Source: an optimization exercise on an open RTL-to-GDS flow (aim: small area and a short achievable clock period). Production flows keep margins and buffers that such runs may drop.
RTL that was checked went through simulation tests only; none was proved equivalent to the original.
The series may have gaps, and a smaller design here may also do less where the tests do not look.
Function not checked in runs 3 to 5: the RTL went through the layout flow alone.
Power and IR drop assume default switching activity.

$ cat flow/constraint.sdc
create_clock -name core_clock -period 4.5 [get_ports {clk}]
set_input_delay 0.9000 -clock core_clock [delete_from_list [all_inputs] [get_ports {clk}]]
set_output_delay 0.9000 -clock core_clock [all_outputs]
set_load 0.01 [all_outputs]
$ cat flow/design.v
`timescale 10ns / 1ns
(* use_dsp = "yes" *) module mac_unit#(parameter WIDTH =4)(    
    input wire [WIDTH-1:0] w,                         
    input wire [WIDTH-1:0] i,                         
    input wire [(WIDTH*3)-1:0] pre_psum,              
    input wire clk,                           
    input wire reset,                         
    output wire [(WIDTH*3)-1:0] new_psum              
    );   
reg [(WIDTH*3)-1:0] acc;                              
reg [(WIDTH*3)-1:0] pre_psum_reg;                     
reg [17:0] w_reg;                                     
reg [17:0] i_reg;                                     
always @(posedge clk) begin
    if (reset) begin                                  
          w_reg <= 18'h0;
          i_reg <= 18'h0;
          acc <= 0;
          pre_psum_reg <= 0;
    end
    else begin
          w_reg <= w;
          i_reg <= i;
          pre_psum_reg <= pre_psum;                   
          acc <= pre_psum_reg + ( w_reg * i_reg) ;    
    end
end
assign new_psum = acc;  
endmodule
`timescale 10ns / 1ns
module pe_array  #(parameter WIDTH =4,k = {WIDTH*3{1'b0}})(       
input wire [WIDTH-1:0] sw_output_1,                             
input wire [WIDTH-1:0] sw_output_2,
input wire [WIDTH-1:0] sw_output_3,
input wire [WIDTH-1:0] sw_output_4,
input wire [WIDTH-1:0] sw_output_5,
input wire [WIDTH-1:0] sw_output_6,
input wire [WIDTH-1:0] sw_output_7,
input wire [WIDTH-1:0] sw_output_8,
input wire [WIDTH-1:0] sw_output_9,
input wire [WIDTH-1:0] sw_output_10,
input wire [WIDTH-1:0] sw_output_11,
input wire [WIDTH-1:0] sw_output_12,
input wire [WIDTH-1:0] sw_output_13,
input wire [WIDTH-1:0] sw_output_14,
input wire [WIDTH-1:0] sw_output_15,
input wire [WIDTH-1:0] sw_output_16,
input wire [WIDTH-1:0] sw_output_17,
input wire [WIDTH-1:0] sw_output_18,
input wire [WIDTH-1:0] sw_output_19,
input wire [WIDTH-1:0] sw_output_20,
input wire [WIDTH-1:0] sw_output_21,
input wire [WIDTH-1:0] sw_output_22,
input wire [WIDTH-1:0] sw_output_23,
input wire [WIDTH-1:0] sw_output_24,
input wire [WIDTH-1:0] sw_output_25,
input wire [WIDTH-1:0] sw_output_26,
input wire [WIDTH-1:0] sw_output_27,
input wire [WIDTH-1:0] sw_output_28,
input wire [WIDTH-1:0] sw_output_29,
input wire [WIDTH-1:0] sw_output_30,
input wire [WIDTH-1:0] sw_output_31,
input wire [WIDTH-1:0] sw_output_32,
input wire [WIDTH-1:0] sw_output_33,
input wire [WIDTH-1:0] sw_output_34,
input wire [WIDTH-1:0] sw_output_35,
input wire [WIDTH-1:0] sw_output_36,
input wire [WIDTH-1:0] sw_output_37,
input wire [WIDTH-1:0] sw_output_38,
input wire [WIDTH-1:0] sw_output_39,
input wire [WIDTH-1:0] sw_output_40,
input wire [WIDTH-1:0] sw_output_41,
input wire [WIDTH-1:0] sw_output_42,
input wire [WIDTH-1:0] sw_output_43,
input wire [WIDTH-1:0] sw_output_44,
input wire [WIDTH-1:0] sw_output_45,
input wire [WIDTH-1:0] sw_output_46,
input wire [WIDTH-1:0] sw_output_47,
input wire [WIDTH-1:0] sw_output_48,
input wire [WIDTH-1:0] sw_output_49,
input wire [WIDTH-1:0] sw_output_50,
input wire [WIDTH-1:0] sw_output_51,
input wire [WIDTH-1:0] sw_output_52,
input wire [WIDTH-1:0] sw_output_53,
input wire [WIDTH-1:0] sw_output_54,
input wire [WIDTH-1:0] sw_output_55,
input wire [WIDTH-1:0] sw_output_56,
input wire [WIDTH-1:0] sw_output_57,
input wire [WIDTH-1:0] sw_output_58,
input wire [WIDTH-1:0] sw_output_59,
input wire [WIDTH-1:0] sw_output_60,
input wire [WIDTH-1:0] sw_output_61,
input wire [WIDTH-1:0] sw_output_62,
input wire [WIDTH-1:0] sw_output_63,
input wire [WIDTH-1:0] sw_output_64,
input wire [WIDTH-1:0] sw_output_65,          
input wire [WIDTH-1:0] sw_output_66,
input wire [WIDTH-1:0] sw_output_67,
input wire [WIDTH-1:0] sw_output_68,
input wire [WIDTH-1:0] sw_output_69,
input wire [WIDTH-1:0] sw_output_70,
input wire [WIDTH-1:0] sw_output_71,
input wire [WIDTH-1:0] sw_output_72,
input wire [WIDTH-1:0] sw_output_73,
input wire [WIDTH-1:0] sw_output_74,
input wire [WIDTH-1:0] sw_output_75,
input wire [WIDTH-1:0] sw_output_76,
input wire [WIDTH-1:0] sw_output_77,
input wire [WIDTH-1:0] sw_output_78,
input wire [WIDTH-1:0] sw_output_79,
input wire [WIDTH-1:0] sw_output_80,
input wire [WIDTH-1:0] sw_output_81,
input wire [WIDTH-1:0] sw_output_82,
input wire [WIDTH-1:0] sw_output_83,
input wire [WIDTH-1:0] sw_output_84,
input wire [WIDTH-1:0] sw_output_85,
input wire [WIDTH-1:0] sw_output_86,
input wire [WIDTH-1:0] sw_output_87,
input wire [WIDTH-1:0] sw_output_88,
input wire [WIDTH-1:0] sw_output_89,
input wire [WIDTH-1:0] sw_output_90,
input wire [WIDTH-1:0] sw_output_91,
input wire [WIDTH-1:0] sw_output_92,
input wire [WIDTH-1:0] sw_output_93,
input wire [WIDTH-1:0] sw_output_94,
input wire [WIDTH-1:0] sw_output_95,
input wire [WIDTH-1:0] sw_output_96,
input wire [WIDTH-1:0] sw_output_97,
input wire [WIDTH-1:0] sw_output_98,
input wire [WIDTH-1:0] sw_output_99,
input wire [WIDTH-1:0] sw_output_100,
input wire [WIDTH-1:0] sw_output_101,
input wire [WIDTH-1:0] sw_output_102,
input wire [WIDTH-1:0] sw_output_103,
input wire [WIDTH-1:0] sw_output_104,
input wire [WIDTH-1:0] sw_output_105,
input wire [WIDTH-1:0] sw_output_106,
input wire [WIDTH-1:0] sw_output_107,
input wire [WIDTH-1:0] sw_output_108,
input wire [WIDTH-1:0] sw_output_109,
input wire [WIDTH-1:0] sw_output_110,
input wire [WIDTH-1:0] sw_output_111,
input wire [WIDTH-1:0] sw_output_112,
input wire [WIDTH-1:0] sw_output_113,
input wire [WIDTH-1:0] sw_output_114,
input wire [WIDTH-1:0] sw_output_115,
input wire [WIDTH-1:0] sw_output_116,
input wire [WIDTH-1:0] sw_output_117,
input wire [WIDTH-1:0] sw_output_118,
input wire [WIDTH-1:0] sw_output_119,
input wire [WIDTH-1:0] sw_output_120,
input wire [WIDTH-1:0] sw_output_121,
input wire [WIDTH-1:0] sw_output_122,
input wire [WIDTH-1:0] sw_output_123,
input wire [WIDTH-1:0] sw_output_124,
input wire [WIDTH-1:0] sw_output_125,
input wire [WIDTH-1:0] sw_output_126,
input wire [WIDTH-1:0] sw_output_127,
input wire [WIDTH-1:0] sw_output_128,
input wire [WIDTH-1:0] sw_output_129,
input wire [WIDTH-1:0] sw_output_130,
input wire [WIDTH-1:0] sw_output_131,
input wire [WIDTH-1:0] sw_output_132,
input wire [WIDTH-1:0] sw_output_133,
input wire [WIDTH-1:0] sw_output_134,
input wire [WIDTH-1:0] sw_output_135,
input wire [WIDTH-1:0] sw_output_136,
input wire [WIDTH-1:0] sw_output_137,
input wire [WIDTH-1:0] sw_output_138,
input wire [WIDTH-1:0] sw_output_139,
input wire [WIDTH-1:0] sw_output_140,
input wire [WIDTH-1:0] sw_output_141,
input wire [WIDTH-1:0] sw_output_142,
input wire [WIDTH-1:0] sw_output_143,
input wire [WIDTH-1:0] sw_output_144,
input wire [WIDTH-1:0] sw_output_145,
input wire [WIDTH-1:0] sw_output_146,
input wire [WIDTH-1:0] sw_output_147,
input wire [WIDTH-1:0] sw_output_148,
input wire [WIDTH-1:0] sw_output_149,
input wire [WIDTH-1:0] sw_output_150,
input wire [WIDTH-1:0] sw_output_151,
input wire [WIDTH-1:0] sw_output_152,
input wire [WIDTH-1:0] sw_output_153,
input wire [WIDTH-1:0] sw_output_154,
input wire [WIDTH-1:0] sw_output_155,
input wire [WIDTH-1:0] sw_output_156,
input wire [WIDTH-1:0] sw_output_157,
input wire [WIDTH-1:0] sw_output_158,
input wire [WIDTH-1:0] sw_output_159,
input wire [WIDTH-1:0] sw_output_160,
input wire [WIDTH-1:0] sw_output_161,
input wire [WIDTH-1:0] sw_output_162, 
input wire clk,
input wire reset,  
input wire pe_array_enable,                                                    
output wire [(WIDTH*3)-1 :0] final_output_1,                                   
output wire [(WIDTH*3)-1:0] final_output_2,
output wire [(WIDTH*3)-1:0] final_output_3,
output wire [(WIDTH*3)-1:0] final_output_4,
output wire [(WIDTH*3)-1:0] final_output_5,
output wire [(WIDTH*3)-1:0] final_output_6,
output wire [(WIDTH*3)-1:0] final_output_7,
output wire [(WIDTH*3)-1:0] final_output_8,
output wire [(WIDTH*3)-1:0] final_output_9
);
wire [(WIDTH*3)-1:0] out_array_1 [8:0];
wire [(WIDTH*3)-1:0] out_array_2 [8:0];
wire [(WIDTH*3)-1:0] out_array_3 [8:0];
wire [(WIDTH*3)-1:0] out_array_4 [8:0];
wire [(WIDTH*3)-1:0] out_array_5 [8:0];
wire [(WIDTH*3)-1:0] out_array_6 [8:0];
wire [(WIDTH*3)-1:0] out_array_7 [8:0];
wire [(WIDTH*3)-1:0] out_array_8 [8:0]; 
wire [(WIDTH*3)-1:0] out_array_9 [8:0];    
  mac_unit mac_unit_1 (                 
    .w(sw_output_1),
    .i(sw_output_82),
    .pre_psum(k),
    .clk(clk),
    .reset(reset),
    .new_psum(out_array_1[0])
  );
    mac_unit mac_unit_2 (                 
    .w(sw_output_2),
    .i(sw_output_83),
    .pre_psum(out_array_1[0]),
    .clk(clk),
    .reset(reset),
    .new_psum(out_array_1[1])
  );
    mac_unit mac_unit_3 (                 
    .w(sw_output_3),
    .i(sw_output_84),
    .pre_psum(out_array_1[1]),
    .clk(clk),
    .reset(reset),
    .new_psum(out_array_1[2])
  ); 
     mac_unit mac_unit_4 (                 
    .w(sw_output_4),
    .i(sw_output_85),
    .pre_psum(out_array_1[2]),
    .clk(clk),
    .reset(reset),
    .new_psum(out_array_1[3])
  );    
       mac_unit mac_unit_5 (                 
    .w(sw_output_5),
    .i(sw_output_86),
    .pre_psum(out_array_1[3]),
    .clk(clk),
    .reset(reset),
    .new_psum(out_array_1[4])
  ); 
       mac_unit mac_unit_6 (                 
    .w(sw_output_6),
    .i(sw_output_87),
    .pre_psum(out_array_1[4]),
    .clk(clk),
    .reset(reset),
    .new_psum(out_array_1[5])
  ); 
       mac_unit mac_unit_7 (                 
    .w(sw_output_7),
    .i(sw_output_88),
    .pre_psum(out_array_1[5]),
    .clk(clk),
    .reset(reset),
    .new_psum(out_array_1[6])
  ); 
       mac_unit mac_unit_8 (                 
    .w(sw_output_8),
    .i(sw_output_89),
    .pre_psum(out_array_1[6]),
    .clk(clk),
    .reset(reset),
    .new_psum(out_array_1[7])
  );   
  mac_unit mac_unit_9 (                 
    .w(sw_output_9),
    .i(sw_output_90),
    .pre_psum(out_array_1[7]),
    .clk(clk),
    .reset(reset),
    .new_psum(out_array_1[8])
  );
    mac_unit mac_unit_10 (                 
    .w(sw_output_10),
    .i(sw_output_91),
    .pre_psum(k),
    .clk(clk),
    .reset(reset),
    .new_psum(out_array_2[0])
  );
    mac_unit mac_unit_11 (                 
    .w(sw_output_11),
    .i(sw_output_92),
    .pre_psum(out_array_2[0]),
    .clk(clk),
    .reset(reset),
    .new_psum(out_array_2[1])
  ); 
     mac_unit mac_unit_12 (                 
    .w(sw_output_12),
    .i(sw_output_93),
    .pre_psum(out_array_2[1]),
    .clk(clk),
    .reset(reset),
    .new_psum(out_array_2[2])
  ); 
       mac_unit mac_unit_13 (                 
    .w(sw_output_13),
    .i(sw_output_94),
    .pre_psum(out_array_2[2]),
    .clk(clk),
    .reset(reset),
    .new_psum(out_array_2[3])
  ); 
       mac_unit mac_unit_14 (                 
    .w(sw_output_14),
    .i(sw_output_95),
    .pre_psum(out_array_2[3]),
    .clk(clk),
    .reset(reset),
    .new_psum(out_array_2[4])
  ); 
       mac_unit mac_unit_15 (                 
    .w(sw_output_15),
    .i(sw_output_96),
    .pre_psum(out_array_2[4]),
    .clk(clk),
    .reset(reset),
    .new_psum(out_array_2[5])
  ); 
       mac_unit mac_unit_16 (                 
    .w(sw_output_16),
    .i(sw_output_97),
    .pre_psum(out_array_2[5]),
    .clk(clk),
    .reset(reset),
    .new_psum(out_array_2[6])
  ); 
  mac_unit mac_unit_17 (                 
    .w(sw_output_17),
    .i(sw_output_98),
    .pre_psum(out_array_2[6]),
    .clk(clk),
    .reset(reset),
    .new_psum(out_array_2[7])
  );
    mac_unit mac_unit_18 (                 
    .w(sw_output_18),
    .i(sw_output_99),
    .pre_psum(out_array_2[7]),
    .clk(clk),
    .reset(reset),
    .new_psum(out_array_2[8])
  );
    mac_unit mac_unit_19 (                 
    .w(sw_output_19),
    .i(sw_output_100),
    .pre_psum(k),
    .clk(clk),
    .reset(reset),
    .new_psum(out_array_3[0])
  ); 
     mac_unit mac_unit_20 (                 
    .w(sw_output_20),
    .i(sw_output_101),
    .pre_psum(out_array_3[0]),
    .clk(clk),
    .reset(reset),
    .new_psum(out_array_3[1])
  ); 
       mac_unit mac_unit_21 (                 
    .w(sw_output_21),
    .i(sw_output_102),
    .pre_psum(out_array_3[1]),
    .clk(clk),
    .reset(reset),
    .new_psum(out_array_3[2])
  ); 
       mac_unit mac_unit_22 (                 
    .w(sw_output_22),
    .i(sw_output_103),
    .pre_psum(out_array_3[2]),
    .clk(clk),
    .reset(reset),
    .new_psum(out_array_3[3])
  ); 
       mac_unit mac_unit_23 (                 
    .w(sw_output_23),
    .i(sw_output_104),
    .pre_psum(out_array_3[3]),
    .clk(clk),
    .reset(reset),
    .new_psum(out_array_3[4])
  ); 
       mac_unit mac_unit_24 (                 
    .w(sw_output_24),
    .i(sw_output_105),
    .pre_psum(out_array_3[4]),
    .clk(clk),
    .reset(reset),
    .new_psum(out_array_3[5])
  ); 
  mac_unit mac_unit_25 (                 
    .w(sw_output_25),
    .i(sw_output_106),
    .pre_psum(out_array_3[5]),
    .clk(clk),
    .reset(reset),
    .new_psum(out_array_3[6])
  );
    mac_unit mac_unit_26 (                 
    .w(sw_output_26),
    .i(sw_output_107),
    .pre_psum(out_array_3[6]),
    .clk(clk),
    .reset(reset),
    .new_psum(out_array_3[7])
  );
    mac_unit mac_unit_27 (                 
    .w(sw_output_27),
    .i(sw_output_108),
    .pre_psum(out_array_3[7]),
    .clk(clk),
    .reset(reset),
    .new_psum(out_array_3[8])
  ); 
     mac_unit mac_unit_28 (                 
    .w(sw_output_28),
    .i(sw_output_109),
    .pre_psum(k),
    .clk(clk),
    .reset(reset),
    .new_psum(out_array_4[0])
  ); 
       mac_unit mac_unit_29 (                 
    .w(sw_output_29),
    .i(sw_output_110),
    .pre_psum(out_array_4[0]),
    .clk(clk),
    .reset(reset),
    .new_psum(out_array_4[1])
  ); 
       mac_unit mac_unit_30 (                 
    .w(sw_output_30),
    .i(sw_output_111),
    .pre_psum(out_array_4[1]),
    .clk(clk),
    .reset(reset),
    .new_psum(out_array_4[2])
  ); 
       mac_unit mac_unit_31 (                 
    .w(sw_output_31),
    .i(sw_output_112),
    .pre_psum(out_array_4[2]),
    .clk(clk),
    .reset(reset),
    .new_psum(out_array_4[3])
  ); 
       mac_unit mac_unit_32 (                 
    .w(sw_output_32),
    .i(sw_output_113),
    .pre_psum(out_array_4[3]),
    .clk(clk),
    .reset(reset),
    .new_psum(out_array_4[4])
  ); 
  mac_unit mac_unit_33 (                 
    .w(sw_output_33),
    .i(sw_output_114),
    .pre_psum(out_array_4[4]),
    .clk(clk),
    .reset(reset),
    .new_psum(out_array_4[5])
  );
    mac_unit mac_unit_34 (                 
    .w(sw_output_34),
    .i(sw_output_115),
    .pre_psum(out_array_4[5]),
    .clk(clk),
    .reset(reset),
    .new_psum(out_array_4[6])
  );
    mac_unit mac_unit_35 (                 
    .w(sw_output_35),
    .i(sw_output_116),
    .pre_psum(out_array_4[6]),
    .clk(clk),
    .reset(reset),
    .new_psum(out_array_4[7])
  ); 
     mac_unit mac_unit_36 (                 
    .w(sw_output_36),
    .i(sw_output_117),
    .pre_psum(out_array_4[7]),
    .clk(clk),
    .reset(reset),
    .new_psum(out_array_4[8])
  );
       mac_unit mac_unit_37 (                 
    .w(sw_output_37),
    .i(sw_output_118),
    .pre_psum(k),
    .clk(clk),
    .reset(reset),
    .new_psum(out_array_5[0])
  ); 
       mac_unit mac_unit_38 (                 
    .w(sw_output_38),
    .i(sw_output_119),
    .pre_psum(out_array_5[0]),
    .clk(clk),
    .reset(reset),
    .new_psum(out_array_5[1])
  ); 
       mac_unit mac_unit_39 (                 
    .w(sw_output_39),
    .i(sw_output_120),
    .pre_psum(out_array_5[1]),
    .clk(clk),
    .reset(reset),
    .new_psum(out_array_5[2])
  ); 
       mac_unit mac_unit_40 (                 
    .w(sw_output_40),
    .i(sw_output_121),
    .pre_psum(out_array_5[2]),
    .clk(clk),
    .reset(reset),
    .new_psum(out_array_5[3])
  ); 
  mac_unit mac_unit_41 (                 
    .w(sw_output_41),
    .i(sw_output_122),
    .pre_psum(out_array_5[3]),
    .clk(clk),
    .reset(reset),
    .new_psum(out_array_5[4])
  );
    mac_unit mac_unit_42 (                 
    .w(sw_output_42),
    .i(sw_output_123),
    .pre_psum(out_array_5[4]),
    .clk(clk),
    .reset(reset),
    .new_psum(out_array_5[5])
  );
    mac_unit mac_unit_43 (                 
    .w(sw_output_43),
    .i(sw_output_124),
    .pre_psum(out_array_5[5]),
    .clk(clk),
    .reset(reset),
    .new_psum(out_array_5[6])
  ); 
     mac_unit mac_unit_44 (                 
    .w(sw_output_44),
    .i(sw_output_125),
    .pre_psum(out_array_5[6]),
    .clk(clk),
    .reset(reset),
    .new_psum(out_array_5[7])
  ); 
       mac_unit mac_unit_45 (                 
    .w(sw_output_45),
    .i(sw_output_126),
    .pre_psum(out_array_5[7]),
    .clk(clk),
    .reset(reset),
    .new_psum(out_array_5[8])
  ); 
       mac_unit mac_unit_46 (                 
    .w(sw_output_46),
    .i(sw_output_127),
    .pre_psum(k),
    .clk(clk),
    .reset(reset),
    .new_psum(out_array_6[0])
  ); 
       mac_unit mac_unit_47 (                 
    .w(sw_output_47),
    .i(sw_output_128),
    .pre_psum(out_array_6[0]),
    .clk(clk),
    .reset(reset),
    .new_psum(out_array_6[1])
  ); 
       mac_unit mac_unit_48 (                 
    .w(sw_output_48),
    .i(sw_output_129),
    .pre_psum(out_array_6[1]),
    .clk(clk),
    .reset(reset),
    .new_psum(out_array_6[2])
  ); 
  mac_unit mac_unit_49 (                 
    .w(sw_output_49),
    .i(sw_output_130),
    .pre_psum(out_array_6[2]),
    .clk(clk),
    .reset(reset),
    .new_psum(out_array_6[3])
  );
    mac_unit mac_unit_50 (                 
    .w(sw_output_50),
    .i(sw_output_131),
    .pre_psum(out_array_6[3]),
    .clk(clk),
    .reset(reset),
    .new_psum(out_array_6[4])
  );
    mac_unit mac_unit_51 (                 
    .w(sw_output_51),
    .i(sw_output_132),
    .pre_psum(out_array_6[4]),
    .clk(clk),
    .reset(reset),
    .new_psum(out_array_6[5])
  ); 
     mac_unit mac_unit_52 (                 
    .w(sw_output_52),
    .i(sw_output_133),
    .pre_psum(out_array_6[5]),
    .clk(clk),
    .reset(reset),
    .new_psum(out_array_6[6])
  ); 
       mac_unit mac_unit_53 (                 
    .w(sw_output_53),
    .i(sw_output_134),
    .pre_psum(out_array_6[6]),
    .clk(clk),
    .reset(reset),
    .new_psum(out_array_6[7])
  ); 
       mac_unit mac_unit_54 (                 
    .w(sw_output_54),
    .i(sw_output_135),
    .pre_psum(out_array_6[7]),
    .clk(clk),
    .reset(reset),
    .new_psum(out_array_6[8])
  ); 
       mac_unit mac_unit_55 (                 
    .w(sw_output_55),
    .i(sw_output_136),
    .pre_psum(k),
    .clk(clk),
    .reset(reset),
    .new_psum(out_array_7[0])
  ); 
       mac_unit mac_unit_56 (                 
    .w(sw_output_56),
    .i(sw_output_137),
    .pre_psum(out_array_7[0]),
    .clk(clk),
    .reset(reset),
    .new_psum(out_array_7[1])
  ); 
  mac_unit mac_unit_57 (                 
    .w(sw_output_57),
    .i(sw_output_138),
    .pre_psum(out_array_7[1]),
    .clk(clk),
    .reset(reset),
    .new_psum(out_array_7[2])
  );
    mac_unit mac_unit_58 (                 
    .w(sw_output_58),
    .i(sw_output_139),
    .pre_psum(out_array_7[2]),
    .clk(clk),
    .reset(reset),
    .new_psum(out_array_7[3])
  );
    mac_unit mac_unit_59 (                 
    .w(sw_output_59),
    .i(sw_output_140),
    .pre_psum(out_array_7[3]),
    .clk(clk),
    .reset(reset),
    .new_psum(out_array_7[4])
  ); 
     mac_unit mac_unit_60 (                 
    .w(sw_output_60),
    .i(sw_output_141),
    .pre_psum(out_array_7[4]),
    .clk(clk),
    .reset(reset),
    .new_psum(out_array_7[5])
  ); 
       mac_unit mac_unit_61 (                 
    .w(sw_output_61),
    .i(sw_output_142),
    .pre_psum(out_array_7[5]),
    .clk(clk),
    .reset(reset),
    .new_psum(out_array_7[6])
  ); 
       mac_unit mac_unit_62 (                 
    .w(sw_output_62),
    .i(sw_output_143),
    .pre_psum(out_array_7[6]),
    .clk(clk),
    .reset(reset),
    .new_psum(out_array_7[7])
  ); 
       mac_unit mac_unit_63 (                 
    .w(sw_output_63),
    .i(sw_output_144),
    .pre_psum(out_array_7[7]),
    .clk(clk),
    .reset(reset),
    .new_psum(out_array_7[8])
  ); 
       mac_unit mac_unit_64 (                 
    .w(sw_output_64),
    .i(sw_output_145),
    .pre_psum(k),
    .clk(clk),
    .reset(reset),
    .new_psum(out_array_8[0])
  ); 
    mac_unit mac_unit_65 (                 
    .w(sw_output_65),
    .i(sw_output_146),
    .pre_psum(out_array_8[0]),
    .clk(clk),
    .reset(reset),
    .new_psum(out_array_8[1])
  ); 
    mac_unit mac_unit_66 (                 
    .w(sw_output_66),
    .i(sw_output_147),
    .pre_psum(out_array_8[1]),
    .clk(clk),
    .reset(reset),
    .new_psum(out_array_8[2])
  ); 
    mac_unit mac_unit_67 (                 
    .w(sw_output_67),
    .i(sw_output_148),
    .pre_psum(out_array_8[2]),
    .clk(clk),
    .reset(reset),
    .new_psum(out_array_8[3])
  ); 
    mac_unit mac_unit_68 (                 
    .w(sw_output_68),
    .i(sw_output_149),
    .pre_psum(out_array_8[3]),
    .clk(clk),
    .reset(reset),
    .new_psum(out_array_8[4])
  ); 
    mac_unit mac_unit_69 (                 
    .w(sw_output_69),
    .i(sw_output_150),
    .pre_psum(out_array_8[4]),
    .clk(clk),
    .reset(reset),
    .new_psum(out_array_8[5])
  ); 
    mac_unit mac_unit_70 (                 
    .w(sw_output_70),
    .i(sw_output_151),
    .pre_psum(out_array_8[5]),
    .clk(clk),
    .reset(reset),
    .new_psum(out_array_8[6])
  ); 
    mac_unit mac_unit_71 (                 
    .w(sw_output_71),
    .i(sw_output_152),
    .pre_psum(out_array_8[6]),
    .clk(clk),
    .reset(reset),
    .new_psum(out_array_8[7])
  ); 
    mac_unit mac_unit_72 (                 
    .w(sw_output_72),
    .i(sw_output_153),
    .pre_psum(out_array_8[7]),
    .clk(clk),
    .reset(reset),
    .new_psum(out_array_8[8])
  ); 
    mac_unit mac_unit_73 (                 
    .w(sw_output_73),
    .i(sw_output_154),
    .pre_psum(k),
    .clk(clk),
    .reset(reset),
    .new_psum(out_array_9[0])
  ); 
    mac_unit mac_unit_74 (                 
    .w(sw_output_74),
    .i(sw_output_155),
    .pre_psum(out_array_9[0]),
    .clk(clk),
    .reset(reset),
    .new_psum(out_array_9[1])
  ); 
    mac_unit mac_unit_75 (                 
    .w(sw_output_75),
    .i(sw_output_156),
    .pre_psum(out_array_9[1]),
    .clk(clk),
    .reset(reset),
    .new_psum(out_array_9[2])
  ); 
    mac_unit mac_unit_76 (                 
    .w(sw_output_76),
    .i(sw_output_157),
    .pre_psum(out_array_9[2]),
    .clk(clk),
    .reset(reset),
    .new_psum(out_array_9[3])
  ); 
    mac_unit mac_unit_77 (                 
    .w(sw_output_77),
    .i(sw_output_158),
    .pre_psum(out_array_9[3]),
    .clk(clk),
    .reset(reset),
    .new_psum(out_array_9[4])
  ); 
    mac_unit mac_unit_78 (                 
    .w(sw_output_78),
    .i(sw_output_159),
    .pre_psum(out_array_9[4]),
    .clk(clk),
    .reset(reset),
    .new_psum(out_array_9[5])
  ); 
    mac_unit mac_unit_79 (                 
    .w(sw_output_79),
    .i(sw_output_160),
    .pre_psum(out_array_9[5]),
    .clk(clk),
    .reset(reset),
    .new_psum(out_array_9[6])
  ); 
    mac_unit mac_unit_80 (                 
    .w(sw_output_80),
    .i(sw_output_161),
    .pre_psum(out_array_9[6]),
    .clk(clk),
    .reset(reset),
    .new_psum(out_array_9[7])
  ); 
    mac_unit mac_unit_81 (                 
    .w(sw_output_81),
    .i(sw_output_162),
    .pre_psum(out_array_9[7]),
    .clk(clk),
    .reset(reset),
    .new_psum(out_array_9[8])
  ); 
assign final_output_1 = (pe_array_enable == 1'b0) ? {(WIDTH*3){1'b0}} : out_array_1[8];      
assign final_output_2 = (pe_array_enable == 1'b0) ? {(WIDTH*3){1'b0}} : out_array_2[8];
assign final_output_3 = (pe_array_enable == 1'b0) ? {(WIDTH*3){1'b0}} : out_array_3[8];  
assign final_output_4 = (pe_array_enable == 1'b0) ? {(WIDTH*3){1'b0}} : out_array_4[8];  
assign final_output_5 = (pe_array_enable == 1'b0) ? {(WIDTH*3){1'b0}} : out_array_5[8];  
assign final_output_6 = (pe_array_enable == 1'b0) ? {(WIDTH*3){1'b0}} : out_array_6[8];  
assign final_output_7 = (pe_array_enable == 1'b0) ? {(WIDTH*3){1'b0}} : out_array_7[8];       
assign final_output_8 = (pe_array_enable == 1'b0) ? {(WIDTH*3){1'b0}} : out_array_8[8];
assign final_output_9 = (pe_array_enable == 1'b0) ? {(WIDTH*3){1'b0}} : out_array_9[8];
endmodule
$ cat flow/run.sh
#!/bin/bash
# synth_recipe.tcl (not shown) runs the flow's synth.tcl, then flattens the netlist and writes it again
# the make line also repeats each setting of config.mk as NAME=value (left out here)
make -C /OpenROAD-flow-scripts/flow DESIGN_CONFIG=/design/flow/config.mk WORK_HOME=/design/flow/orfs CLKGATE_MAP_FILE= SYNTH_SCRIPT=/design/flow/synth_recipe.tcl finish
$ cat flow/config.mk
export PLATFORM = sky130hd
export DESIGN_NAME = pe_array
export DESIGN_NICKNAME = pe_array
export VERILOG_FILES = /design/flow/design.v
export SDC_FILE = /design/flow/constraint.sdc
export NUM_CORES = 4
export LEC_CHECK = 0
export CAP_MARGIN = 20
export CORE_MARGIN = 2
export CORE_UTILIZATION = 40
export SLEW_MARGIN = 20
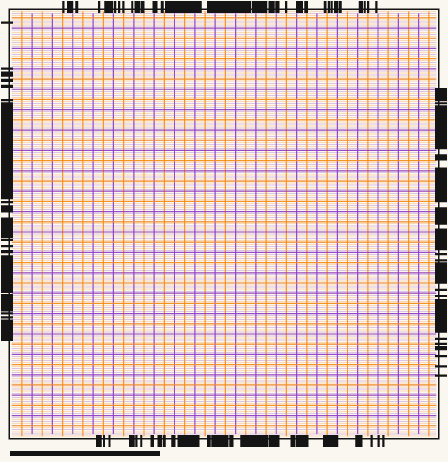
(run_1/floorplan.png)
The bar under the picture is 200 um long. Pins as bars on the die edge.
| colour | net |
|---|---|
| purple | VDD |
| orange | VSS |
met4 straps: 41
rows: 208
signal pins: 759
met1 rails: 209
Core Area: 0.320 sq mm
die outline width: 571 um

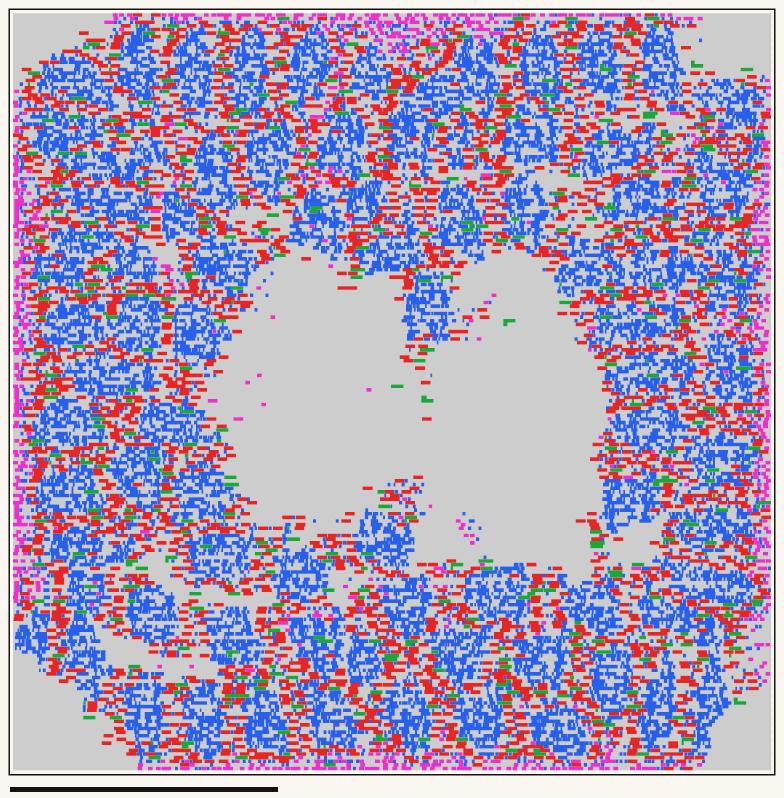
(run_1/class_map.png)
The bar under the picture is 200 um long. Fill, decap, tap and diode cells in grey.
| colour | class | cells | share of their area |
|---|---|---|---|
| green | clock drivers and dummy loads | 494 | 6.5% |
| red | registers | 2376 | 33% |
| blue | remaining logic cells | 9878 | 55% |
| magenta | remaining buffers and delay cells | 811 | 5.7% |

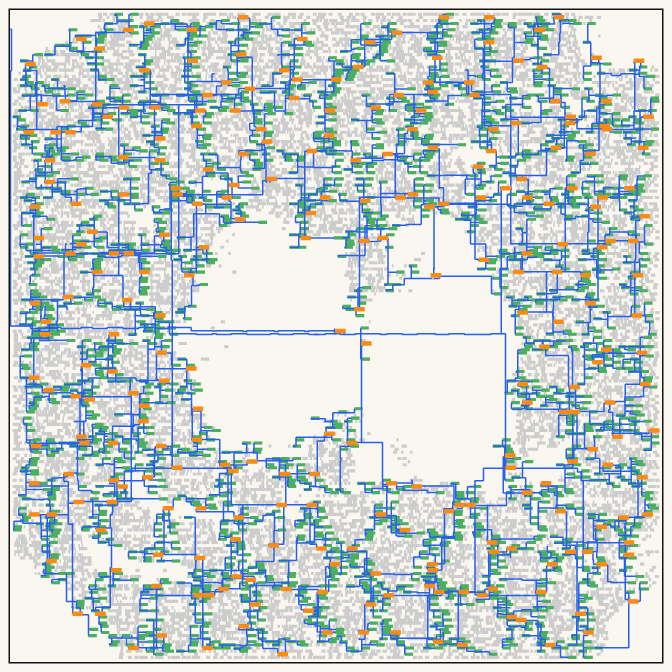
(run_1/clock_wires.png)
[orange] clock-net drivers | count: 278
[blue] clock wires | length: 32.0 mm
[green] flip-flops | count: 2376
flops lie: spread over the die

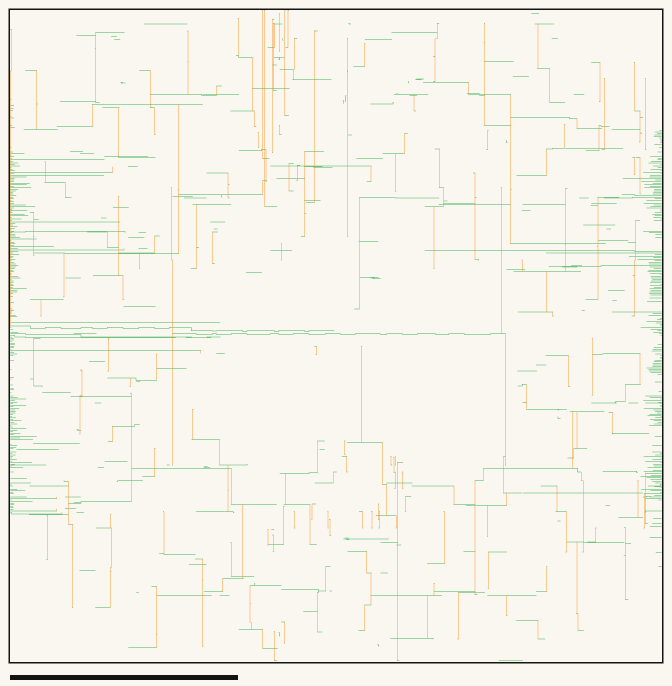
(run_1/layers.png)
The bar under the picture is 200 um long. Two of the layers only.
| colour | layer | wire length |
|---|---|---|
| orange | M4 | 7140 um |
| green | M3 | 10300 um |

==> run notes, run 1 <==
- Setup TNS: 0 ns
- Post-synthesis register bit count: between 2000 and 2500
- WP data required: 5.25 ns
- Largest net degree at the start of global routing: 139
- # nets final: 16500
- Antenna violations before repair: 60
- Worst setup SP type: flop
- Min-delay src: mac_unit_1.acc[5]$_SDFF_PP0_
- Via/cell ratio: between 4 and 5
- IO Pins: between 700 and 800
- R2R Path Start: mac_unit_24.w_reg[1]$_SDFF_PP0_
- WL final: around 260 mm
- Max Slew Vio Count: 0
- Final hold violation count: 0
- Final min period: 4.12 ns
- CTS Buffer Depth: 4
- Worst hold path class: reg -> reg
- Reg area: between 0.04 and 0.05 sq mm
- Worst skew pair latency: about 0.88 ns
- Synthesis Warnings: 2
- Number of buffers created by CTS: between 200 and 300
- Final worst path period share: between 90% and 100%
- Setup bufs post-CTS: 0
- Final setup vio count: 0
- Crit Path Max Fanout: 4
- Count leader, synth: dfxtp_1
- Synth cell types: 55
- DRT antenna net count: 0
- Router iterations before antenna repair: 5
- Crit. Startpoint: mac_unit_24.w_reg[1]$_SDFF_PP0_
- Most area-consuming cells after synthesis: dfxtp_1, ha_1, fa_1
- RSZ-0062 raised after global routing: no
- Root Driver: clkbuf_16
- Clock transition at path regs: ~0.06 ns
- Peak supply drop: around 300 uV
- Placed wire-length estimate: 201 mm
- Final worst setup slack: 0.381 ns
- Slew headroom: ~40%
- GRT overflow: 0
- Area grow syn2layout: 16.9%
- Outcome: finished clean
- Gr busiest metal: met2
- Final core occ: 46.9%
- Dpl cells: roughly 17000
- Leakage: roughly 70 nW
- Max-cap violations: 0
- FFs w/ async S/R, synth: 0%
- Post-synth top cells: dfxtp_1, nor2b_1, ha_1, inv_1, and2_1
- Worst Path Arrival: around 4.9 ns
- Largest area contributor in the netlist: dfxtp_1
- Routing usage on met2: 26.6%
- Post-Synthesis Cells: ~13000
- Vias in the first global route: 80900
- Post-Route Skew: between 0.02 and 0.03 ns
- Number of cell rows: roughly 210
- DRT iter0 DRCs: between 2000 and 3000
- Fin cells: about 18000
- CTS tree: yes
- Global routing usage on met3: under 10%
- GR Layer Usage met1: a little over 20%
- DR WL/cell: roughly 14 um
- Total Routing Usage GR: 15.7%
- Cts hold-fix bufs: 0
- Vias: about 80000
- First-pass GRT wire length: approximately 420 mm
- Worst slew pin tran: ~0.89 ns
- Path type of the worst setup path: reg -> reg
- Synth Flop Type: dfxtp_1
- DRC Markers: 0
- Post-synth EDFFs: 0
- Synth top area share: 37.0%
- Sequential fraction of the synthesis area: a little under two fifths
- Global placement routability congestion: 0.823
- Max frequency: around 240 MHz
- Dpl ws: approximately 0.38 ns
- Htree depth: 5
- Initial Utilization: roughly 40%
- CTS Sinks: around 2400
- I/O Buffers: between 700 and 800
- Die area: 0.326 sq mm
- Syn Area/Cell: between 10 and 15 sq um
- Post-Syn Area: 0.129 sq mm
- Cts repair resizes: 0
- FILL cells: roughly 30000
- Area of the multi-input gates: about 0.074 sq mm
- Layout cells sized above 1: under 10%
- Pwr dens: 329 mW/mm^2
- WHS: a little over 0.4 ns
- Worst Setup End Kind: flop
[run 1: path summary, 6_finish.rpt]
| kind | cells past startpoint | slack, ns | to |
|---|---|---|---|
| setup / recovery | 12 | 0.38 | mac_unit_24.acc[11]$_SDFF_PP0_ |
| hold / removal | 1 | 0.42 | mac_unit_2.pre_psum_reg[5]$_SDFF_PP0_ |
| setup reg to reg | 12 | 0.38 | mac_unit_24.acc[11]$_SDFF_PP0_ |
| hold reg to reg | 1 | 0.42 | mac_unit_2.pre_psum_reg[5]$_SDFF_PP0_ |
[run 1: layout make-up]
class	instances	area share (%)
antenna	25	0.0416
clock buffer	369	5.19
clock inverter	125	1.09
inverter	1504	3.76
multi-input combinational	8374	49.2
sequential	2376	31.6
tap	4305	3.58
timing repair buffer	811	5.50
[run 1: critical path, stage by stage, from the launching register on]
cell     delay, ns
dfxtp_1       0.33
and2_1        0.18
fa_1          0.53
fa_1          0.41
ha_1          0.28
ha_1          0.31
fa_1          0.57
inv_1         0.07
fa_1          0.44
nor2b_1       0.24
o31ai_1       0.14
a21oi_1       0.17
mux2_2        0.34
[run 1: power breakdown]
| part | leakage (nW) | total, W | switching (W) | internal, W |
|---|---|---|---|---|
| logic | 47.9 | 0.00414 | 0.00206 | 0.00208 |
| registers | 19.4 | 0.0223 | 0.000449 | 0.0219 |
| clock network | 4.61 | 0.0231 | 0.00920 | 0.0139 |
| total | 71.9 | 0.0495 | 0.0117 | 0.0378 |
[run 1: layer usage]
layer  vias to the layer above  share of wire (%)
li1                      41800                  -
met1                     37200                 47
met2                      1006                 46
met3                       434                4.0
met4                        20                2.8
met5                         -              0.045
[run 1: per-stage QoR]
step	area, sq um	power (W)
6_report	150000	0.0495
5_1_grt	150000	0.0519
4_1_cts	150000	0.0505
3_5_place_dp	141000	0.0270
3_3_place_gp	141000	0.0269
2_1_floorplan	129000	0.0254
[run 1: cell usage in the layout, fill, tap and decap left out, types with 75 or more instances in the layout]
master | netlist | routed
nand2_1 | 508 | 508
clkdlybuf4s50_1 | 0 | 756
a211oi_1 | 75 | 75
a21oi_1 | 235 | 235
nand3_1 | 88 | 88
dfxtp_1 | 2376 | 2376
xnor2_1 | 75 | 75
a21o_1 | 150 | 150
nor2_1 | 440 | 440
inv_1 | 1504 | 1504
and2_1 | 1069 | 1069
fa_1 | 846 | 846
nand2b_1 | 82 | 82
ha_1 | 1701 | 1701
nor2b_1 | 1950 | 1950
nor4b_1 | 126 | 126
clkbuf_16 | 0 | 281
xor2_1 | 104 | 104
nor3b_1 | 112 | 112
o21ai_0 | 134 | 134
nor3_1 | 131 | 131
[run 1: cell families after synthesis]
family / share of synthesized area, %
and+or+nand+nor: 21.4
adders and majority gates: 29.7
DFF: 37.0
buffers and inverters: 5.47
AOI/OAI and AO/OA: 4.54
xor gates and xnor gates: 1.22
muxes: 0.622
## Run 2: files that changed since run 1, shown whole
==> flow/design.v <==
module mac_unit #(parameter PW = 8, parameter W = 9) (
  input  wire [3:0]    w,
  input  wire [3:0]    i,
  input  wire          kill,    
  input  wire          mask,    
  input  wire [PW-1:0] psum,
  input  wire          clk,
  output reg  [W-1:0]  sum
);
wire [3:0] wk = kill ? 4'd0 : w;
wire [PW-1:0] pk = mask ? {PW{1'b0}} : psum;
always @(posedge clk) sum <= pk + wk * i;
endmodule
module pe_array (
  input wire [3:0] sw_output_1,
  input wire [3:0] sw_output_2,
  input wire [3:0] sw_output_3,
  input wire [3:0] sw_output_4,
  input wire [3:0] sw_output_5,
  input wire [3:0] sw_output_6,
  input wire [3:0] sw_output_7,
  input wire [3:0] sw_output_8,
  input wire [3:0] sw_output_9,
  input wire [3:0] sw_output_10,
  input wire [3:0] sw_output_11,
  input wire [3:0] sw_output_12,
  input wire [3:0] sw_output_13,
  input wire [3:0] sw_output_14,
  input wire [3:0] sw_output_15,
  input wire [3:0] sw_output_16,
  input wire [3:0] sw_output_17,
  input wire [3:0] sw_output_18,
  input wire [3:0] sw_output_19,
  input wire [3:0] sw_output_20,
  input wire [3:0] sw_output_21,
  input wire [3:0] sw_output_22,
  input wire [3:0] sw_output_23,
  input wire [3:0] sw_output_24,
  input wire [3:0] sw_output_25,
  input wire [3:0] sw_output_26,
  input wire [3:0] sw_output_27,
  input wire [3:0] sw_output_28,
  input wire [3:0] sw_output_29,
  input wire [3:0] sw_output_30,
  input wire [3:0] sw_output_31,
  input wire [3:0] sw_output_32,
  input wire [3:0] sw_output_33,
  input wire [3:0] sw_output_34,
  input wire [3:0] sw_output_35,
  input wire [3:0] sw_output_36,
  input wire [3:0] sw_output_37,
  input wire [3:0] sw_output_38,
  input wire [3:0] sw_output_39,
  input wire [3:0] sw_output_40,
  input wire [3:0] sw_output_41,
  input wire [3:0] sw_output_42,
  input wire [3:0] sw_output_43,
  input wire [3:0] sw_output_44,
  input wire [3:0] sw_output_45,
  input wire [3:0] sw_output_46,
  input wire [3:0] sw_output_47,
  input wire [3:0] sw_output_48,
  input wire [3:0] sw_output_49,
  input wire [3:0] sw_output_50,
  input wire [3:0] sw_output_51,
  input wire [3:0] sw_output_52,
  input wire [3:0] sw_output_53,
  input wire [3:0] sw_output_54,
  input wire [3:0] sw_output_55,
  input wire [3:0] sw_output_56,
  input wire [3:0] sw_output_57,
  input wire [3:0] sw_output_58,
  input wire [3:0] sw_output_59,
  input wire [3:0] sw_output_60,
  input wire [3:0] sw_output_61,
  input wire [3:0] sw_output_62,
  input wire [3:0] sw_output_63,
  input wire [3:0] sw_output_64,
  input wire [3:0] sw_output_65,
  input wire [3:0] sw_output_66,
  input wire [3:0] sw_output_67,
  input wire [3:0] sw_output_68,
  input wire [3:0] sw_output_69,
  input wire [3:0] sw_output_70,
  input wire [3:0] sw_output_71,
  input wire [3:0] sw_output_72,
  input wire [3:0] sw_output_73,
  input wire [3:0] sw_output_74,
  input wire [3:0] sw_output_75,
  input wire [3:0] sw_output_76,
  input wire [3:0] sw_output_77,
  input wire [3:0] sw_output_78,
  input wire [3:0] sw_output_79,
  input wire [3:0] sw_output_80,
  input wire [3:0] sw_output_81,
  input wire [3:0] sw_output_82,
  input wire [3:0] sw_output_83,
  input wire [3:0] sw_output_84,
  input wire [3:0] sw_output_85,
  input wire [3:0] sw_output_86,
  input wire [3:0] sw_output_87,
  input wire [3:0] sw_output_88,
  input wire [3:0] sw_output_89,
  input wire [3:0] sw_output_90,
  input wire [3:0] sw_output_91,
  input wire [3:0] sw_output_92,
  input wire [3:0] sw_output_93,
  input wire [3:0] sw_output_94,
  input wire [3:0] sw_output_95,
  input wire [3:0] sw_output_96,
  input wire [3:0] sw_output_97,
  input wire [3:0] sw_output_98,
  input wire [3:0] sw_output_99,
  input wire [3:0] sw_output_100,
  input wire [3:0] sw_output_101,
  input wire [3:0] sw_output_102,
  input wire [3:0] sw_output_103,
  input wire [3:0] sw_output_104,
  input wire [3:0] sw_output_105,
  input wire [3:0] sw_output_106,
  input wire [3:0] sw_output_107,
  input wire [3:0] sw_output_108,
  input wire [3:0] sw_output_109,
  input wire [3:0] sw_output_110,
  input wire [3:0] sw_output_111,
  input wire [3:0] sw_output_112,
  input wire [3:0] sw_output_113,
  input wire [3:0] sw_output_114,
  input wire [3:0] sw_output_115,
  input wire [3:0] sw_output_116,
  input wire [3:0] sw_output_117,
  input wire [3:0] sw_output_118,
  input wire [3:0] sw_output_119,
  input wire [3:0] sw_output_120,
  input wire [3:0] sw_output_121,
  input wire [3:0] sw_output_122,
  input wire [3:0] sw_output_123,
  input wire [3:0] sw_output_124,
  input wire [3:0] sw_output_125,
  input wire [3:0] sw_output_126,
  input wire [3:0] sw_output_127,
  input wire [3:0] sw_output_128,
  input wire [3:0] sw_output_129,
  input wire [3:0] sw_output_130,
  input wire [3:0] sw_output_131,
  input wire [3:0] sw_output_132,
  input wire [3:0] sw_output_133,
  input wire [3:0] sw_output_134,
  input wire [3:0] sw_output_135,
  input wire [3:0] sw_output_136,
  input wire [3:0] sw_output_137,
  input wire [3:0] sw_output_138,
  input wire [3:0] sw_output_139,
  input wire [3:0] sw_output_140,
  input wire [3:0] sw_output_141,
  input wire [3:0] sw_output_142,
  input wire [3:0] sw_output_143,
  input wire [3:0] sw_output_144,
  input wire [3:0] sw_output_145,
  input wire [3:0] sw_output_146,
  input wire [3:0] sw_output_147,
  input wire [3:0] sw_output_148,
  input wire [3:0] sw_output_149,
  input wire [3:0] sw_output_150,
  input wire [3:0] sw_output_151,
  input wire [3:0] sw_output_152,
  input wire [3:0] sw_output_153,
  input wire [3:0] sw_output_154,
  input wire [3:0] sw_output_155,
  input wire [3:0] sw_output_156,
  input wire [3:0] sw_output_157,
  input wire [3:0] sw_output_158,
  input wire [3:0] sw_output_159,
  input wire [3:0] sw_output_160,
  input wire [3:0] sw_output_161,
  input wire [3:0] sw_output_162,
  input wire clk,
  input wire reset,
  input wire pe_array_enable,
  output wire [11:0] final_output_1,
  output wire [11:0] final_output_2,
  output wire [11:0] final_output_3,
  output wire [11:0] final_output_4,
  output wire [11:0] final_output_5,
  output wire [11:0] final_output_6,
  output wire [11:0] final_output_7,
  output wire [11:0] final_output_8,
  output wire [11:0] final_output_9
);
reg reset_d;
always @(posedge clk) reset_d <= reset;
wire mask = reset | reset_d;
wire [7:0] s_0_0;
mac_unit #(.PW(1), .W(8)) pe_0_0 (.w(sw_output_1), .i(sw_output_82), .kill(reset), .mask(mask), .psum(1'b0), .sum(s_0_0), .clk(clk));
reg [7:0] d_0_0;
always @(posedge clk) d_0_0 <= s_0_0;
wire [8:0] s_0_1;
mac_unit #(.PW(8), .W(9)) pe_0_1 (.w(sw_output_2), .i(sw_output_83), .kill(reset), .mask(mask), .psum(d_0_0), .sum(s_0_1), .clk(clk));
reg [8:0] d_0_1;
always @(posedge clk) d_0_1 <= s_0_1;
wire [9:0] s_0_2;
mac_unit #(.PW(9), .W(10)) pe_0_2 (.w(sw_output_3), .i(sw_output_84), .kill(reset), .mask(mask), .psum(d_0_1), .sum(s_0_2), .clk(clk));
reg [9:0] d_0_2;
always @(posedge clk) d_0_2 <= s_0_2;
wire [9:0] s_0_3;
mac_unit #(.PW(10), .W(10)) pe_0_3 (.w(sw_output_4), .i(sw_output_85), .kill(reset), .mask(mask), .psum(d_0_2), .sum(s_0_3), .clk(clk));
reg [9:0] d_0_3;
always @(posedge clk) d_0_3 <= s_0_3;
wire [10:0] s_0_4;
mac_unit #(.PW(10), .W(11)) pe_0_4 (.w(sw_output_5), .i(sw_output_86), .kill(reset), .mask(mask), .psum(d_0_3), .sum(s_0_4), .clk(clk));
reg [10:0] d_0_4;
always @(posedge clk) d_0_4 <= s_0_4;
wire [10:0] s_0_5;
mac_unit #(.PW(11), .W(11)) pe_0_5 (.w(sw_output_6), .i(sw_output_87), .kill(reset), .mask(mask), .psum(d_0_4), .sum(s_0_5), .clk(clk));
reg [10:0] d_0_5;
always @(posedge clk) d_0_5 <= s_0_5;
wire [10:0] s_0_6;
mac_unit #(.PW(11), .W(11)) pe_0_6 (.w(sw_output_7), .i(sw_output_88), .kill(reset), .mask(mask), .psum(d_0_5), .sum(s_0_6), .clk(clk));
reg [10:0] d_0_6;
always @(posedge clk) d_0_6 <= s_0_6;
wire [10:0] s_0_7;
mac_unit #(.PW(11), .W(11)) pe_0_7 (.w(sw_output_8), .i(sw_output_89), .kill(reset), .mask(mask), .psum(d_0_6), .sum(s_0_7), .clk(clk));
reg [10:0] d_0_7;
always @(posedge clk) d_0_7 <= s_0_7;
wire [10:0] s_0_8;
mac_unit #(.PW(11), .W(11)) pe_0_8 (.w(sw_output_9), .i(sw_output_90), .kill(reset), .mask(mask), .psum(d_0_7), .sum(s_0_8), .clk(clk));
reg [10:0] o_0;
always @(posedge clk) o_0 <= reset ? 11'd0 : s_0_8;
assign final_output_1 = {1'b0, o_0 & {11{pe_array_enable}}};
wire [7:0] s_1_0;
mac_unit #(.PW(1), .W(8)) pe_1_0 (.w(sw_output_10), .i(sw_output_91), .kill(reset), .mask(mask), .psum(1'b0), .sum(s_1_0), .clk(clk));
reg [7:0] d_1_0;
always @(posedge clk) d_1_0 <= s_1_0;
wire [8:0] s_1_1;
mac_unit #(.PW(8), .W(9)) pe_1_1 (.w(sw_output_11), .i(sw_output_92), .kill(reset), .mask(mask), .psum(d_1_0), .sum(s_1_1), .clk(clk));
reg [8:0] d_1_1;
always @(posedge clk) d_1_1 <= s_1_1;
wire [9:0] s_1_2;
mac_unit #(.PW(9), .W(10)) pe_1_2 (.w(sw_output_12), .i(sw_output_93), .kill(reset), .mask(mask), .psum(d_1_1), .sum(s_1_2), .clk(clk));
reg [9:0] d_1_2;
always @(posedge clk) d_1_2 <= s_1_2;
wire [9:0] s_1_3;
mac_unit #(.PW(10), .W(10)) pe_1_3 (.w(sw_output_13), .i(sw_output_94), .kill(reset), .mask(mask), .psum(d_1_2), .sum(s_1_3), .clk(clk));
reg [9:0] d_1_3;
always @(posedge clk) d_1_3 <= s_1_3;
wire [10:0] s_1_4;
mac_unit #(.PW(10), .W(11)) pe_1_4 (.w(sw_output_14), .i(sw_output_95), .kill(reset), .mask(mask), .psum(d_1_3), .sum(s_1_4), .clk(clk));
reg [10:0] d_1_4;
always @(posedge clk) d_1_4 <= s_1_4;
wire [10:0] s_1_5;
mac_unit #(.PW(11), .W(11)) pe_1_5 (.w(sw_output_15), .i(sw_output_96), .kill(reset), .mask(mask), .psum(d_1_4), .sum(s_1_5), .clk(clk));
reg [10:0] d_1_5;
always @(posedge clk) d_1_5 <= s_1_5;
wire [10:0] s_1_6;
mac_unit #(.PW(11), .W(11)) pe_1_6 (.w(sw_output_16), .i(sw_output_97), .kill(reset), .mask(mask), .psum(d_1_5), .sum(s_1_6), .clk(clk));
reg [10:0] d_1_6;
always @(posedge clk) d_1_6 <= s_1_6;
wire [10:0] s_1_7;
mac_unit #(.PW(11), .W(11)) pe_1_7 (.w(sw_output_17), .i(sw_output_98), .kill(reset), .mask(mask), .psum(d_1_6), .sum(s_1_7), .clk(clk));
reg [10:0] d_1_7;
always @(posedge clk) d_1_7 <= s_1_7;
wire [10:0] s_1_8;
mac_unit #(.PW(11), .W(11)) pe_1_8 (.w(sw_output_18), .i(sw_output_99), .kill(reset), .mask(mask), .psum(d_1_7), .sum(s_1_8), .clk(clk));
reg [10:0] o_1;
always @(posedge clk) o_1 <= reset ? 11'd0 : s_1_8;
assign final_output_2 = {1'b0, o_1 & {11{pe_array_enable}}};
wire [7:0] s_2_0;
mac_unit #(.PW(1), .W(8)) pe_2_0 (.w(sw_output_19), .i(sw_output_100), .kill(reset), .mask(mask), .psum(1'b0), .sum(s_2_0), .clk(clk));
reg [7:0] d_2_0;
always @(posedge clk) d_2_0 <= s_2_0;
wire [8:0] s_2_1;
mac_unit #(.PW(8), .W(9)) pe_2_1 (.w(sw_output_20), .i(sw_output_101), .kill(reset), .mask(mask), .psum(d_2_0), .sum(s_2_1), .clk(clk));
reg [8:0] d_2_1;
always @(posedge clk) d_2_1 <= s_2_1;
wire [9:0] s_2_2;
mac_unit #(.PW(9), .W(10)) pe_2_2 (.w(sw_output_21), .i(sw_output_102), .kill(reset), .mask(mask), .psum(d_2_1), .sum(s_2_2), .clk(clk));
reg [9:0] d_2_2;
always @(posedge clk) d_2_2 <= s_2_2;
wire [9:0] s_2_3;
mac_unit #(.PW(10), .W(10)) pe_2_3 (.w(sw_output_22), .i(sw_output_103), .kill(reset), .mask(mask), .psum(d_2_2), .sum(s_2_3), .clk(clk));
reg [9:0] d_2_3;
always @(posedge clk) d_2_3 <= s_2_3;
wire [10:0] s_2_4;
mac_unit #(.PW(10), .W(11)) pe_2_4 (.w(sw_output_23), .i(sw_output_104), .kill(reset), .mask(mask), .psum(d_2_3), .sum(s_2_4), .clk(clk));
reg [10:0] d_2_4;
always @(posedge clk) d_2_4 <= s_2_4;
wire [10:0] s_2_5;
mac_unit #(.PW(11), .W(11)) pe_2_5 (.w(sw_output_24), .i(sw_output_105), .kill(reset), .mask(mask), .psum(d_2_4), .sum(s_2_5), .clk(clk));
reg [10:0] d_2_5;
always @(posedge clk) d_2_5 <= s_2_5;
wire [10:0] s_2_6;
mac_unit #(.PW(11), .W(11)) pe_2_6 (.w(sw_output_25), .i(sw_output_106), .kill(reset), .mask(mask), .psum(d_2_5), .sum(s_2_6), .clk(clk));
reg [10:0] d_2_6;
always @(posedge clk) d_2_6 <= s_2_6;
wire [10:0] s_2_7;
mac_unit #(.PW(11), .W(11)) pe_2_7 (.w(sw_output_26), .i(sw_output_107), .kill(reset), .mask(mask), .psum(d_2_6), .sum(s_2_7), .clk(clk));
reg [10:0] d_2_7;
always @(posedge clk) d_2_7 <= s_2_7;
wire [10:0] s_2_8;
mac_unit #(.PW(11), .W(11)) pe_2_8 (.w(sw_output_27), .i(sw_output_108), .kill(reset), .mask(mask), .psum(d_2_7), .sum(s_2_8), .clk(clk));
reg [10:0] o_2;
always @(posedge clk) o_2 <= reset ? 11'd0 : s_2_8;
assign final_output_3 = {1'b0, o_2 & {11{pe_array_enable}}};
wire [7:0] s_3_0;
mac_unit #(.PW(1), .W(8)) pe_3_0 (.w(sw_output_28), .i(sw_output_109), .kill(reset), .mask(mask), .psum(1'b0), .sum(s_3_0), .clk(clk));
reg [7:0] d_3_0;
always @(posedge clk) d_3_0 <= s_3_0;
wire [8:0] s_3_1;
mac_unit #(.PW(8), .W(9)) pe_3_1 (.w(sw_output_29), .i(sw_output_110), .kill(reset), .mask(mask), .psum(d_3_0), .sum(s_3_1), .clk(clk));
reg [8:0] d_3_1;
always @(posedge clk) d_3_1 <= s_3_1;
wire [9:0] s_3_2;
mac_unit #(.PW(9), .W(10)) pe_3_2 (.w(sw_output_30), .i(sw_output_111), .kill(reset), .mask(mask), .psum(d_3_1), .sum(s_3_2), .clk(clk));
reg [9:0] d_3_2;
always @(posedge clk) d_3_2 <= s_3_2;
wire [9:0] s_3_3;
mac_unit #(.PW(10), .W(10)) pe_3_3 (.w(sw_output_31), .i(sw_output_112), .kill(reset), .mask(mask), .psum(d_3_2), .sum(s_3_3), .clk(clk));
reg [9:0] d_3_3;
always @(posedge clk) d_3_3 <= s_3_3;
wire [10:0] s_3_4;
mac_unit #(.PW(10), .W(11)) pe_3_4 (.w(sw_output_32), .i(sw_output_113), .kill(reset), .mask(mask), .psum(d_3_3), .sum(s_3_4), .clk(clk));
reg [10:0] d_3_4;
always @(posedge clk) d_3_4 <= s_3_4;
wire [10:0] s_3_5;
mac_unit #(.PW(11), .W(11)) pe_3_5 (.w(sw_output_33), .i(sw_output_114), .kill(reset), .mask(mask), .psum(d_3_4), .sum(s_3_5), .clk(clk));
reg [10:0] d_3_5;
always @(posedge clk) d_3_5 <= s_3_5;
wire [10:0] s_3_6;
mac_unit #(.PW(11), .W(11)) pe_3_6 (.w(sw_output_34), .i(sw_output_115), .kill(reset), .mask(mask), .psum(d_3_5), .sum(s_3_6), .clk(clk));
reg [10:0] d_3_6;
always @(posedge clk) d_3_6 <= s_3_6;
wire [10:0] s_3_7;
mac_unit #(.PW(11), .W(11)) pe_3_7 (.w(sw_output_35), .i(sw_output_116), .kill(reset), .mask(mask), .psum(d_3_6), .sum(s_3_7), .clk(clk));
reg [10:0] d_3_7;
always @(posedge clk) d_3_7 <= s_3_7;
wire [10:0] s_3_8;
mac_unit #(.PW(11), .W(11)) pe_3_8 (.w(sw_output_36), .i(sw_output_117), .kill(reset), .mask(mask), .psum(d_3_7), .sum(s_3_8), .clk(clk));
reg [10:0] o_3;
always @(posedge clk) o_3 <= reset ? 11'd0 : s_3_8;
assign final_output_4 = {1'b0, o_3 & {11{pe_array_enable}}};
wire [7:0] s_4_0;
mac_unit #(.PW(1), .W(8)) pe_4_0 (.w(sw_output_37), .i(sw_output_118), .kill(reset), .mask(mask), .psum(1'b0), .sum(s_4_0), .clk(clk));
reg [7:0] d_4_0;
always @(posedge clk) d_4_0 <= s_4_0;
wire [8:0] s_4_1;
mac_unit #(.PW(8), .W(9)) pe_4_1 (.w(sw_output_38), .i(sw_output_119), .kill(reset), .mask(mask), .psum(d_4_0), .sum(s_4_1), .clk(clk));
reg [8:0] d_4_1;
always @(posedge clk) d_4_1 <= s_4_1;
wire [9:0] s_4_2;
mac_unit #(.PW(9), .W(10)) pe_4_2 (.w(sw_output_39), .i(sw_output_120), .kill(reset), .mask(mask), .psum(d_4_1), .sum(s_4_2), .clk(clk));
reg [9:0] d_4_2;
always @(posedge clk) d_4_2 <= s_4_2;
wire [9:0] s_4_3;
mac_unit #(.PW(10), .W(10)) pe_4_3 (.w(sw_output_40), .i(sw_output_121), .kill(reset), .mask(mask), .psum(d_4_2), .sum(s_4_3), .clk(clk));
reg [9:0] d_4_3;
always @(posedge clk) d_4_3 <= s_4_3;
wire [10:0] s_4_4;
mac_unit #(.PW(10), .W(11)) pe_4_4 (.w(sw_output_41), .i(sw_output_122), .kill(reset), .mask(mask), .psum(d_4_3), .sum(s_4_4), .clk(clk));
reg [10:0] d_4_4;
always @(posedge clk) d_4_4 <= s_4_4;
wire [10:0] s_4_5;
mac_unit #(.PW(11), .W(11)) pe_4_5 (.w(sw_output_42), .i(sw_output_123), .kill(reset), .mask(mask), .psum(d_4_4), .sum(s_4_5), .clk(clk));
reg [10:0] d_4_5;
always @(posedge clk) d_4_5 <= s_4_5;
wire [10:0] s_4_6;
mac_unit #(.PW(11), .W(11)) pe_4_6 (.w(sw_output_43), .i(sw_output_124), .kill(reset), .mask(mask), .psum(d_4_5), .sum(s_4_6), .clk(clk));
reg [10:0] d_4_6;
always @(posedge clk) d_4_6 <= s_4_6;
wire [10:0] s_4_7;
mac_unit #(.PW(11), .W(11)) pe_4_7 (.w(sw_output_44), .i(sw_output_125), .kill(reset), .mask(mask), .psum(d_4_6), .sum(s_4_7), .clk(clk));
reg [10:0] d_4_7;
always @(posedge clk) d_4_7 <= s_4_7;
wire [10:0] s_4_8;
mac_unit #(.PW(11), .W(11)) pe_4_8 (.w(sw_output_45), .i(sw_output_126), .kill(reset), .mask(mask), .psum(d_4_7), .sum(s_4_8), .clk(clk));
reg [10:0] o_4;
always @(posedge clk) o_4 <= reset ? 11'd0 : s_4_8;
assign final_output_5 = {1'b0, o_4 & {11{pe_array_enable}}};
wire [7:0] s_5_0;
mac_unit #(.PW(1), .W(8)) pe_5_0 (.w(sw_output_46), .i(sw_output_127), .kill(reset), .mask(mask), .psum(1'b0), .sum(s_5_0), .clk(clk));
reg [7:0] d_5_0;
always @(posedge clk) d_5_0 <= s_5_0;
wire [8:0] s_5_1;
mac_unit #(.PW(8), .W(9)) pe_5_1 (.w(sw_output_47), .i(sw_output_128), .kill(reset), .mask(mask), .psum(d_5_0), .sum(s_5_1), .clk(clk));
reg [8:0] d_5_1;
always @(posedge clk) d_5_1 <= s_5_1;
wire [9:0] s_5_2;
mac_unit #(.PW(9), .W(10)) pe_5_2 (.w(sw_output_48), .i(sw_output_129), .kill(reset), .mask(mask), .psum(d_5_1), .sum(s_5_2), .clk(clk));
reg [9:0] d_5_2;
always @(posedge clk) d_5_2 <= s_5_2;
wire [9:0] s_5_3;
mac_unit #(.PW(10), .W(10)) pe_5_3 (.w(sw_output_49), .i(sw_output_130), .kill(reset), .mask(mask), .psum(d_5_2), .sum(s_5_3), .clk(clk));
reg [9:0] d_5_3;
always @(posedge clk) d_5_3 <= s_5_3;
wire [10:0] s_5_4;
mac_unit #(.PW(10), .W(11)) pe_5_4 (.w(sw_output_50), .i(sw_output_131), .kill(reset), .mask(mask), .psum(d_5_3), .sum(s_5_4), .clk(clk));
reg [10:0] d_5_4;
always @(posedge clk) d_5_4 <= s_5_4;
wire [10:0] s_5_5;
mac_unit #(.PW(11), .W(11)) pe_5_5 (.w(sw_output_51), .i(sw_output_132), .kill(reset), .mask(mask), .psum(d_5_4), .sum(s_5_5), .clk(clk));
reg [10:0] d_5_5;
always @(posedge clk) d_5_5 <= s_5_5;
wire [10:0] s_5_6;
mac_unit #(.PW(11), .W(11)) pe_5_6 (.w(sw_output_52), .i(sw_output_133), .kill(reset), .mask(mask), .psum(d_5_5), .sum(s_5_6), .clk(clk));
reg [10:0] d_5_6;
always @(posedge clk) d_5_6 <= s_5_6;
wire [10:0] s_5_7;
mac_unit #(.PW(11), .W(11)) pe_5_7 (.w(sw_output_53), .i(sw_output_134), .kill(reset), .mask(mask), .psum(d_5_6), .sum(s_5_7), .clk(clk));
reg [10:0] d_5_7;
always @(posedge clk) d_5_7 <= s_5_7;
wire [10:0] s_5_8;
mac_unit #(.PW(11), .W(11)) pe_5_8 (.w(sw_output_54), .i(sw_output_135), .kill(reset), .mask(mask), .psum(d_5_7), .sum(s_5_8), .clk(clk));
reg [10:0] o_5;
always @(posedge clk) o_5 <= reset ? 11'd0 : s_5_8;
assign final_output_6 = {1'b0, o_5 & {11{pe_array_enable}}};
wire [7:0] s_6_0;
mac_unit #(.PW(1), .W(8)) pe_6_0 (.w(sw_output_55), .i(sw_output_136), .kill(reset), .mask(mask), .psum(1'b0), .sum(s_6_0), .clk(clk));
reg [7:0] d_6_0;
always @(posedge clk) d_6_0 <= s_6_0;
wire [8:0] s_6_1;
mac_unit #(.PW(8), .W(9)) pe_6_1 (.w(sw_output_56), .i(sw_output_137), .kill(reset), .mask(mask), .psum(d_6_0), .sum(s_6_1), .clk(clk));
reg [8:0] d_6_1;
always @(posedge clk) d_6_1 <= s_6_1;
wire [9:0] s_6_2;
mac_unit #(.PW(9), .W(10)) pe_6_2 (.w(sw_output_57), .i(sw_output_138), .kill(reset), .mask(mask), .psum(d_6_1), .sum(s_6_2), .clk(clk));
reg [9:0] d_6_2;
always @(posedge clk) d_6_2 <= s_6_2;
wire [9:0] s_6_3;
mac_unit #(.PW(10), .W(10)) pe_6_3 (.w(sw_output_58), .i(sw_output_139), .kill(reset), .mask(mask), .psum(d_6_2), .sum(s_6_3), .clk(clk));
reg [9:0] d_6_3;
always @(posedge clk) d_6_3 <= s_6_3;
wire [10:0] s_6_4;
mac_unit #(.PW(10), .W(11)) pe_6_4 (.w(sw_output_59), .i(sw_output_140), .kill(reset), .mask(mask), .psum(d_6_3), .sum(s_6_4), .clk(clk));
reg [10:0] d_6_4;
always @(posedge clk) d_6_4 <= s_6_4;
wire [10:0] s_6_5;
mac_unit #(.PW(11), .W(11)) pe_6_5 (.w(sw_output_60), .i(sw_output_141), .kill(reset), .mask(mask), .psum(d_6_4), .sum(s_6_5), .clk(clk));
reg [10:0] d_6_5;
always @(posedge clk) d_6_5 <= s_6_5;
wire [10:0] s_6_6;
mac_unit #(.PW(11), .W(11)) pe_6_6 (.w(sw_output_61), .i(sw_output_142), .kill(reset), .mask(mask), .psum(d_6_5), .sum(s_6_6), .clk(clk));
reg [10:0] d_6_6;
always @(posedge clk) d_6_6 <= s_6_6;
wire [10:0] s_6_7;
mac_unit #(.PW(11), .W(11)) pe_6_7 (.w(sw_output_62), .i(sw_output_143), .kill(reset), .mask(mask), .psum(d_6_6), .sum(s_6_7), .clk(clk));
reg [10:0] d_6_7;
always @(posedge clk) d_6_7 <= s_6_7;
wire [10:0] s_6_8;
mac_unit #(.PW(11), .W(11)) pe_6_8 (.w(sw_output_63), .i(sw_output_144), .kill(reset), .mask(mask), .psum(d_6_7), .sum(s_6_8), .clk(clk));
reg [10:0] o_6;
always @(posedge clk) o_6 <= reset ? 11'd0 : s_6_8;
assign final_output_7 = {1'b0, o_6 & {11{pe_array_enable}}};
wire [7:0] s_7_0;
mac_unit #(.PW(1), .W(8)) pe_7_0 (.w(sw_output_64), .i(sw_output_145), .kill(reset), .mask(mask), .psum(1'b0), .sum(s_7_0), .clk(clk));
reg [7:0] d_7_0;
always @(posedge clk) d_7_0 <= s_7_0;
wire [8:0] s_7_1;
mac_unit #(.PW(8), .W(9)) pe_7_1 (.w(sw_output_65), .i(sw_output_146), .kill(reset), .mask(mask), .psum(d_7_0), .sum(s_7_1), .clk(clk));
reg [8:0] d_7_1;
always @(posedge clk) d_7_1 <= s_7_1;
wire [9:0] s_7_2;
mac_unit #(.PW(9), .W(10)) pe_7_2 (.w(sw_output_66), .i(sw_output_147), .kill(reset), .mask(mask), .psum(d_7_1), .sum(s_7_2), .clk(clk));
reg [9:0] d_7_2;
always @(posedge clk) d_7_2 <= s_7_2;
wire [9:0] s_7_3;
mac_unit #(.PW(10), .W(10)) pe_7_3 (.w(sw_output_67), .i(sw_output_148), .kill(reset), .mask(mask), .psum(d_7_2), .sum(s_7_3), .clk(clk));
reg [9:0] d_7_3;
always @(posedge clk) d_7_3 <= s_7_3;
wire [10:0] s_7_4;
mac_unit #(.PW(10), .W(11)) pe_7_4 (.w(sw_output_68), .i(sw_output_149), .kill(reset), .mask(mask), .psum(d_7_3), .sum(s_7_4), .clk(clk));
reg [10:0] d_7_4;
always @(posedge clk) d_7_4 <= s_7_4;
wire [10:0] s_7_5;
mac_unit #(.PW(11), .W(11)) pe_7_5 (.w(sw_output_69), .i(sw_output_150), .kill(reset), .mask(mask), .psum(d_7_4), .sum(s_7_5), .clk(clk));
reg [10:0] d_7_5;
always @(posedge clk) d_7_5 <= s_7_5;
wire [10:0] s_7_6;
mac_unit #(.PW(11), .W(11)) pe_7_6 (.w(sw_output_70), .i(sw_output_151), .kill(reset), .mask(mask), .psum(d_7_5), .sum(s_7_6), .clk(clk));
reg [10:0] d_7_6;
always @(posedge clk) d_7_6 <= s_7_6;
wire [10:0] s_7_7;
mac_unit #(.PW(11), .W(11)) pe_7_7 (.w(sw_output_71), .i(sw_output_152), .kill(reset), .mask(mask), .psum(d_7_6), .sum(s_7_7), .clk(clk));
reg [10:0] d_7_7;
always @(posedge clk) d_7_7 <= s_7_7;
wire [10:0] s_7_8;
mac_unit #(.PW(11), .W(11)) pe_7_8 (.w(sw_output_72), .i(sw_output_153), .kill(reset), .mask(mask), .psum(d_7_7), .sum(s_7_8), .clk(clk));
reg [10:0] o_7;
always @(posedge clk) o_7 <= reset ? 11'd0 : s_7_8;
assign final_output_8 = {1'b0, o_7 & {11{pe_array_enable}}};
wire [7:0] s_8_0;
mac_unit #(.PW(1), .W(8)) pe_8_0 (.w(sw_output_73), .i(sw_output_154), .kill(reset), .mask(mask), .psum(1'b0), .sum(s_8_0), .clk(clk));
reg [7:0] d_8_0;
always @(posedge clk) d_8_0 <= s_8_0;
wire [8:0] s_8_1;
mac_unit #(.PW(8), .W(9)) pe_8_1 (.w(sw_output_74), .i(sw_output_155), .kill(reset), .mask(mask), .psum(d_8_0), .sum(s_8_1), .clk(clk));
reg [8:0] d_8_1;
always @(posedge clk) d_8_1 <= s_8_1;
wire [9:0] s_8_2;
mac_unit #(.PW(9), .W(10)) pe_8_2 (.w(sw_output_75), .i(sw_output_156), .kill(reset), .mask(mask), .psum(d_8_1), .sum(s_8_2), .clk(clk));
reg [9:0] d_8_2;
always @(posedge clk) d_8_2 <= s_8_2;
wire [9:0] s_8_3;
mac_unit #(.PW(10), .W(10)) pe_8_3 (.w(sw_output_76), .i(sw_output_157), .kill(reset), .mask(mask), .psum(d_8_2), .sum(s_8_3), .clk(clk));
reg [9:0] d_8_3;
always @(posedge clk) d_8_3 <= s_8_3;
wire [10:0] s_8_4;
mac_unit #(.PW(10), .W(11)) pe_8_4 (.w(sw_output_77), .i(sw_output_158), .kill(reset), .mask(mask), .psum(d_8_3), .sum(s_8_4), .clk(clk));
reg [10:0] d_8_4;
always @(posedge clk) d_8_4 <= s_8_4;
wire [10:0] s_8_5;
mac_unit #(.PW(11), .W(11)) pe_8_5 (.w(sw_output_78), .i(sw_output_159), .kill(reset), .mask(mask), .psum(d_8_4), .sum(s_8_5), .clk(clk));
reg [10:0] d_8_5;
always @(posedge clk) d_8_5 <= s_8_5;
wire [10:0] s_8_6;
mac_unit #(.PW(11), .W(11)) pe_8_6 (.w(sw_output_79), .i(sw_output_160), .kill(reset), .mask(mask), .psum(d_8_5), .sum(s_8_6), .clk(clk));
reg [10:0] d_8_6;
always @(posedge clk) d_8_6 <= s_8_6;
wire [10:0] s_8_7;
mac_unit #(.PW(11), .W(11)) pe_8_7 (.w(sw_output_80), .i(sw_output_161), .kill(reset), .mask(mask), .psum(d_8_6), .sum(s_8_7), .clk(clk));
reg [10:0] d_8_7;
always @(posedge clk) d_8_7 <= s_8_7;
wire [10:0] s_8_8;
mac_unit #(.PW(11), .W(11)) pe_8_8 (.w(sw_output_81), .i(sw_output_162), .kill(reset), .mask(mask), .psum(d_8_7), .sum(s_8_8), .clk(clk));
reg [10:0] o_8;
always @(posedge clk) o_8 <= reset ? 11'd0 : s_8_8;
assign final_output_9 = {1'b0, o_8 & {11{pe_array_enable}}};
endmodule
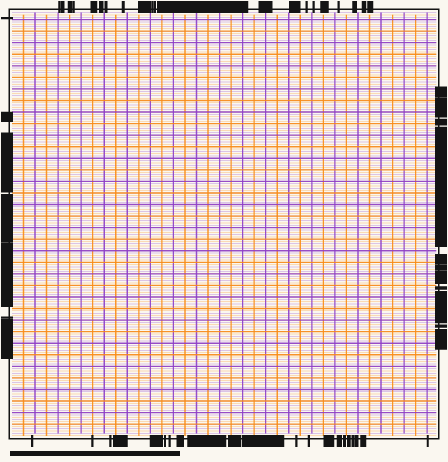
(run_2/floorplan.png)
The bar under the picture is 200 um long. Pins as bars on the die edge.
| colour | net |
|---|---|
| purple | VDD |
| orange | VSS |
met4 straps: 36
rows: 183
met1 rails: 184

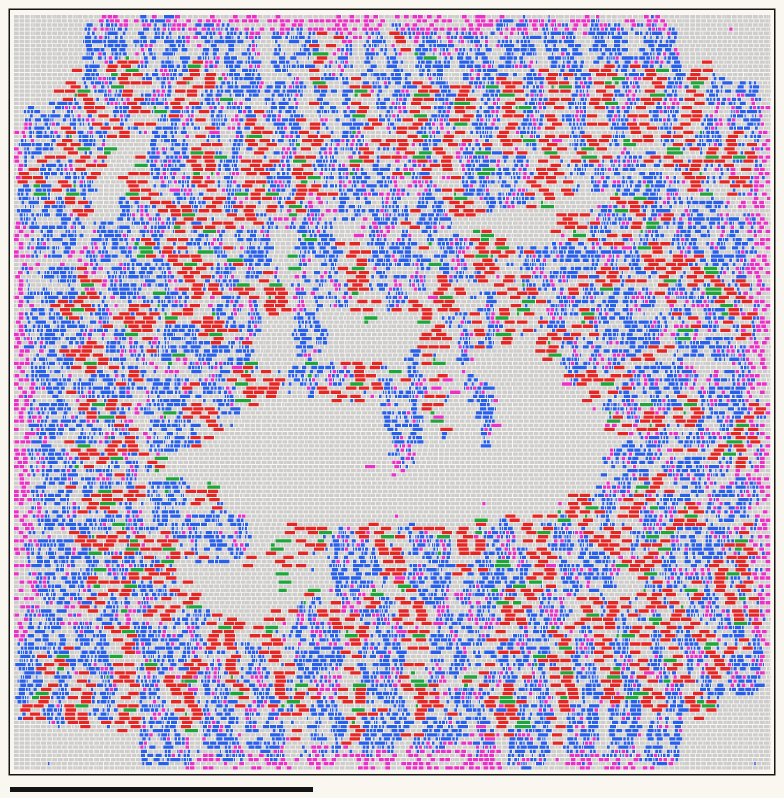
(run_2/class_map.png)
The bar under the picture is 200 um long. Fill, decap, tap and diode cells in grey.
| colour | class | cells | share of their area |
|---|---|---|---|
| green | clock drivers and dummy loads | 332 | 5.1% |
| red | registers | 1657 | 27% |
| magenta | remaining buffers and delay cells | 2161 | 15% |
| blue | remaining logic cells | 8319 | 53% |

==> run 2 against run 1 <==
Synthesized area decreased by 22%. Non-clock buffer count increased by 1350. Sequential power decreased by 22%. Worst hold slack got worse by 0.13 ns. Global-route usage increased by 2.9 points. Clock power decreased by 33%. Die area decreased by 22%. Sequential share of layout area decreased by 5.9 points. First-iteration DRC count decreased by 8.0%. Critical path depth increased by 7. Clock skew increased by 0.015 ns. Setup slack got worse by 0.18 ns. Critical path type is now in -> reg.
==> run notes, run 2 <==
- Outcome: finished clean
- Routing usage on met2: 32.5% (+5.8 points)
- Syn Area/Cell: 9.85 sq um (-3.6%)
- Sequential fraction of the synthesis area: 33.2% (-3.8 points)
- Worst slew pin tran: 0.909 ns (+0.0141 ns)
- Initial Utilization: 40.2% (+0.071 points)
- WL final: 236 mm (-7.5%)
- Max Slew Vio Count: 0 (unchanged)
- Synth top area share: 33.2% (-3.8 points)
- FFs w/ async S/R, synth: 0% (unchanged)
- CTS tree: yes
- Core Area: 0.248 sq mm (-22%)
- Via/cell ratio: 4.69 (+4.3%)
- DR WL/cell: 14.9 um (+4.5%)
- Total Routing Usage GR: 18.6% (+2.9 points)
- Post-Route Skew: 0.0441 ns (+0.0152 ns)
- Area grow syn2layout: 28.8%
- Most frequent cells in the layout: and2_1, dfxtp_1, ha_1
- Dpl cells: 15500 (-11%)
- Max frequency: 233 MHz (-4.2%)
- Post-synthesis register bit count: 1657 (-30%)
- First-pass GRT wire length: 384 mm (-7.6%)
- Hold depth: 0 (-1)
- Largest area contributor in the netlist: dfxtp_1
- Die height: a little over 500 um
- DRT iter0 DRCs: 2497 (-8.0%)
- Worst setup SP type: input pin
- GRT overflow: 0 (unchanged)
- DRC Markers: 0 (unchanged)
- Root Driver: clkbuf_16
- Final hold violation count: 0 (unchanged)
- Worst Setup End Kind: flop
- I/O Buffers: 749 (-1.2%)
- Post-synth EDFFs: 0 (unchanged)
- Path type of the worst setup path: in -> reg
- # nets final: 14900 (-9.8%)
- Clock transition at path regs: 0.06 ns (about the same)
- WHS: 0.287 ns (-0.129 ns)
- Most common cell after layout, fill and taps aside: and2_1
- Synth cell types: 59 (+7.3%)
- Worst skew pair latency: 0.80 ns (-0.08 ns)
- R2r setup slk: 1.28 ns (+0.90 ns)
- Number of buffers created by CTS: 180 (-35%)
- Antenna violations before repair: 69 (+15%)
- Count leader, synth: and2_1
- Number of cell rows: 183 (-12%)
- Final worst path period share: 95.5% (+4.0 points)
- Final setup vio count: 0 (unchanged)
- Post-synth top cells: and2_1, dfxtp_1, ha_1, nor2b_1, a21oi_1
- Peak supply drop: 355 uV (+21%)
- Global placement routability congestion: 0.879 (+6.8%)
- Placed wire-length estimate: 197 mm (-2.0%)
- Pwr dens: 320 mW/mm^2 (-2.9%)
- CTS Sinks: 1657 (-30%)
- Crit Path Max Fanout: 3 (-1)
- Vias in the first global route: 77400 (-4.4%)
- Global routing usage on met3: 3.30% (+0.80 points)
- Router iterations before antenna repair: 6 (+1)
- Largest net degree at the start of global routing: 85 (-39%)
- IO Pins: 759 (unchanged)
- Worst Reg-to-Reg Cells: 11 (-1)
- Htree depth: 4 (-1)
- Max-cap violations: 0 (unchanged)
- GR Layer Usage met1: 22.9% (+2.4 points)
- Synth Flop Type: dfxtp_1
- Cts hold-fix bufs: 0 (unchanged)
- Most area-consuming cells after synthesis: dfxtp_1, ha_1, and2_1
- Synthesis Warnings: 7 (+5)
- CTS Buffer Depth: 3 (-1)
- Die outline width: 504 um (-12%)
- Gr busiest metal: met2
- Leakage: 64.2 nW (-11%)
- Slew headroom: 39.4% (-0.94 points)
- RSZ-0062 raised after global routing: no
- WP data required: 5.17 ns (-0.08 ns)
- DRT antenna net count: 0 (unchanged)
- Post-Syn Area: 0.0998 sq mm (-22%)
- Vias: 74200 (-7.7%)
- Post-Synthesis Cells: 10100 (-19%)
- Layout cells sized above 1: 15.2% (+11 points)
- Worst hold path class: reg -> reg
- Die area: 0.254 sq mm (-22%)
- Worst Path Arrival: 4.97 ns (+0.10 ns)
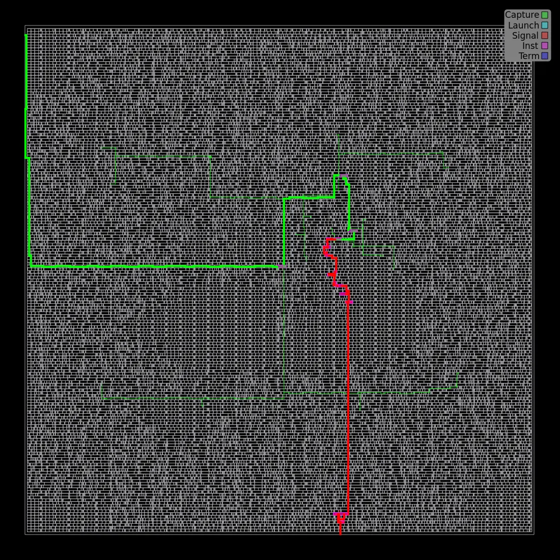
(run_2/critical_path.png)
fin cells: 15800
Final min period: 4.30 ns
setup TNS: 0 ns

## run 2: cell families after synthesis
family,after synthesis,share of synthesized area [%]
XOR/XNOR,766,6.72
buffers and inverters,635,2.45
flip-flops,1657,33.2
other,1,0.00376
multiplexers,50,0.503
AO/OA/AOI/OAI,1608,10.5
AND/OR/NAND/NOR,3466,19.2
adder cells (fa/ha/maj),1953,27.5
## run 2: through the flow
| stage | power (W) | cell area [sq um] | util (%) | worst slack (ns) |
|---|---|---|---|---|
| 6_report | 0.0411 | 129000 | 51.8 | 0.202 |
| 5_1_grt | 0.0435 | 129000 | 51.8 | 0.0249 |
| 4_1_cts | 0.0418 | 129000 | 51.7 | 0.140 |
| 3_5_place_dp | 0.0261 | 122000 | 49.2 | -0.729 |
| 3_3_place_gp | 0.0259 | 122000 | 49.2 | -0.861 |
| 2_1_floorplan | 0.0222 | 101000 | - | -0.0160 |
## run 2: routing by layer
| metal | part of all wire [%] | vias to the layer above | wire (um) |
|---|---|---|---|
| li1 | - | 38500 | - |
| met1 | 45 | 34300 | 106000 |
| met2 | 48 | 986 | 113000 |
| met3 | 4.1 | 389 | 9590 |
| met4 | 3.3 | 50 | 7760 |
| met5 | 0.14 | - | 330 |
## run 2: critical path: stages
cell,delay [ns]
clkdlybuf4s50_1,0.49
nor2b_4,0.16
nand2_1,0.09
fa_2,0.73
buf_12,0.13
inv_1,0.04
fa_1,0.50
ha_1,0.30
a21o_1,0.16
a21oi_2,0.16
o21bai_1,0.08
a21oi_1,0.16
xnor2_1,0.18
ha_1,0.29
a21oi_1,0.15
nor2b_1,0.06
a41oi_1,0.15
o21ai_1,0.10
mux2i_1,0.14
## run 2: area by class of cell
type                    count  area (sq um)
inverters                 467          1750
clock buffers             238          5040
multi-input cells        7852         64700
fillers                 22400        120000
repair buffers           2161         18400
clock inverters            94          1270
diodes                     30          75.1
flip-flops and latches   1657         33200
well taps                3330          4170
## run 2: worst paths after layout
kind	from	end
hold reg to reg	pe_8_1.sum[3]$_DFF_P_	d_8_1[3]$_DFF_P_
setup / recovery	sw_output_113[3]	pe_3_4.sum[9]$_DFF_P_
hold / removal	pe_8_1.sum[3]$_DFF_P_	d_8_1[3]$_DFF_P_
setup reg to reg	reset_d$_DFF_P_	pe_0_8.sum[10]$_DFF_P_
## run 2: where the power goes
part	leakage [nW]	switching (W)	internal, W	total (W)
Sequential	13.7	0.000456	0.0168	0.0173
Clock	3.07	0.00621	0.00918	0.0154
Combinational	47.4	0.00398	0.00451	0.00849
## run 2: what timing repair did
item,in CTS,in global routing
endpoints found under the hold margin,0,0
buffers inserted,0,0
setup endpoints to repair,0,2
gates resized for setup,0,2
==> run 3: too many edits to list; what changed since run 2 <==
flow/design.v: 526 -> 1036 lines; modules unchanged: 0
  mac_1_8: new, 46 lines
  mac_8_9: new, 60 lines
  mac_9_10: new, 62 lines
  mac_10_10: new, 64 lines
  mac_10_11: new, 64 lines
  mac_11_11: new, 66 lines
  pe_array: edited, 513 -> 674 lines
  removed: mac_unit
==> module mac_1_8 as of run 3 <==
module mac_1_8 (
  input  wire [3:0] w,
  input  wire [3:0] i,
  input  wire [0:0] psum,
  input  wire mask,
  input  wire kill,
  output wire [7:0] sum
);
wire [0:0] pk = mask ? 1'd0 : psum;
wire [15:0] pp;
genvar a, b;
generate for (a = 0; a < 4; a = a + 1) begin : ga
  for (b = 0; b < 4; b = b + 1) begin : gb
    assign pp[4*a+b] = w[a] & i[b] & ~kill;
  end
end endgenerate
wire t1 = pp[3] ^ pp[6];
wire t2 = pp[3] & pp[6];
wire t3 = pp[7] ^ pp[10];
wire t4 = pp[7] & pp[10];
wire t5 = pp[2] ^ pp[5];
wire t6 = pp[2] & pp[5];
wire t7 = pp[9] ^ pp[12] ^ t1;
wire t8 = (pp[9] & pp[12]) | (pp[9] & t1) | (pp[12] & t1);
wire t9 = pp[13] ^ t3 ^ t2;
wire t10 = (pp[13] & t3) | (pp[13] & t2) | (t3 & t2);
wire t11 = pp[11] ^ pp[14] ^ t4;
wire t12 = (pp[11] & pp[14]) | (pp[11] & t4) | (pp[14] & t4);
wire [7:0] r0 = {1'b0, pp[15], t11, t9, t7, pp[8], pp[1], pp[0]};
wire [7:0] r1 = {1'b0, t12, t10, t8, t6, t5, pp[4], pk[0]};
wire t13 = pp[0] ^ pk[0];
wire t14 = pp[0] & pk[0];
wire t15 = pp[1] ^ pp[4] ^ t14;
wire t16 = (pp[1] & pp[4]) | (pp[1] & t14) | (pp[4] & t14);
wire t17 = pp[8] ^ t5 ^ t16;
wire t18 = (pp[8] & t5) | (pp[8] & t16) | (t5 & t16);
wire t19 = t7 ^ t6 ^ t18;
wire t20 = (t7 & t6) | (t7 & t18) | (t6 & t18);
wire t21 = t9 ^ t8 ^ t20;
wire t22 = (t9 & t8) | (t9 & t20) | (t8 & t20);
wire t23 = t11 ^ t10 ^ t22;
wire t24 = (t11 & t10) | (t11 & t22) | (t10 & t22);
wire t25 = pp[15] ^ t12 ^ t24;
wire t26 = (pp[15] & t12) | (pp[15] & t24) | (t12 & t24);
assign sum = {t26, t25, t23, t21, t19, t17, t15, t13};
endmodule
==> module mac_9_10 as of run 3 <==
module mac_9_10 (
  input  wire [3:0] w,
  input  wire [3:0] i,
  input  wire [8:0] psum,
  input  wire mask,
  input  wire kill,
  output wire [9:0] sum
);
wire [8:0] pk = mask ? 9'd0 : psum;
wire [15:0] pp;
genvar a, b;
generate for (a = 0; a < 4; a = a + 1) begin : ga
  for (b = 0; b < 4; b = b + 1) begin : gb
    assign pp[4*a+b] = w[a] & i[b] & ~kill;
  end
end endgenerate
wire t1 = pp[3] ^ pp[6];
wire t2 = pp[3] & pp[6];
wire t3 = pp[7] ^ pp[10];
wire t4 = pp[7] & pp[10];
wire t5 = pp[2] ^ pp[5];
wire t6 = pp[2] & pp[5];
wire t7 = pp[9] ^ pp[12] ^ pk[3];
wire t8 = (pp[9] & pp[12]) | (pp[9] & pk[3]) | (pp[12] & pk[3]);
wire t9 = pp[13] ^ pk[4] ^ t3;
wire t10 = (pp[13] & pk[4]) | (pp[13] & t3) | (pk[4] & t3);
wire t11 = pp[11] ^ pp[14] ^ pk[5];
wire t12 = (pp[11] & pp[14]) | (pp[11] & pk[5]) | (pp[14] & pk[5]);
wire t13 = pp[1] ^ pp[4];
wire t14 = pp[1] & pp[4];
wire t15 = pp[8] ^ pk[2] ^ t5;
wire t16 = (pp[8] & pk[2]) | (pp[8] & t5) | (pk[2] & t5);
wire t17 = t1 ^ t7 ^ t6;
wire t18 = (t1 & t7) | (t1 & t6) | (t7 & t6);
wire t19 = t2 ^ t9 ^ t8;
wire t20 = (t2 & t9) | (t2 & t8) | (t9 & t8);
wire t21 = t4 ^ t11 ^ t10;
wire t22 = (t4 & t11) | (t4 & t10) | (t11 & t10);
wire t23 = pp[15] ^ pk[6] ^ t12;
wire t24 = (pp[15] & pk[6]) | (pp[15] & t12) | (pk[6] & t12);
wire [9:0] r0 = {1'b0, pk[8], pk[7], t23, t21, t19, t17, t15, pk[1], pp[0]};
wire [9:0] r1 = {1'b0, 1'b0, t24, t22, t20, t18, t16, t14, t13, pk[0]};
wire t25 = pp[0] ^ pk[0];
wire t26 = pp[0] & pk[0];
wire t27 = pk[1] ^ t13 ^ t26;
wire t28 = (pk[1] & t13) | (pk[1] & t26) | (t13 & t26);
wire t29 = t15 ^ t14 ^ t28;
wire t30 = (t15 & t14) | (t15 & t28) | (t14 & t28);
wire t31 = t17 ^ t16 ^ t30;
wire t32 = (t17 & t16) | (t17 & t30) | (t16 & t30);
wire t33 = t19 ^ t18 ^ t32;
wire t34 = (t19 & t18) | (t19 & t32) | (t18 & t32);
wire t35 = t21 ^ t20 ^ t34;
wire t36 = (t21 & t20) | (t21 & t34) | (t20 & t34);
wire t37 = t23 ^ t22 ^ t36;
wire t38 = (t23 & t22) | (t23 & t36) | (t22 & t36);
wire t39 = pk[7] ^ t24 ^ t38;
wire t40 = (pk[7] & t24) | (pk[7] & t38) | (t24 & t38);
wire t41 = pk[8] ^ t40;
wire t42 = pk[8] & t40;
assign sum = {t42, t41, t39, t37, t35, t33, t31, t29, t27, t25};
endmodule
==> module mac_11_11 as of run 3 <==
module mac_11_11 (
  input  wire [3:0] w,
  input  wire [3:0] i,
  input  wire [10:0] psum,
  input  wire mask,
  input  wire kill,
  output wire [10:0] sum
);
wire [10:0] pk = mask ? 11'd0 : psum;
wire [15:0] pp;
genvar a, b;
generate for (a = 0; a < 4; a = a + 1) begin : ga
  for (b = 0; b < 4; b = b + 1) begin : gb
    assign pp[4*a+b] = w[a] & i[b] & ~kill;
  end
end endgenerate
wire t1 = pp[3] ^ pp[6];
wire t2 = pp[3] & pp[6];
wire t3 = pp[7] ^ pp[10];
wire t4 = pp[7] & pp[10];
wire t5 = pp[2] ^ pp[5];
wire t6 = pp[2] & pp[5];
wire t7 = pp[9] ^ pp[12] ^ pk[3];
wire t8 = (pp[9] & pp[12]) | (pp[9] & pk[3]) | (pp[12] & pk[3]);
wire t9 = pp[13] ^ pk[4] ^ t3;
wire t10 = (pp[13] & pk[4]) | (pp[13] & t3) | (pk[4] & t3);
wire t11 = pp[11] ^ pp[14] ^ pk[5];
wire t12 = (pp[11] & pp[14]) | (pp[11] & pk[5]) | (pp[14] & pk[5]);
wire t13 = pp[1] ^ pp[4];
wire t14 = pp[1] & pp[4];
wire t15 = pp[8] ^ pk[2] ^ t5;
wire t16 = (pp[8] & pk[2]) | (pp[8] & t5) | (pk[2] & t5);
wire t17 = t1 ^ t7 ^ t6;
wire t18 = (t1 & t7) | (t1 & t6) | (t7 & t6);
wire t19 = t2 ^ t9 ^ t8;
wire t20 = (t2 & t9) | (t2 & t8) | (t9 & t8);
wire t21 = t4 ^ t11 ^ t10;
wire t22 = (t4 & t11) | (t4 & t10) | (t11 & t10);
wire t23 = pp[15] ^ pk[6] ^ t12;
wire t24 = (pp[15] & pk[6]) | (pp[15] & t12) | (pk[6] & t12);
wire [10:0] r0 = {pk[10], pk[9], pk[8], pk[7], t23, t21, t19, t17, t15, pk[1], pp[0]};
wire [10:0] r1 = {1'b0, 1'b0, 1'b0, t24, t22, t20, t18, t16, t14, t13, pk[0]};
wire t25 = pp[0] ^ pk[0];
wire t26 = pp[0] & pk[0];
wire t27 = pk[1] ^ t13 ^ t26;
wire t28 = (pk[1] & t13) | (pk[1] & t26) | (t13 & t26);
wire t29 = t15 ^ t14 ^ t28;
wire t30 = (t15 & t14) | (t15 & t28) | (t14 & t28);
wire t31 = t17 ^ t16 ^ t30;
wire t32 = (t17 & t16) | (t17 & t30) | (t16 & t30);
wire t33 = t19 ^ t18 ^ t32;
wire t34 = (t19 & t18) | (t19 & t32) | (t18 & t32);
wire t35 = t21 ^ t20 ^ t34;
wire t36 = (t21 & t20) | (t21 & t34) | (t20 & t34);
wire t37 = t23 ^ t22 ^ t36;
wire t38 = (t23 & t22) | (t23 & t36) | (t22 & t36);
wire t39 = pk[7] ^ t24 ^ t38;
wire t40 = (pk[7] & t24) | (pk[7] & t38) | (t24 & t38);
wire t41 = pk[8] ^ t40;
wire t42 = pk[8] & t40;
wire t43 = pk[9] ^ t42;
wire t44 = pk[9] & t42;
wire t45 = pk[10] ^ t44;
wire t46 = pk[10] & t44;
assign sum = {t45, t43, t41, t39, t37, t35, t33, t31, t29, t27, t25};
endmodule
--- a/flow/config.mk
+++ b/flow/config.mk
@@ -9,3 +9,4 @@
 export CORE_MARGIN = 2
 export CORE_UTILIZATION = 40
+export GPL_TIMING_DRIVEN = 0
 export SLEW_MARGIN = 20
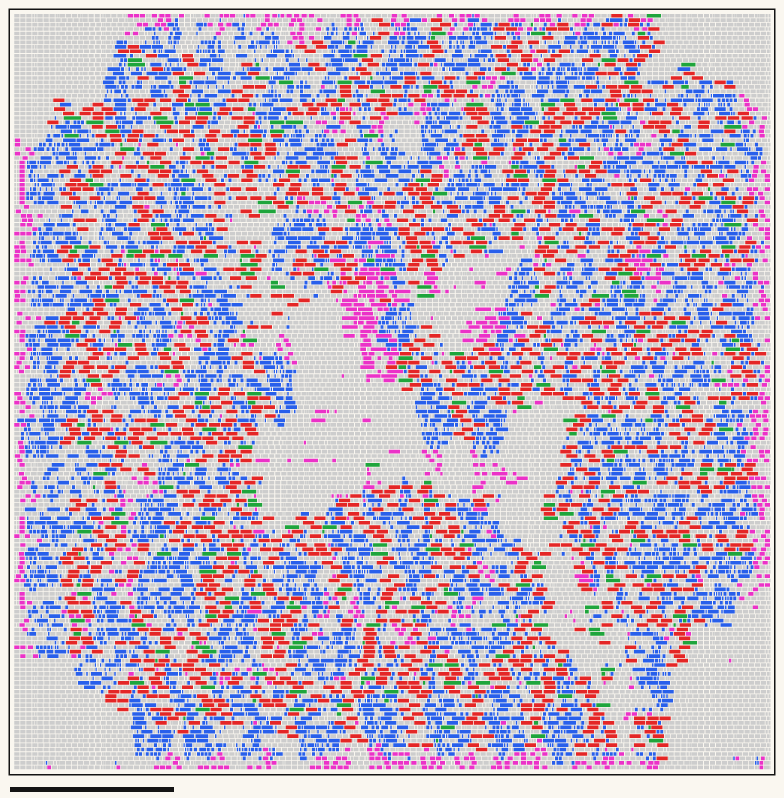
(run_3/class_map.png)
The bar under the picture is 100 um long. Fill, decap, tap and diode cells in grey.
fraction of area in registers: 30.9%
number of cell rows: 170
final core occ: 50.2%

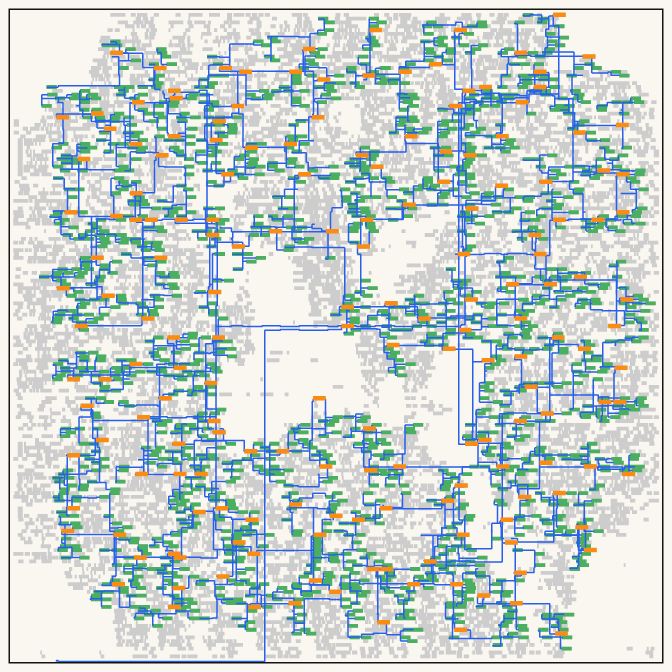
(run_3/clock_wires.png)
[orange] clock-net drivers | count: 179
[green] flip-flops | count: 1657
[blue] clock wires | length: 20.9 mm
flops lie: spread over the die
routed clock nets: 180
Clock group: 0.0156 W
Post-Route Skew: 0.0420 ns
Clk network pwr share: 35.4%
worst skew pair latency: 0.84 ns

==> run 3 against run 2 <==
Now fails the layout checks on negative setup slack. Critical path depth up 2. Non-clock buffer count shrank 1099. Worst hold slack better by 0.0079 ns. Sequential cell count did not move. Via count down 29%. Register-to-register slack got worse by 1.4 ns. Maximum frequency down 7.7%. Cell area shrank 17%. Setup slack worse by 0.36 ns. Sequential power up 5%. Combinational power increased by 21%. Global-route usage up 4.4 points.
==> run notes, run 3 <==
- FFs w/ async S/R, synth: 0% (unchanged)
- Synth top area share: 38.6% (+5.4 points)
- Router iterations before antenna repair: 5 (-1)
- Post-synth top cells: dfxtp_1, fa_1, nor2b_1, inv_1, and2_1
- I/O Buffers: 748 (-0.13%)
- Most area-consuming cells after synthesis: dfxtp_1, fa_1, nor2b_1
- Clock transition at path regs: 0.06 ns (about the same)
- Via/cell ratio: 4.43 (-5.4%)
- CTS Sinks: 1657 (unchanged)
- Worst hold path class: reg -> reg
- FILL cells: 19300 (-14%)
- Outcome: failed layout checks
- WL final: 248 mm (+4.8%)
- DRT iter0 DRCs: 2097 (-16%)
- DRC Markers: 0 (unchanged)
- Max frequency: 215 MHz (-7.7%)
- Vias: 52400 (-29%)
- Max-cap violations: 0 (unchanged)
- Htree depth: 4 (unchanged)
- RSZ-0062 raised after global routing: yes
- WP data required: 5.22 ns (+0.05 ns)
- Worst Setup End Kind: flop
- Largest area contributor in the netlist: dfxtp_1
- Area of the multi-input gates: 0.0492 sq mm (-24%)
- Max Slew Vio Count: 0 (unchanged)
- Final worst path period share: 104% (+8.0 points)
- CTS tree: yes
- First-pass GRT wire length: 361 mm (-6.0%)
- Initial Utilization: 40.1% (-0.068 points)
- Final worst setup slack: -0.158 ns (-0.360 ns)
- Cts hold-fix bufs: 0 (unchanged)
- IO Pins: 759 (unchanged)
- Largest net degree at the start of global routing: 17 (-80%)
- Path type of the worst setup path: reg -> reg
- Post-synthesis register bit count: 1657 (unchanged)
- CTS Buffer Depth: 3 (unchanged)
- Min-delay src: s_2_0[6]$_SDFF_PP0_
- Hold Path End: d_2_0[6]$_DFF_P_
- Crit Path Max Fanout: 10 (+7)
- # nets final: 11100 (-26%)
- Reg area: 0.0332 sq mm (about the same)
- Syn Area/Cell: 11.1 sq um (+13%)
- Final setup vio count: 44 (+44)
- Post-synth EDFFs: 0 (unchanged)
- Worst slew pin tran: 1.19 ns (+0.281 ns)
- Dpl cells: 11300 (-27%)
- Most frequent cells in the layout: dfxtp_1, nor2b_1, and2_1
- Worst Path Arrival: 5.38 ns (+0.41 ns)
- Hold depth: 0 (unchanged)
- Number of buffers created by CTS: 179 (-0.56%)
- Synthesis Warnings: 1 (-6)
- R2R Path Start: reset_d$_DFF_P_
- R2r setup slk: -0.16 ns (-1.44 ns)
- Synth cell types: 15 (-75%)
- Worst Reg-to-Reg Cells: 21 (+10)
- Final hold violation count: 0 (unchanged)
- DR WL/cell: 21.0 um (+40%)
- Global placement routability congestion: 0.904 (+2.9%)
- Die area: 0.218 sq mm (-14%)
- Post-Syn Area: 0.0858 sq mm (-14%)
- Crit Reg-Reg Endpoint: s_0_6[10]$_SDFF_PP0_
- Total Routing Usage GR: 22.9% (+4.4 points)
- Area grow syn2layout: 25.1%
- Synth Flop Type: dfxtp_1
- GRT overflow: 0 (unchanged)
- Antenna violations before repair: 145 (+110%)
- Checks failing in the layout checks: negative setup slack
- Fin cells: 11800 (-25%)
- Layout cells sized above 1: 11.7% (-3.5 points)
- Leakage: 47.7 nW (-26%)
- Slew headroom: 20.7% (-19 points)
- Pwr dens: 411 mW/mm^2 (+29%)
- Post-Synthesis Cells: 7716 (-24%)
- Root Driver: clkbuf_16
- Most common cell after layout, fill and taps aside: dfxtp_1
- Vias in the first global route: 56200 (-27%)
- Worst setup SP type: flop
- Placed wire-length estimate: 198 mm (+0.80%)
- DRT antenna net count: 0 (unchanged)
- Count leader, synth: dfxtp_1
- Sequential fraction of the synthesis area: 38.6% (+5.4 points)
- Final min period: 4.66 ns (+0.360 ns)
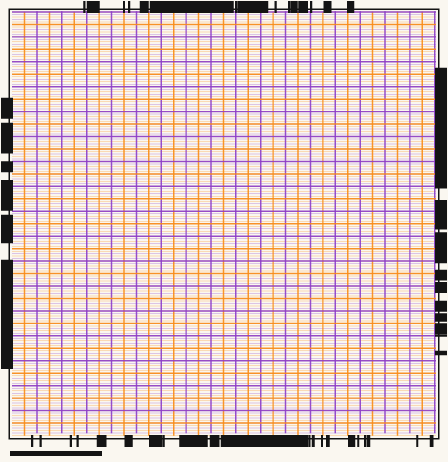
(run_3/floorplan.png)
The bar under the picture is 100 um long. Pins as bars on the die edge.
die height: 467 um
peak supply drop: 340 uV
Core Area: 0.214 sq mm
die outline width: 467 um

==> run 3: cell types whose count changed after synthesis, sizes merged, moves of 248 or more <==
cell | previous run | this run
a21oi | 517 | 0
and2 | 1702 | 1044
fa | 396 | 1152
ha | 1557 | 504
inv | 467 | 1053
nand2b | 30 | 315
nor2 | 506 | 243
nor2b | 533 | 1143
o21ai | 248 | 0
xnor2 | 487 | 0
xor2 | 279 | 0
==> run 3: layout make-up <==
type	count	share of cell area, %
Antenna cell	83	0.193
Buffer	207	1.87
Clock buffer	255	4.97
Clock inverter	75	0.965
Inverter	1053	3.68
Multi-Input combinational cell	4806	45.9
Sequential cell	1657	30.9
Tap cell	2838	3.31
Timing Repair Buffer	855	8.26
==> run 3: repair_timing <==
action,CTS,global route
setup buffers,35,50
gates cloned,0,1
endpoints found under the setup margin,308,153
resized for setup,258,221
pin swaps,14,67
==> run 3: how the worst max path moves through the flow <==
stage,cells after the start,startpoint,slack [ns],to
2_1_floorplan,18,sw_output_94[1],-0.04,s_1_3[9]$_SDFF_PP0_
3_3_place_gp,18,reset_d$_DFF_P_,-1.71,s_1_4[9]$_SDFF_PP0_
3_5_place_dp,21,reset_d$_DFF_P_,-1.26,s_6_5[10]$_SDFF_PP0_
4_1_cts,16,reset_d$_DFF_P_,-0.18,s_0_2[8]$_SDFF_PP0_
5_1_grt,21,reset_d$_DFF_P_,-0.29,s_3_6[10]$_SDFF_PP0_
6_report,21,reset_d$_DFF_P_,-0.16,s_0_6[10]$_SDFF_PP0_
==> run 3: stage by stage <==
step	hold WS, ns	power [W]	TNS (ns)	cell area [sq um]	setup slack, ns
final	0.294	0.0442	-3.10	107000	-0.158
after global routing	0.290	0.0470	-12.43	107000	-0.294
after CTS	0.295	0.0446	-7.31	106000	-0.182
after detailed placement	0.312	0.0286	-163.45	98300	-1.26
after global placement	0.310	0.0284	-308.09	97700	-1.71
after floorplan	0.310	0.0251	-0.0352	86600	-0.0352
==> run 3: worst max-delay path, stage by stage, from the launching register on <==
cell,delay [ns]
dfxtp_2,0.33
buf_12,0.15
buf_12,0.14
buf_12,0.16
buf_12,0.16
nand2b_4,0.16
fa_1,0.55
inv_1,0.06
fa_1,0.45
inv_1,0.08
fa_1,0.15
inv_1,0.05
fa_2,0.34
fa_2,0.37
fa_2,0.37
inv_2,0.07
fa_2,0.18
inv_1,0.04
ha_2,0.19
ha_4,0.15
nor2b_1,0.12
mux2_4,0.30
==> run 3: logic make-up (layout without fill, tap and decap cells) <==
family	Yosys count	in the layout	synth area share (%)
simple gates	3096	3096	20.8
flops	1657	1657	38.6
fa+ha+maj	1656	1656	34.2
buf+inv	1261	2445	5.72
mux	45	45	0.590
other cells	1	92	0.00437
==> run 3: power breakdown <==
part / internal, W / switching (W)
combinational: 0.00507 / 0.00524
sequential: 0.0175 / 0.000690
clock: 0.00942 / 0.00620
==> run 3: routing by layer <==
metal,share of wire [%],up-vias,global-route usage (%)
li1,-,24900,-
met1,44,26000,30.0
met2,46,1095,37.0
met3,5.5,448,4.57
met4,4.1,72,9.53
met5,0.19,-,0
==> run 4: changes to the inputs <==
--- a/flow/config.mk
+++ b/flow/config.mk
@@ -7,6 +7,7 @@
 export LEC_CHECK = 0
 export CAP_MARGIN = 20
 export CORE_MARGIN = 2
-export CORE_UTILIZATION = 40
+export CORE_UTILIZATION = 55
 export GPL_TIMING_DRIVEN = 0
+export SETUP_SLACK_MARGIN = 1.0
 export SLEW_MARGIN = 20
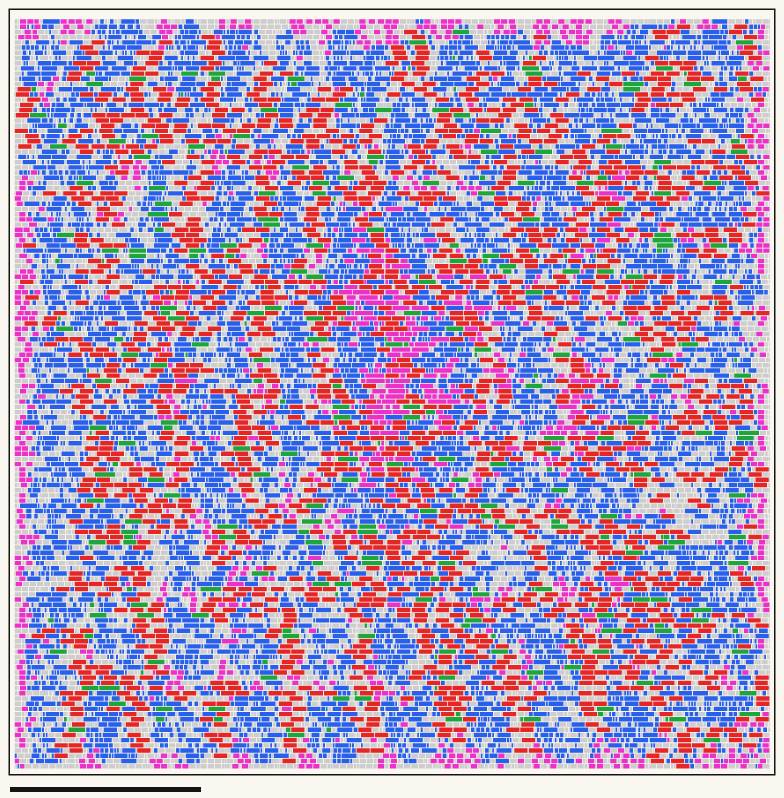
(run_4/class_map.png)
The bar under the picture is 100 um long. Fill, decap, tap and diode cells in grey.
fraction of area in registers: 30.0%
Final Cell Area: 0.110 sq mm

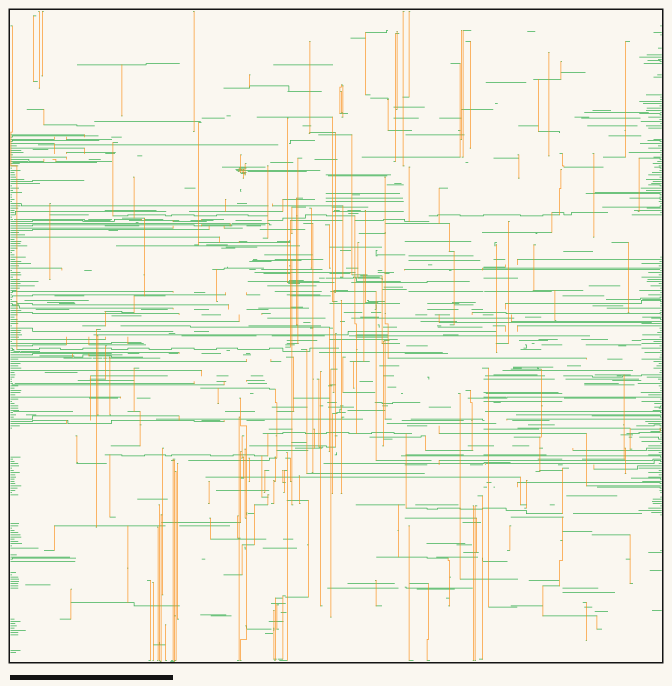
(run_4/layers.png)
The bar under the picture is 100 um long. Two of the layers only.
| colour | layer | wire length |
|---|---|---|
| orange | M4 | 8550 um |
| green | M3 | 18100 um |
DR WL/cell: 21.4 um
WL final: 237 mm
vias: 53800

==> run 4 against run 3 <==
Still fails the layout checks on negative setup slack. Combinational power up 8%. First-iteration DRC count rose by 25%. Clock skew is 0.014 ns lower. Sequential cell count did not move. Critical path depth grew 1. Synthesized cell count stayed put. Maximum frequency is 0.19% lower. Worst hold slack improved by 0.012 ns.
==> run notes, run 4 <==
- Die height: 399 um (-15%)
- Syn Area/Cell: 11.1 sq um (unchanged)
- Root Driver: clkbuf_16
- IO Pins: 759 (unchanged)
- Synth Flop Type: dfxtp_1
- First-pass GRT wire length: 340 mm (-5.8%)
- Die area: 0.159 sq mm (-27%)
- DRT antenna net count: 0 (unchanged)
- Number of cell rows: 144 (-15%)
- Post-Synth Simple-Gate Area: 20.8% (unchanged)
- Largest net degree at the start of global routing: 17 (unchanged)
- Worst hold path class: reg -> reg
- Final worst setup slack: -0.166 ns (-0.00880 ns)
- Min-delay src: s_1_1[3]$_SDFF_PP0_
- Hold Path End: d_1_1[3]$_DFF_P_
- Checks failing in the layout checks: negative setup slack
- Synth cell types: 15 (unchanged)
- Path type of the worst setup path: reg -> reg
- Total Routing Usage GR: 29.4% (+6.5 points)
- Count leader, synth: dfxtp_1
- Pwr dens: 404 mW/mm^2 (-1.7%)
- Post-Synth Adder-Cell Area: 34.2% (unchanged)
- Synthesis Warnings: 1 (unchanged)
- Post-Syn Area: 0.0858 sq mm (unchanged)
- Router iterations before antenna repair: 5 (unchanged)
- Top delay family on crit path: adder cells
- CP most frequent cell: fa_2
- CTS Sinks: 1657 (unchanged)
- Synth top area share: 38.6% (unchanged)
- Die outline width: 399 um (-15%)
- Antenna violations before repair: 124 (-14%)
- Dpl ws: -1.07 ns (+0.192 ns)
- Mux contribution to synthesized area: 0.590% (unchanged)
- WP buf/inv: 10 (+1)
- Outcome: failed layout checks
- Crit Path Max Fanout: 8 (-2)
- Largest area contributor in the netlist: dfxtp_1
- RSZ-0062 raised after global routing: yes
- Crit-path slowest cell: fa_2
- Post-synth EDFFs: 0 (unchanged)
- Worst slew pin tran: 1.36 ns (+0.172 ns)
- Worst Path Arrival: 5.39 ns (about the same)
- Worst Reg-to-Reg Cells: 22 (+4.8%)
- Final setup vio count: 48 (+9.1%)
- Leakage: 48.2 nW (+0.93%)
- Post-synth top cells: dfxtp_1, fa_1, nor2b_1, inv_1, and2_1
- Most frequent cells in the layout: dfxtp_1, nor2b_1, and2_1
- Number of buffers created by CTS: 176 (-1.7%)
- GRT overflow: 0 (unchanged)
- Max Slew Vio Count: 0 (unchanged)
- Slew headroom: 9.20% (-11 points)
- Post-Synthesis Cells: 7716 (unchanged)
- Worst path cell trace: buf_8 -> buf_12 -> buf_4 -> buf_16 -> buf_4 -> buf_16 -> nor2b_1 -> ha_1 -> fa_2 -> fa_2 -> inv_2 -> fa_2 -> inv_2 -> fa_2 -> fa_2 -> fa_2 -> inv_2 -> fa_2 -> inv_2 -> ha_4 -> ha_2 -> nor2b_2
- Htree depth: 4 (unchanged)
- R2R Path Start: reset_d$_DFF_P_
- Max-cap violations: 0 (unchanged)
- WP data required: 5.22 ns (about the same)
- Post-synthesis register bit count: 1657 (unchanged)
- Peak supply drop: 413 uV (+22%)
- Max frequency: 214 MHz (-0.19%)
- Worst Setup End Kind: flop
- Main combinational cell family by area after synthesis: adder cells
- DRC Markers: 0 (unchanged)
- Final hold violation count: 0 (unchanged)
- Post-synthesis compound-gate area fraction: 0% (unchanged)
- Via/cell ratio: 4.85 (+9.4%)
- Placed wire-length estimate: 182 mm (-8.3%)
- # nets final: 11200 (+0.79%)
- Most area-consuming cells after synthesis: dfxtp_1, fa_1, nor2b_1
- Hold depth: 0 (unchanged)
- Post-Route Skew: 0.0285 ns (-0.0136 ns)
- CP peak stage delay: 0.41 ns (-0.14 ns)
- Xor and xnor area share after synthesis: 0% (unchanged)
- Clock transition at path regs: 0.06 ns (about the same)
- Global placement routability congestion: 0.918 (+1.5%)
- I/O Buffers: 748 (unchanged)
- Final Total Pwr: 0.0447 W (+1.1%)
- Worst setup SP type: flop
- Core Area: 0.155 sq mm (-28%)
- Area grow syn2layout: 28.7%
- FFs w/ async S/R, synth: 0% (unchanged)
- Final worst path period share: 104% (+0.20 points)
- DRT iter0 DRCs: 2612 (+25%)
- Crit Reg-Reg Endpoint: s_1_4[9]$_SDFF_PP0_
- Initial Utilization: 55.5% (+15 points)
- R2r setup slk: -0.17 ns (about the same)
- Sequential fraction of the synthesis area: 38.6% (unchanged)
- Vias in the first global route: 56500 (+0.54%)
- Most common cell after layout, fill and taps aside: dfxtp_1
- Worst skew pair latency: 0.81 ns (-0.03 ns)
- CTS Buffer Depth: 3 (unchanged)
- CTS tree: yes
- Layout cells sized above 1: 20.9% (+9.2 points)
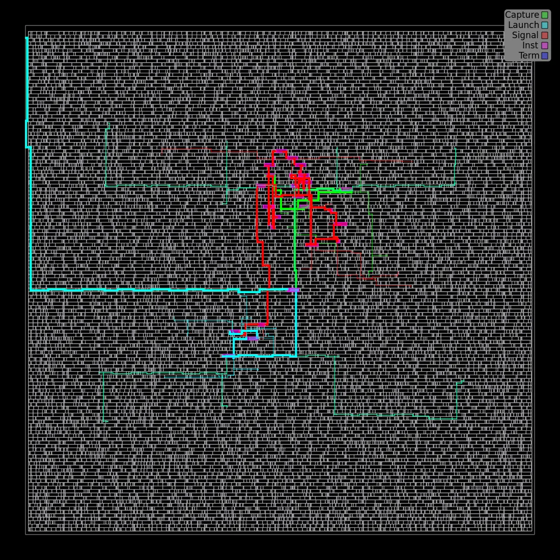
(run_4/critical_path.png)
fin cells: 11100
Final min period: 4.67 ns
setup TNS: -3.78 ns
final core occ: 71.5%

run 4: cell counts after synthesis:
Identical to the previous run, type by type.
run 4: per-layer routing:
layer | wire length (um) | GRT usage, %
met1 | 98700 | 38.0
met2 | 111000 | 48.2
met3 | 18100 | 7.87
met4 | 8550 | 9.47
met5 | 619 | 0
run 4: logic make-up (layout without fill, tap and decap cells):
kind of cell,count (synthesis),in the layout
adder cells (fa/ha/maj),1656,1656
buffers and inverters,1261,2525
flip-flops,1657,1657
multiplexers,45,45
other,1,61
AND/OR/NAND/NOR,3096,3096
run 4: worst register-to-register path, cell delays in order (launching register included):
cell and delay [ns]:
dfxtp_2 0.34, buf_8 0.15, buf_12 0.17, buf_4 0.16
buf_16 0.13, buf_4 0.14, buf_16 0.16, nor2b_1 0.08
ha_1 0.22, fa_2 0.41, fa_2 0.35, inv_2 0.07
fa_2 0.20, inv_2 0.04, fa_2 0.33, fa_2 0.35
fa_2 0.34, inv_2 0.07, fa_2 0.22, inv_2 0.05
ha_4 0.15, ha_2 0.30, nor2b_2 0.17
run 4: through the flow:
step,instances,hold WS (ns),utilization [%],instance area (sq um)
final,11100,0.307,71.5,110000
after global routing,11100,0.315,71.4,110000
after CTS,10900,0.315,68.9,107000
after detailed placement,10500,0.312,63.5,98200
after global placement,10500,0.310,63.3,97800
after floorplan,7724,0.310,-,87800
run 4: cell type report:
| cell class | count | area (sq um) |
|---|---|---|
| Inverter | 1053 | 3960 |
| Multi-Input combinational cell | 4806 | 52500 |
| Buffer | 208 | 2220 |
| Timing Repair Buffer | 944 | 9780 |
| Tap cell | 2044 | 2560 |
| Antenna cell | 52 | 130 |
| Clock inverter | 85 | 1160 |
| Fill cell | 11100 | 44100 |
| Sequential cell | 1657 | 33200 |
| Clock buffer | 235 | 4980 |
run 4: power by group:
group	total (W)	switching, W	internal (W)
Clock	0.0152	0.00612	0.00912
Combinational	0.0111	0.00546	0.00564
Sequential	0.0183	0.000768	0.0175
run 4: worst max-delay path by stage:
stage / from / endpoint / slack [ns] / depth (start not counted)
final: reset_d$_DFF_P_ / s_1_4[9]$_SDFF_PP0_ / -0.17 / 22
after global routing: reset_d$_DFF_P_ / s_5_6[10]$_SDFF_PP0_ / -0.26 / 21
after CTS: reset_d$_DFF_P_ / s_6_5[10]$_SDFF_PP0_ / -0.16 / 21
after detailed placement: reset_d$_DFF_P_ / s_6_7[10]$_SDFF_PP0_ / -1.07 / 20
after global placement: reset_d$_DFF_P_ / s_5_7[10]$_SDFF_PP0_ / -1.51 / 20
after floorplan: sw_output_124[2] / s_4_6[10]$_SDFF_PP0_ / 0.008 / 16
run 4: what timing repair did:
| item | 4_1_cts | 5_1_grt |
|---|---|---|
| pin swaps | 82 | 271 |
| hold buffers | 0 | 0 |
| setup endpoints to repair | 499 | 417 |
| resized for setup | 403 | 704 |
| gates cloned | 3 | 9 |
| setup buffers | 53 | 120 |
## Run 5: large edit since run 4, in outline
flow/design.v: 1036 -> 1843 lines; modules unchanged: 0
  mac_first: new, 42 lines
  mac_unit: new, 60 lines
  pe_array: edited, 674 -> 1741 lines
  removed: mac_1_8, mac_8_9, mac_9_10, mac_10_10, mac_10_11, mac_11_11
==> module mac_first as of run 5 <==
module mac_first (
  input  wire [3:0] w,
  input  wire [3:0] i,
  output wire [7:0] lo,
  output wire [0:0] cd,
  output wire c8
);
wire [15:0] pp;
genvar x, y;
generate for (x = 0; x < 4; x = x + 1) begin : gx
  for (y = 0; y < 4; y = y + 1) begin : gy
    assign pp[4*x+y] = w[x] & i[y];
  end
end endgenerate
wire t1 = pp[3] ^ pp[6];
wire t2 = pp[3] & pp[6];
wire t3 = pp[7] ^ pp[10];
wire t4 = pp[7] & pp[10];
wire t5 = pp[2] ^ pp[5];
wire t6 = pp[2] & pp[5];
wire t7 = pp[9] ^ pp[12] ^ t1;
wire t8 = (pp[9] & pp[12]) | (pp[9] & t1) | (pp[12] & t1);
wire t9 = pp[13] ^ t3 ^ t2;
wire t10 = (pp[13] & t3) | (pp[13] & t2) | (t3 & t2);
wire t11 = pp[11] ^ pp[14] ^ t4;
wire t12 = (pp[11] & pp[14]) | (pp[11] & t4) | (pp[14] & t4);
wire t13 = pp[1] ^ pp[4];
wire t14 = pp[1] & pp[4];
wire t15 = pp[8] ^ t5 ^ t14;
wire t16 = (pp[8] & t5) | (pp[8] & t14) | (t5 & t14);
wire t17 = t7 ^ t6 ^ t16;
wire t18 = (t7 & t6) | (t7 & t16) | (t6 & t16);
wire t19 = t9 ^ t8 ^ t18;
wire t20 = (t9 & t8) | (t9 & t18) | (t8 & t18);
wire t21 = t11 ^ t10 ^ t20;
wire t22 = (t11 & t10) | (t11 & t20) | (t10 & t20);
wire t23 = pp[15] ^ t12 ^ t22;
wire t24 = (pp[15] & t12) | (pp[15] & t22) | (t12 & t22);
assign lo = {t24, t23, t21, t19, t17, t15, t13, pp[0]};
assign cd = 1'b0;
assign c8 = 1'b0;
endmodule
==> flow/flow/run.sh (new file) <==
#!/bin/bash
# Standard layout, with plain buffers (instead of delay cells) on the ports.
set -euo pipefail
bash standard.sh "BUFFER_PORTS_ARGS=-buffer_cell sky130_fd_sc_hd__buf_2" finish > standard_flow.log 2>&1
==> flow/standard.sh (new file) <==
#!/bin/bash
# synth_recipe.tcl (not shown) runs the flow's synth.tcl, then flattens the netlist and writes it again
# the make line also repeats each setting of config.mk as NAME=value (left out here)
make -C /OpenROAD-flow-scripts/flow DESIGN_CONFIG=/design/flow/config.mk WORK_HOME=/design/flow/orfs CLKGATE_MAP_FILE= SYNTH_SCRIPT=/design/flow/synth_recipe.tcl "${@:-finish}"
--- a/flow/config.mk
+++ b/flow/config.mk
@@ -8,6 +8,4 @@
 export CAP_MARGIN = 20
 export CORE_MARGIN = 2
-export CORE_UTILIZATION = 55
-export GPL_TIMING_DRIVEN = 0
-export SETUP_SLACK_MARGIN = 1.0
+export CORE_UTILIZATION = 60
 export SLEW_MARGIN = 20
removed: flow/run.sh
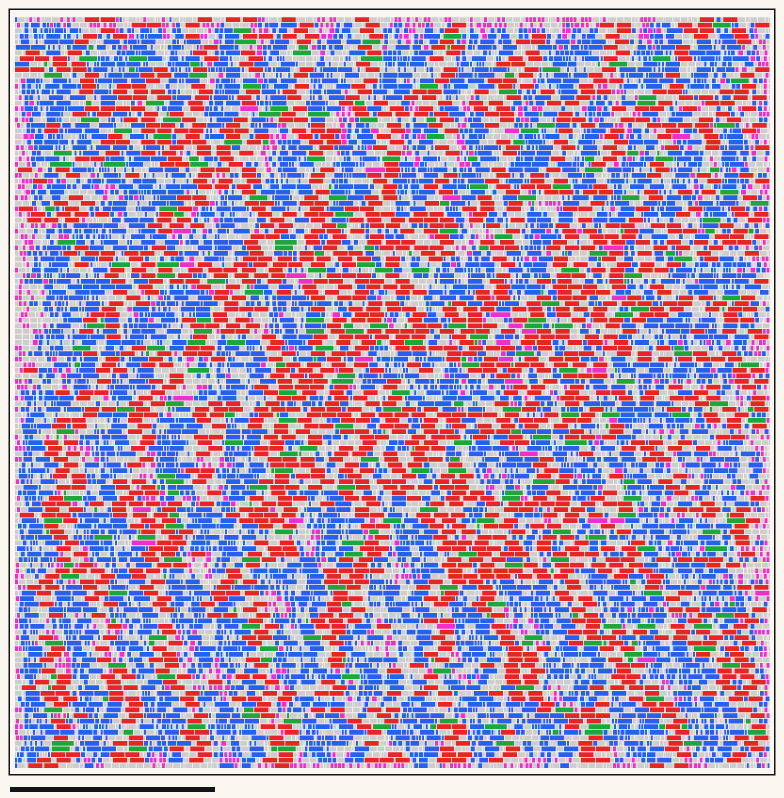
(run_5/class_map.png)
The bar under the picture is 100 um long. Fill, decap, tap and diode cells in grey.
final core occ: 71.4%
fraction of area in registers: 36.0%

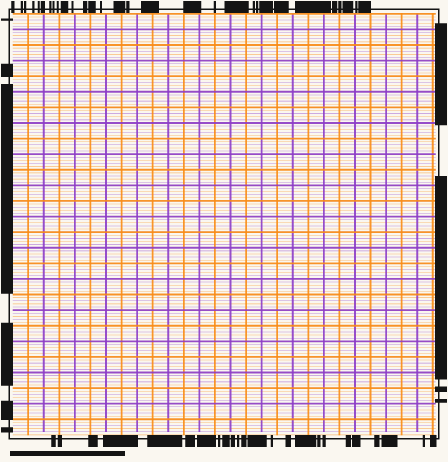
(run_5/floorplan.png)
The bar under the picture is 100 um long. Pins as bars on the die edge.
| colour | net |
|---|---|
| orange | VSS |
| purple | VDD |
signal pins: 759
met5 straps: 27
die outline width: 373 um
Core Area: 0.135 sq mm

==> run 5 against run 4 <==
The run now finishes clean. Critical path type unchanged. Sequential cell count is 82 higher. Largest cell class unchanged. First-iteration DRC count shrank 40%. Largest power group unchanged. Via count shrank 13%. Total power decreased by 4.4%. Sequential power is 11% higher. Critical endpoint is now s_7_2[7]$_DFF_P_.
==> run notes, run 5 <==
- Largest area contributor in the netlist: dfxtp_1
- Hold Path End: reset_d$_DFF_P_
- I/O Buffers: 749 (+0.13%)
- Outcome: finished clean
- Worst hold path class: in -> reg
- DRT iter0 DRCs: 1574 (-40%)
- Worst Reg-to-Reg Cells: 15 (-32%)
- Vias: 46500 (-13%)
- Initial Utilization: 60.4% (+4.9 points)
- WL final: 163 mm (-31%)
- IO Pins: 759 (unchanged)
- Most area-consuming cells after synthesis: dfxtp_1, fa_1, and2_1
- GRT overflow: 0 (unchanged)
- Path type of the worst setup path: reg -> reg
- Max Slew Vio Count: 0 (unchanged)
- Post-Syn Area: 0.0818 sq mm (-4.7%)
- Htree depth: 4 (unchanged)
- DRT antenna net count: 0 (unchanged)
- Count leader, synth: dfxtp_1
- Synth cell types: 16 (+1)
- Die area: 0.139 sq mm (-13%)
- Max frequency: 226 MHz (+5.4%)
- Top delay family on crit path: adder cells
- # nets final: 10300 (-7.2%)
- Post-Route Skew: 0.0270 ns (-0.00145 ns)
- FILL cells: 9903 (-11%)
- Vias in the first global route: 50300 (-11%)
- Antenna violations before repair: 133 (+7.3%)
- Number of cell rows: 135 (-6.3%)
- WP buf/inv: 5 (-5)
- Sequential fraction of the synthesis area: 42.6% (+3.9 points)
- Layout cells sized above 1: 18.6% (-2.3 points)
- R2r setup slk: 0.07 ns (+0.24 ns)
- WP data required: 5.23 ns (about the same)
- Total Routing Usage GR: 23.8% (-5.6 points)
- Most frequent cells in the layout: dfxtp_1, and2_1, inv_1
- Min-delay src: reset
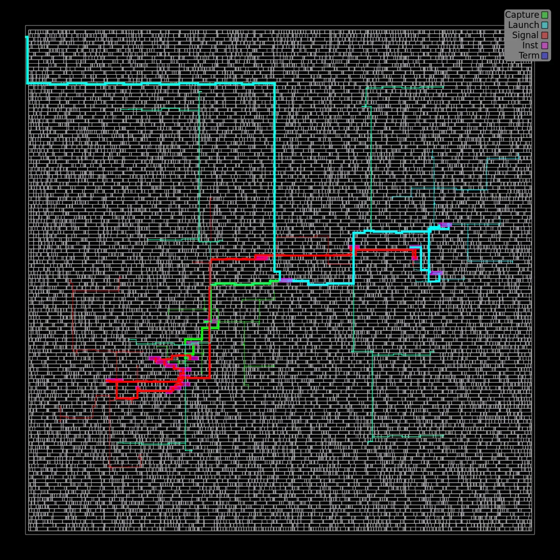
(run_5/critical_path.png)
Final min period: 4.43 ns
fin cells: 10000
setup TNS: 0 ns
final worst setup slack: 0.0708 ns

==> run 5: cell types whose count changed after synthesis, moves of 75 or more <==
cell      delta
and2_1     +594
nand2b_1   -315
nor2_1     -197
clkbuf_1    -75
nand2_1    +189
dfxtp_1     +82
nor2b_1   -1143
==> run 5: what timing repair did <==
action / CTS / global route
hold buffers: 0 / 0
endpoints found under the setup margin: 33 / 109
setup buffers: 3 / 3
cloned: 1 / 10
resized for setup: 24 / 161
pin swaps: 1 / 19
==> run 5: cells by family after synthesis <==
kind of cell | count (synthesis) | share of synthesized area [%]
XOR/XNOR | 45 | 0.482
adder cells (fa/ha/maj) | 1656 | 35.9
buffers and inverters | 1226 | 5.81
flip-flops | 1739 | 42.6
other | 1 | 0.00458
AND/OR/NAND/NOR | 2227 | 15.2
==> run 5: report_power, final <==
group	switching (W)	internal, W	total [W]
clock	0.00604	0.00896	0.0150
combinational	0.00397	0.00337	0.00734
sequential	0.000902	0.0195	0.0204
==> run 5: cell type report <==
class / instances / area, sq um / share of cell area, %
Timing Repair Buffer: 1069 / 6650 / 6.87
Tap cell: 1781 / 2230 / 2.30
Clock inverter: 76 / 993 / 1.03
Sequential cell: 1739 / 34800 / 36.0
Antenna cell: 59 / 148 / 0.153
Inverter: 1116 / 4190 / 4.33
Multi-Input combinational cell: 3937 / 42700 / 44.1
Clock buffer: 245 / 5080 / 5.25
==> run 5: metal layers <==
metal  global-route usage (%)  part of all wire (%)  routed length [um]  vias up
li1                         -                     -                   -    22600
met1                     29.6                    41               67100    22500
met2                     39.6                    48               77800      991
met3                     6.67                   7.3               11800      390
met4                     8.82                   3.5                5680       80
met5                        0                  0.32                 521        -
==> run 5: worst max path at each step <==
stage,start,to,depth (start not counted)
finish,reset_dd$_DFF_P_,s_7_2[7]$_DFF_P_,15
global route,reset_dd$_DFF_P_,s_7_2[7]$_DFF_P_,15
CTS,reset_dd$_DFF_P_,sc8_7_2$_DFF_P_,14
detailed placement,sw_output_132[0],s_5_5[7]$_DFF_P_,12
global placement,sw_output_134[0],sc8_5_7$_DFF_P_,12
floorplan,sw_output_83[1],s_0_1[7]$_DFF_P_,11

==> layout pictures side by side <==
Signal wires by layer.
picture 1
The bar under the picture is 200 um long. Two of the layers only.
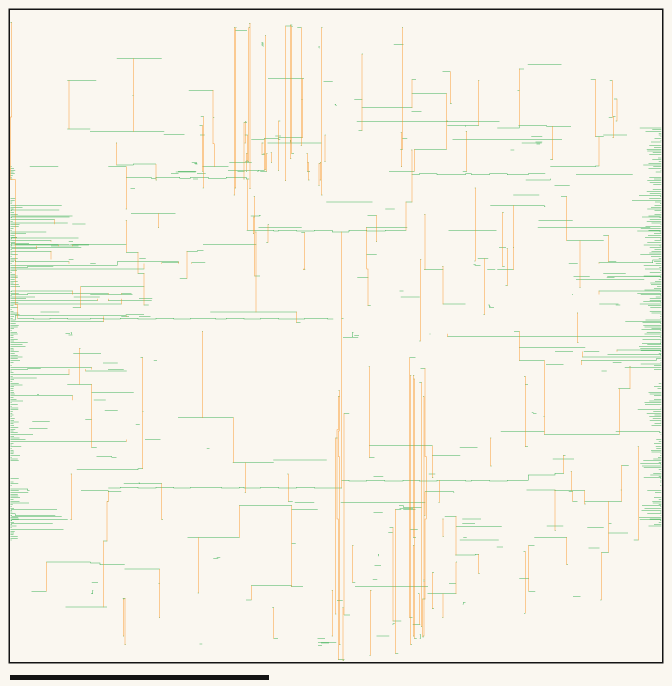
picture 2
The bar under the picture is 100 um long. Two of the layers only.
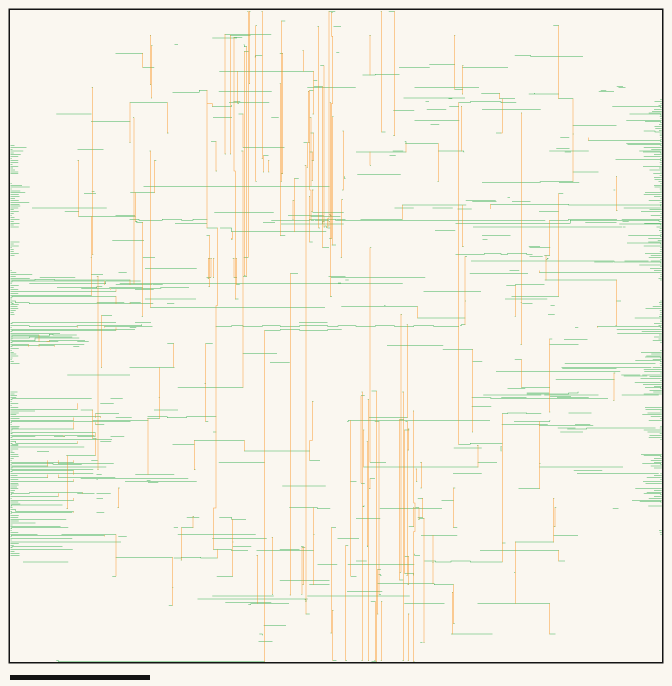
picture 3
The bar under the picture is 100 um long. Two of the layers only.
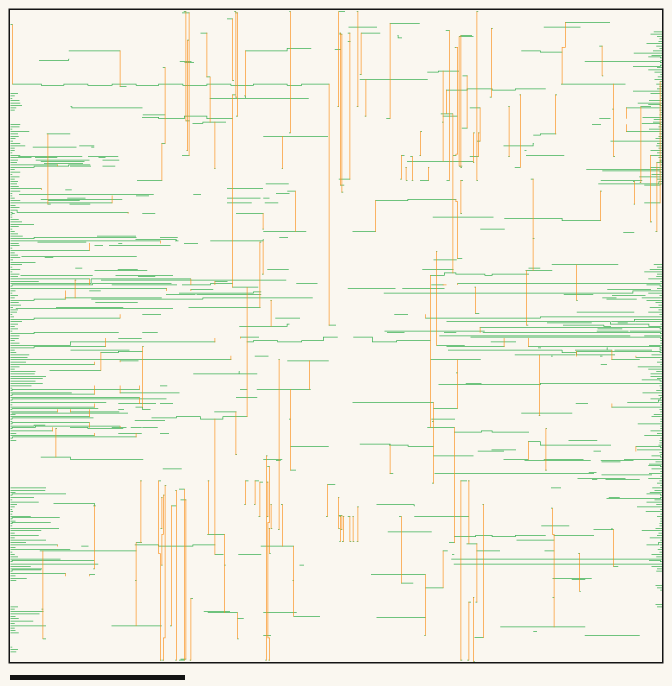
run 2 -> picture 1
run 3 -> picture 2
run 5 -> picture 3
Of these, least wire: picture 3
Of these, smallest die: picture 3


## Gallery

Clock distribution.
panel A
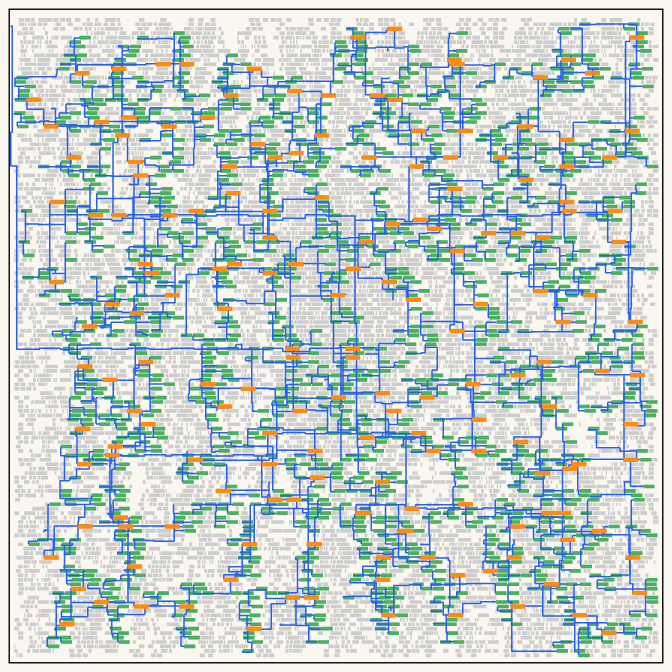
panel B
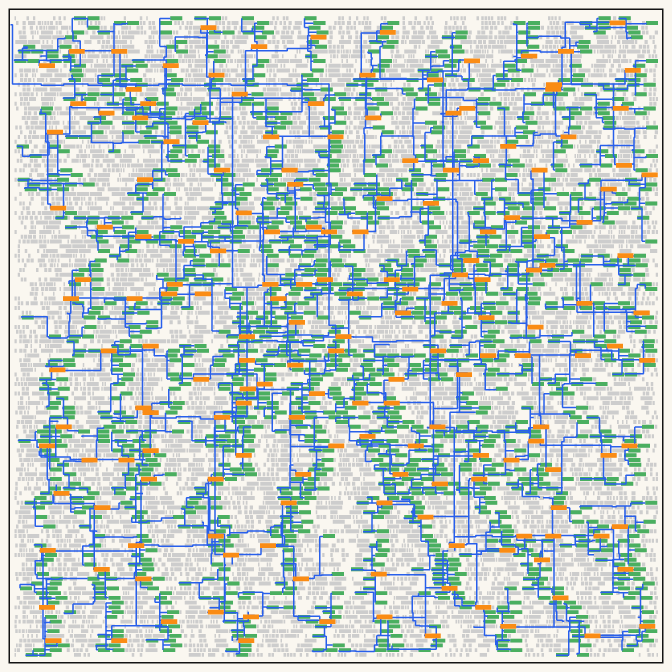
panel C
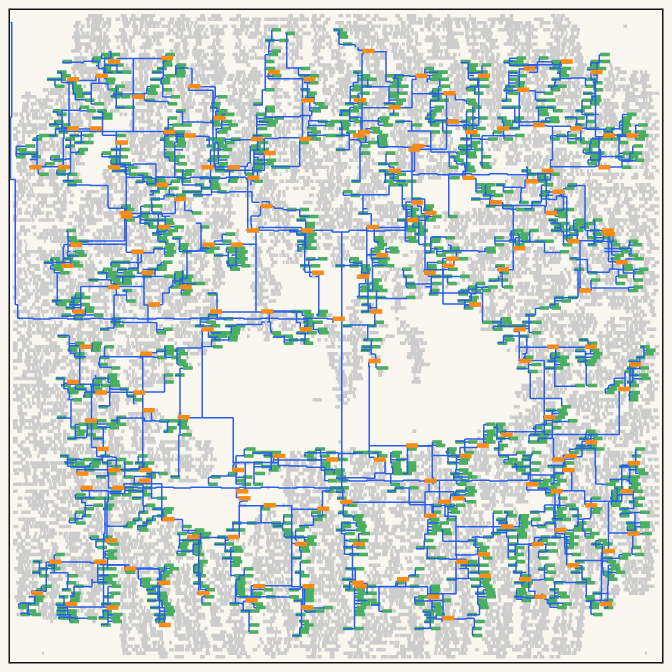
Run 5 is panel B.
Run 2 is panel C.
Run 4 is panel A.

separate check: timing with driven ports:
Ports are ideal in the flow. The routed layouts listed here were re-timed in OpenROAD.
Step 1 (the two cells are an assumption about what drives the block):
set clk [get_ports {clk}]
set_driving_cell -lib_cell sky130_fd_sc_hd__clkbuf_16 $clk
set_driving_cell -lib_cell sky130_fd_sc_hd__buf_2 [delete_from_list [all_inputs] $clk]
Step 2 moves the port delays by t, midway between the first and last clock arrival at a register: inputs arrive t later, outputs are due t later. That takes back most of the time a late clock gives input paths.
Slacks: no drivers / after step 1 / after step 2; pairs: no drivers / after step 1.
| run | t (ns) | slack for setup (ns) | worst setup path after step 2 | worst slew at a driven data input, ns | pins driven straight from the clock port |
|---|---|---|---|---|---|
| run 1 | 0.966 | 0.381 / 0.381 / 0.381 | register to register | 0.28 | 1 |
| run 2 | 0.881 | 0.202 / 0.270 / -0.610 | input to register | 0.21 | 1 |
| run 3 | 0.908 | -0.158 / -0.187 / -0.918 | input to register | 0.83 | 1 |
| run 4 | 0.880 | -0.166 / -0.166 / -0.806 | input to register | 0.49 | 1 |
| run 5 | 0.869 | 0.071 / 0.071 / -0.243 | input to register | 0.16 | 1 |
With both steps, setup timing fails in run 2 and run 5, where it was met with ideal ports. For run 2, which loses most, drivers alone change the setup slack by +0.068 ns; drivers and shift together by -0.812 ns.
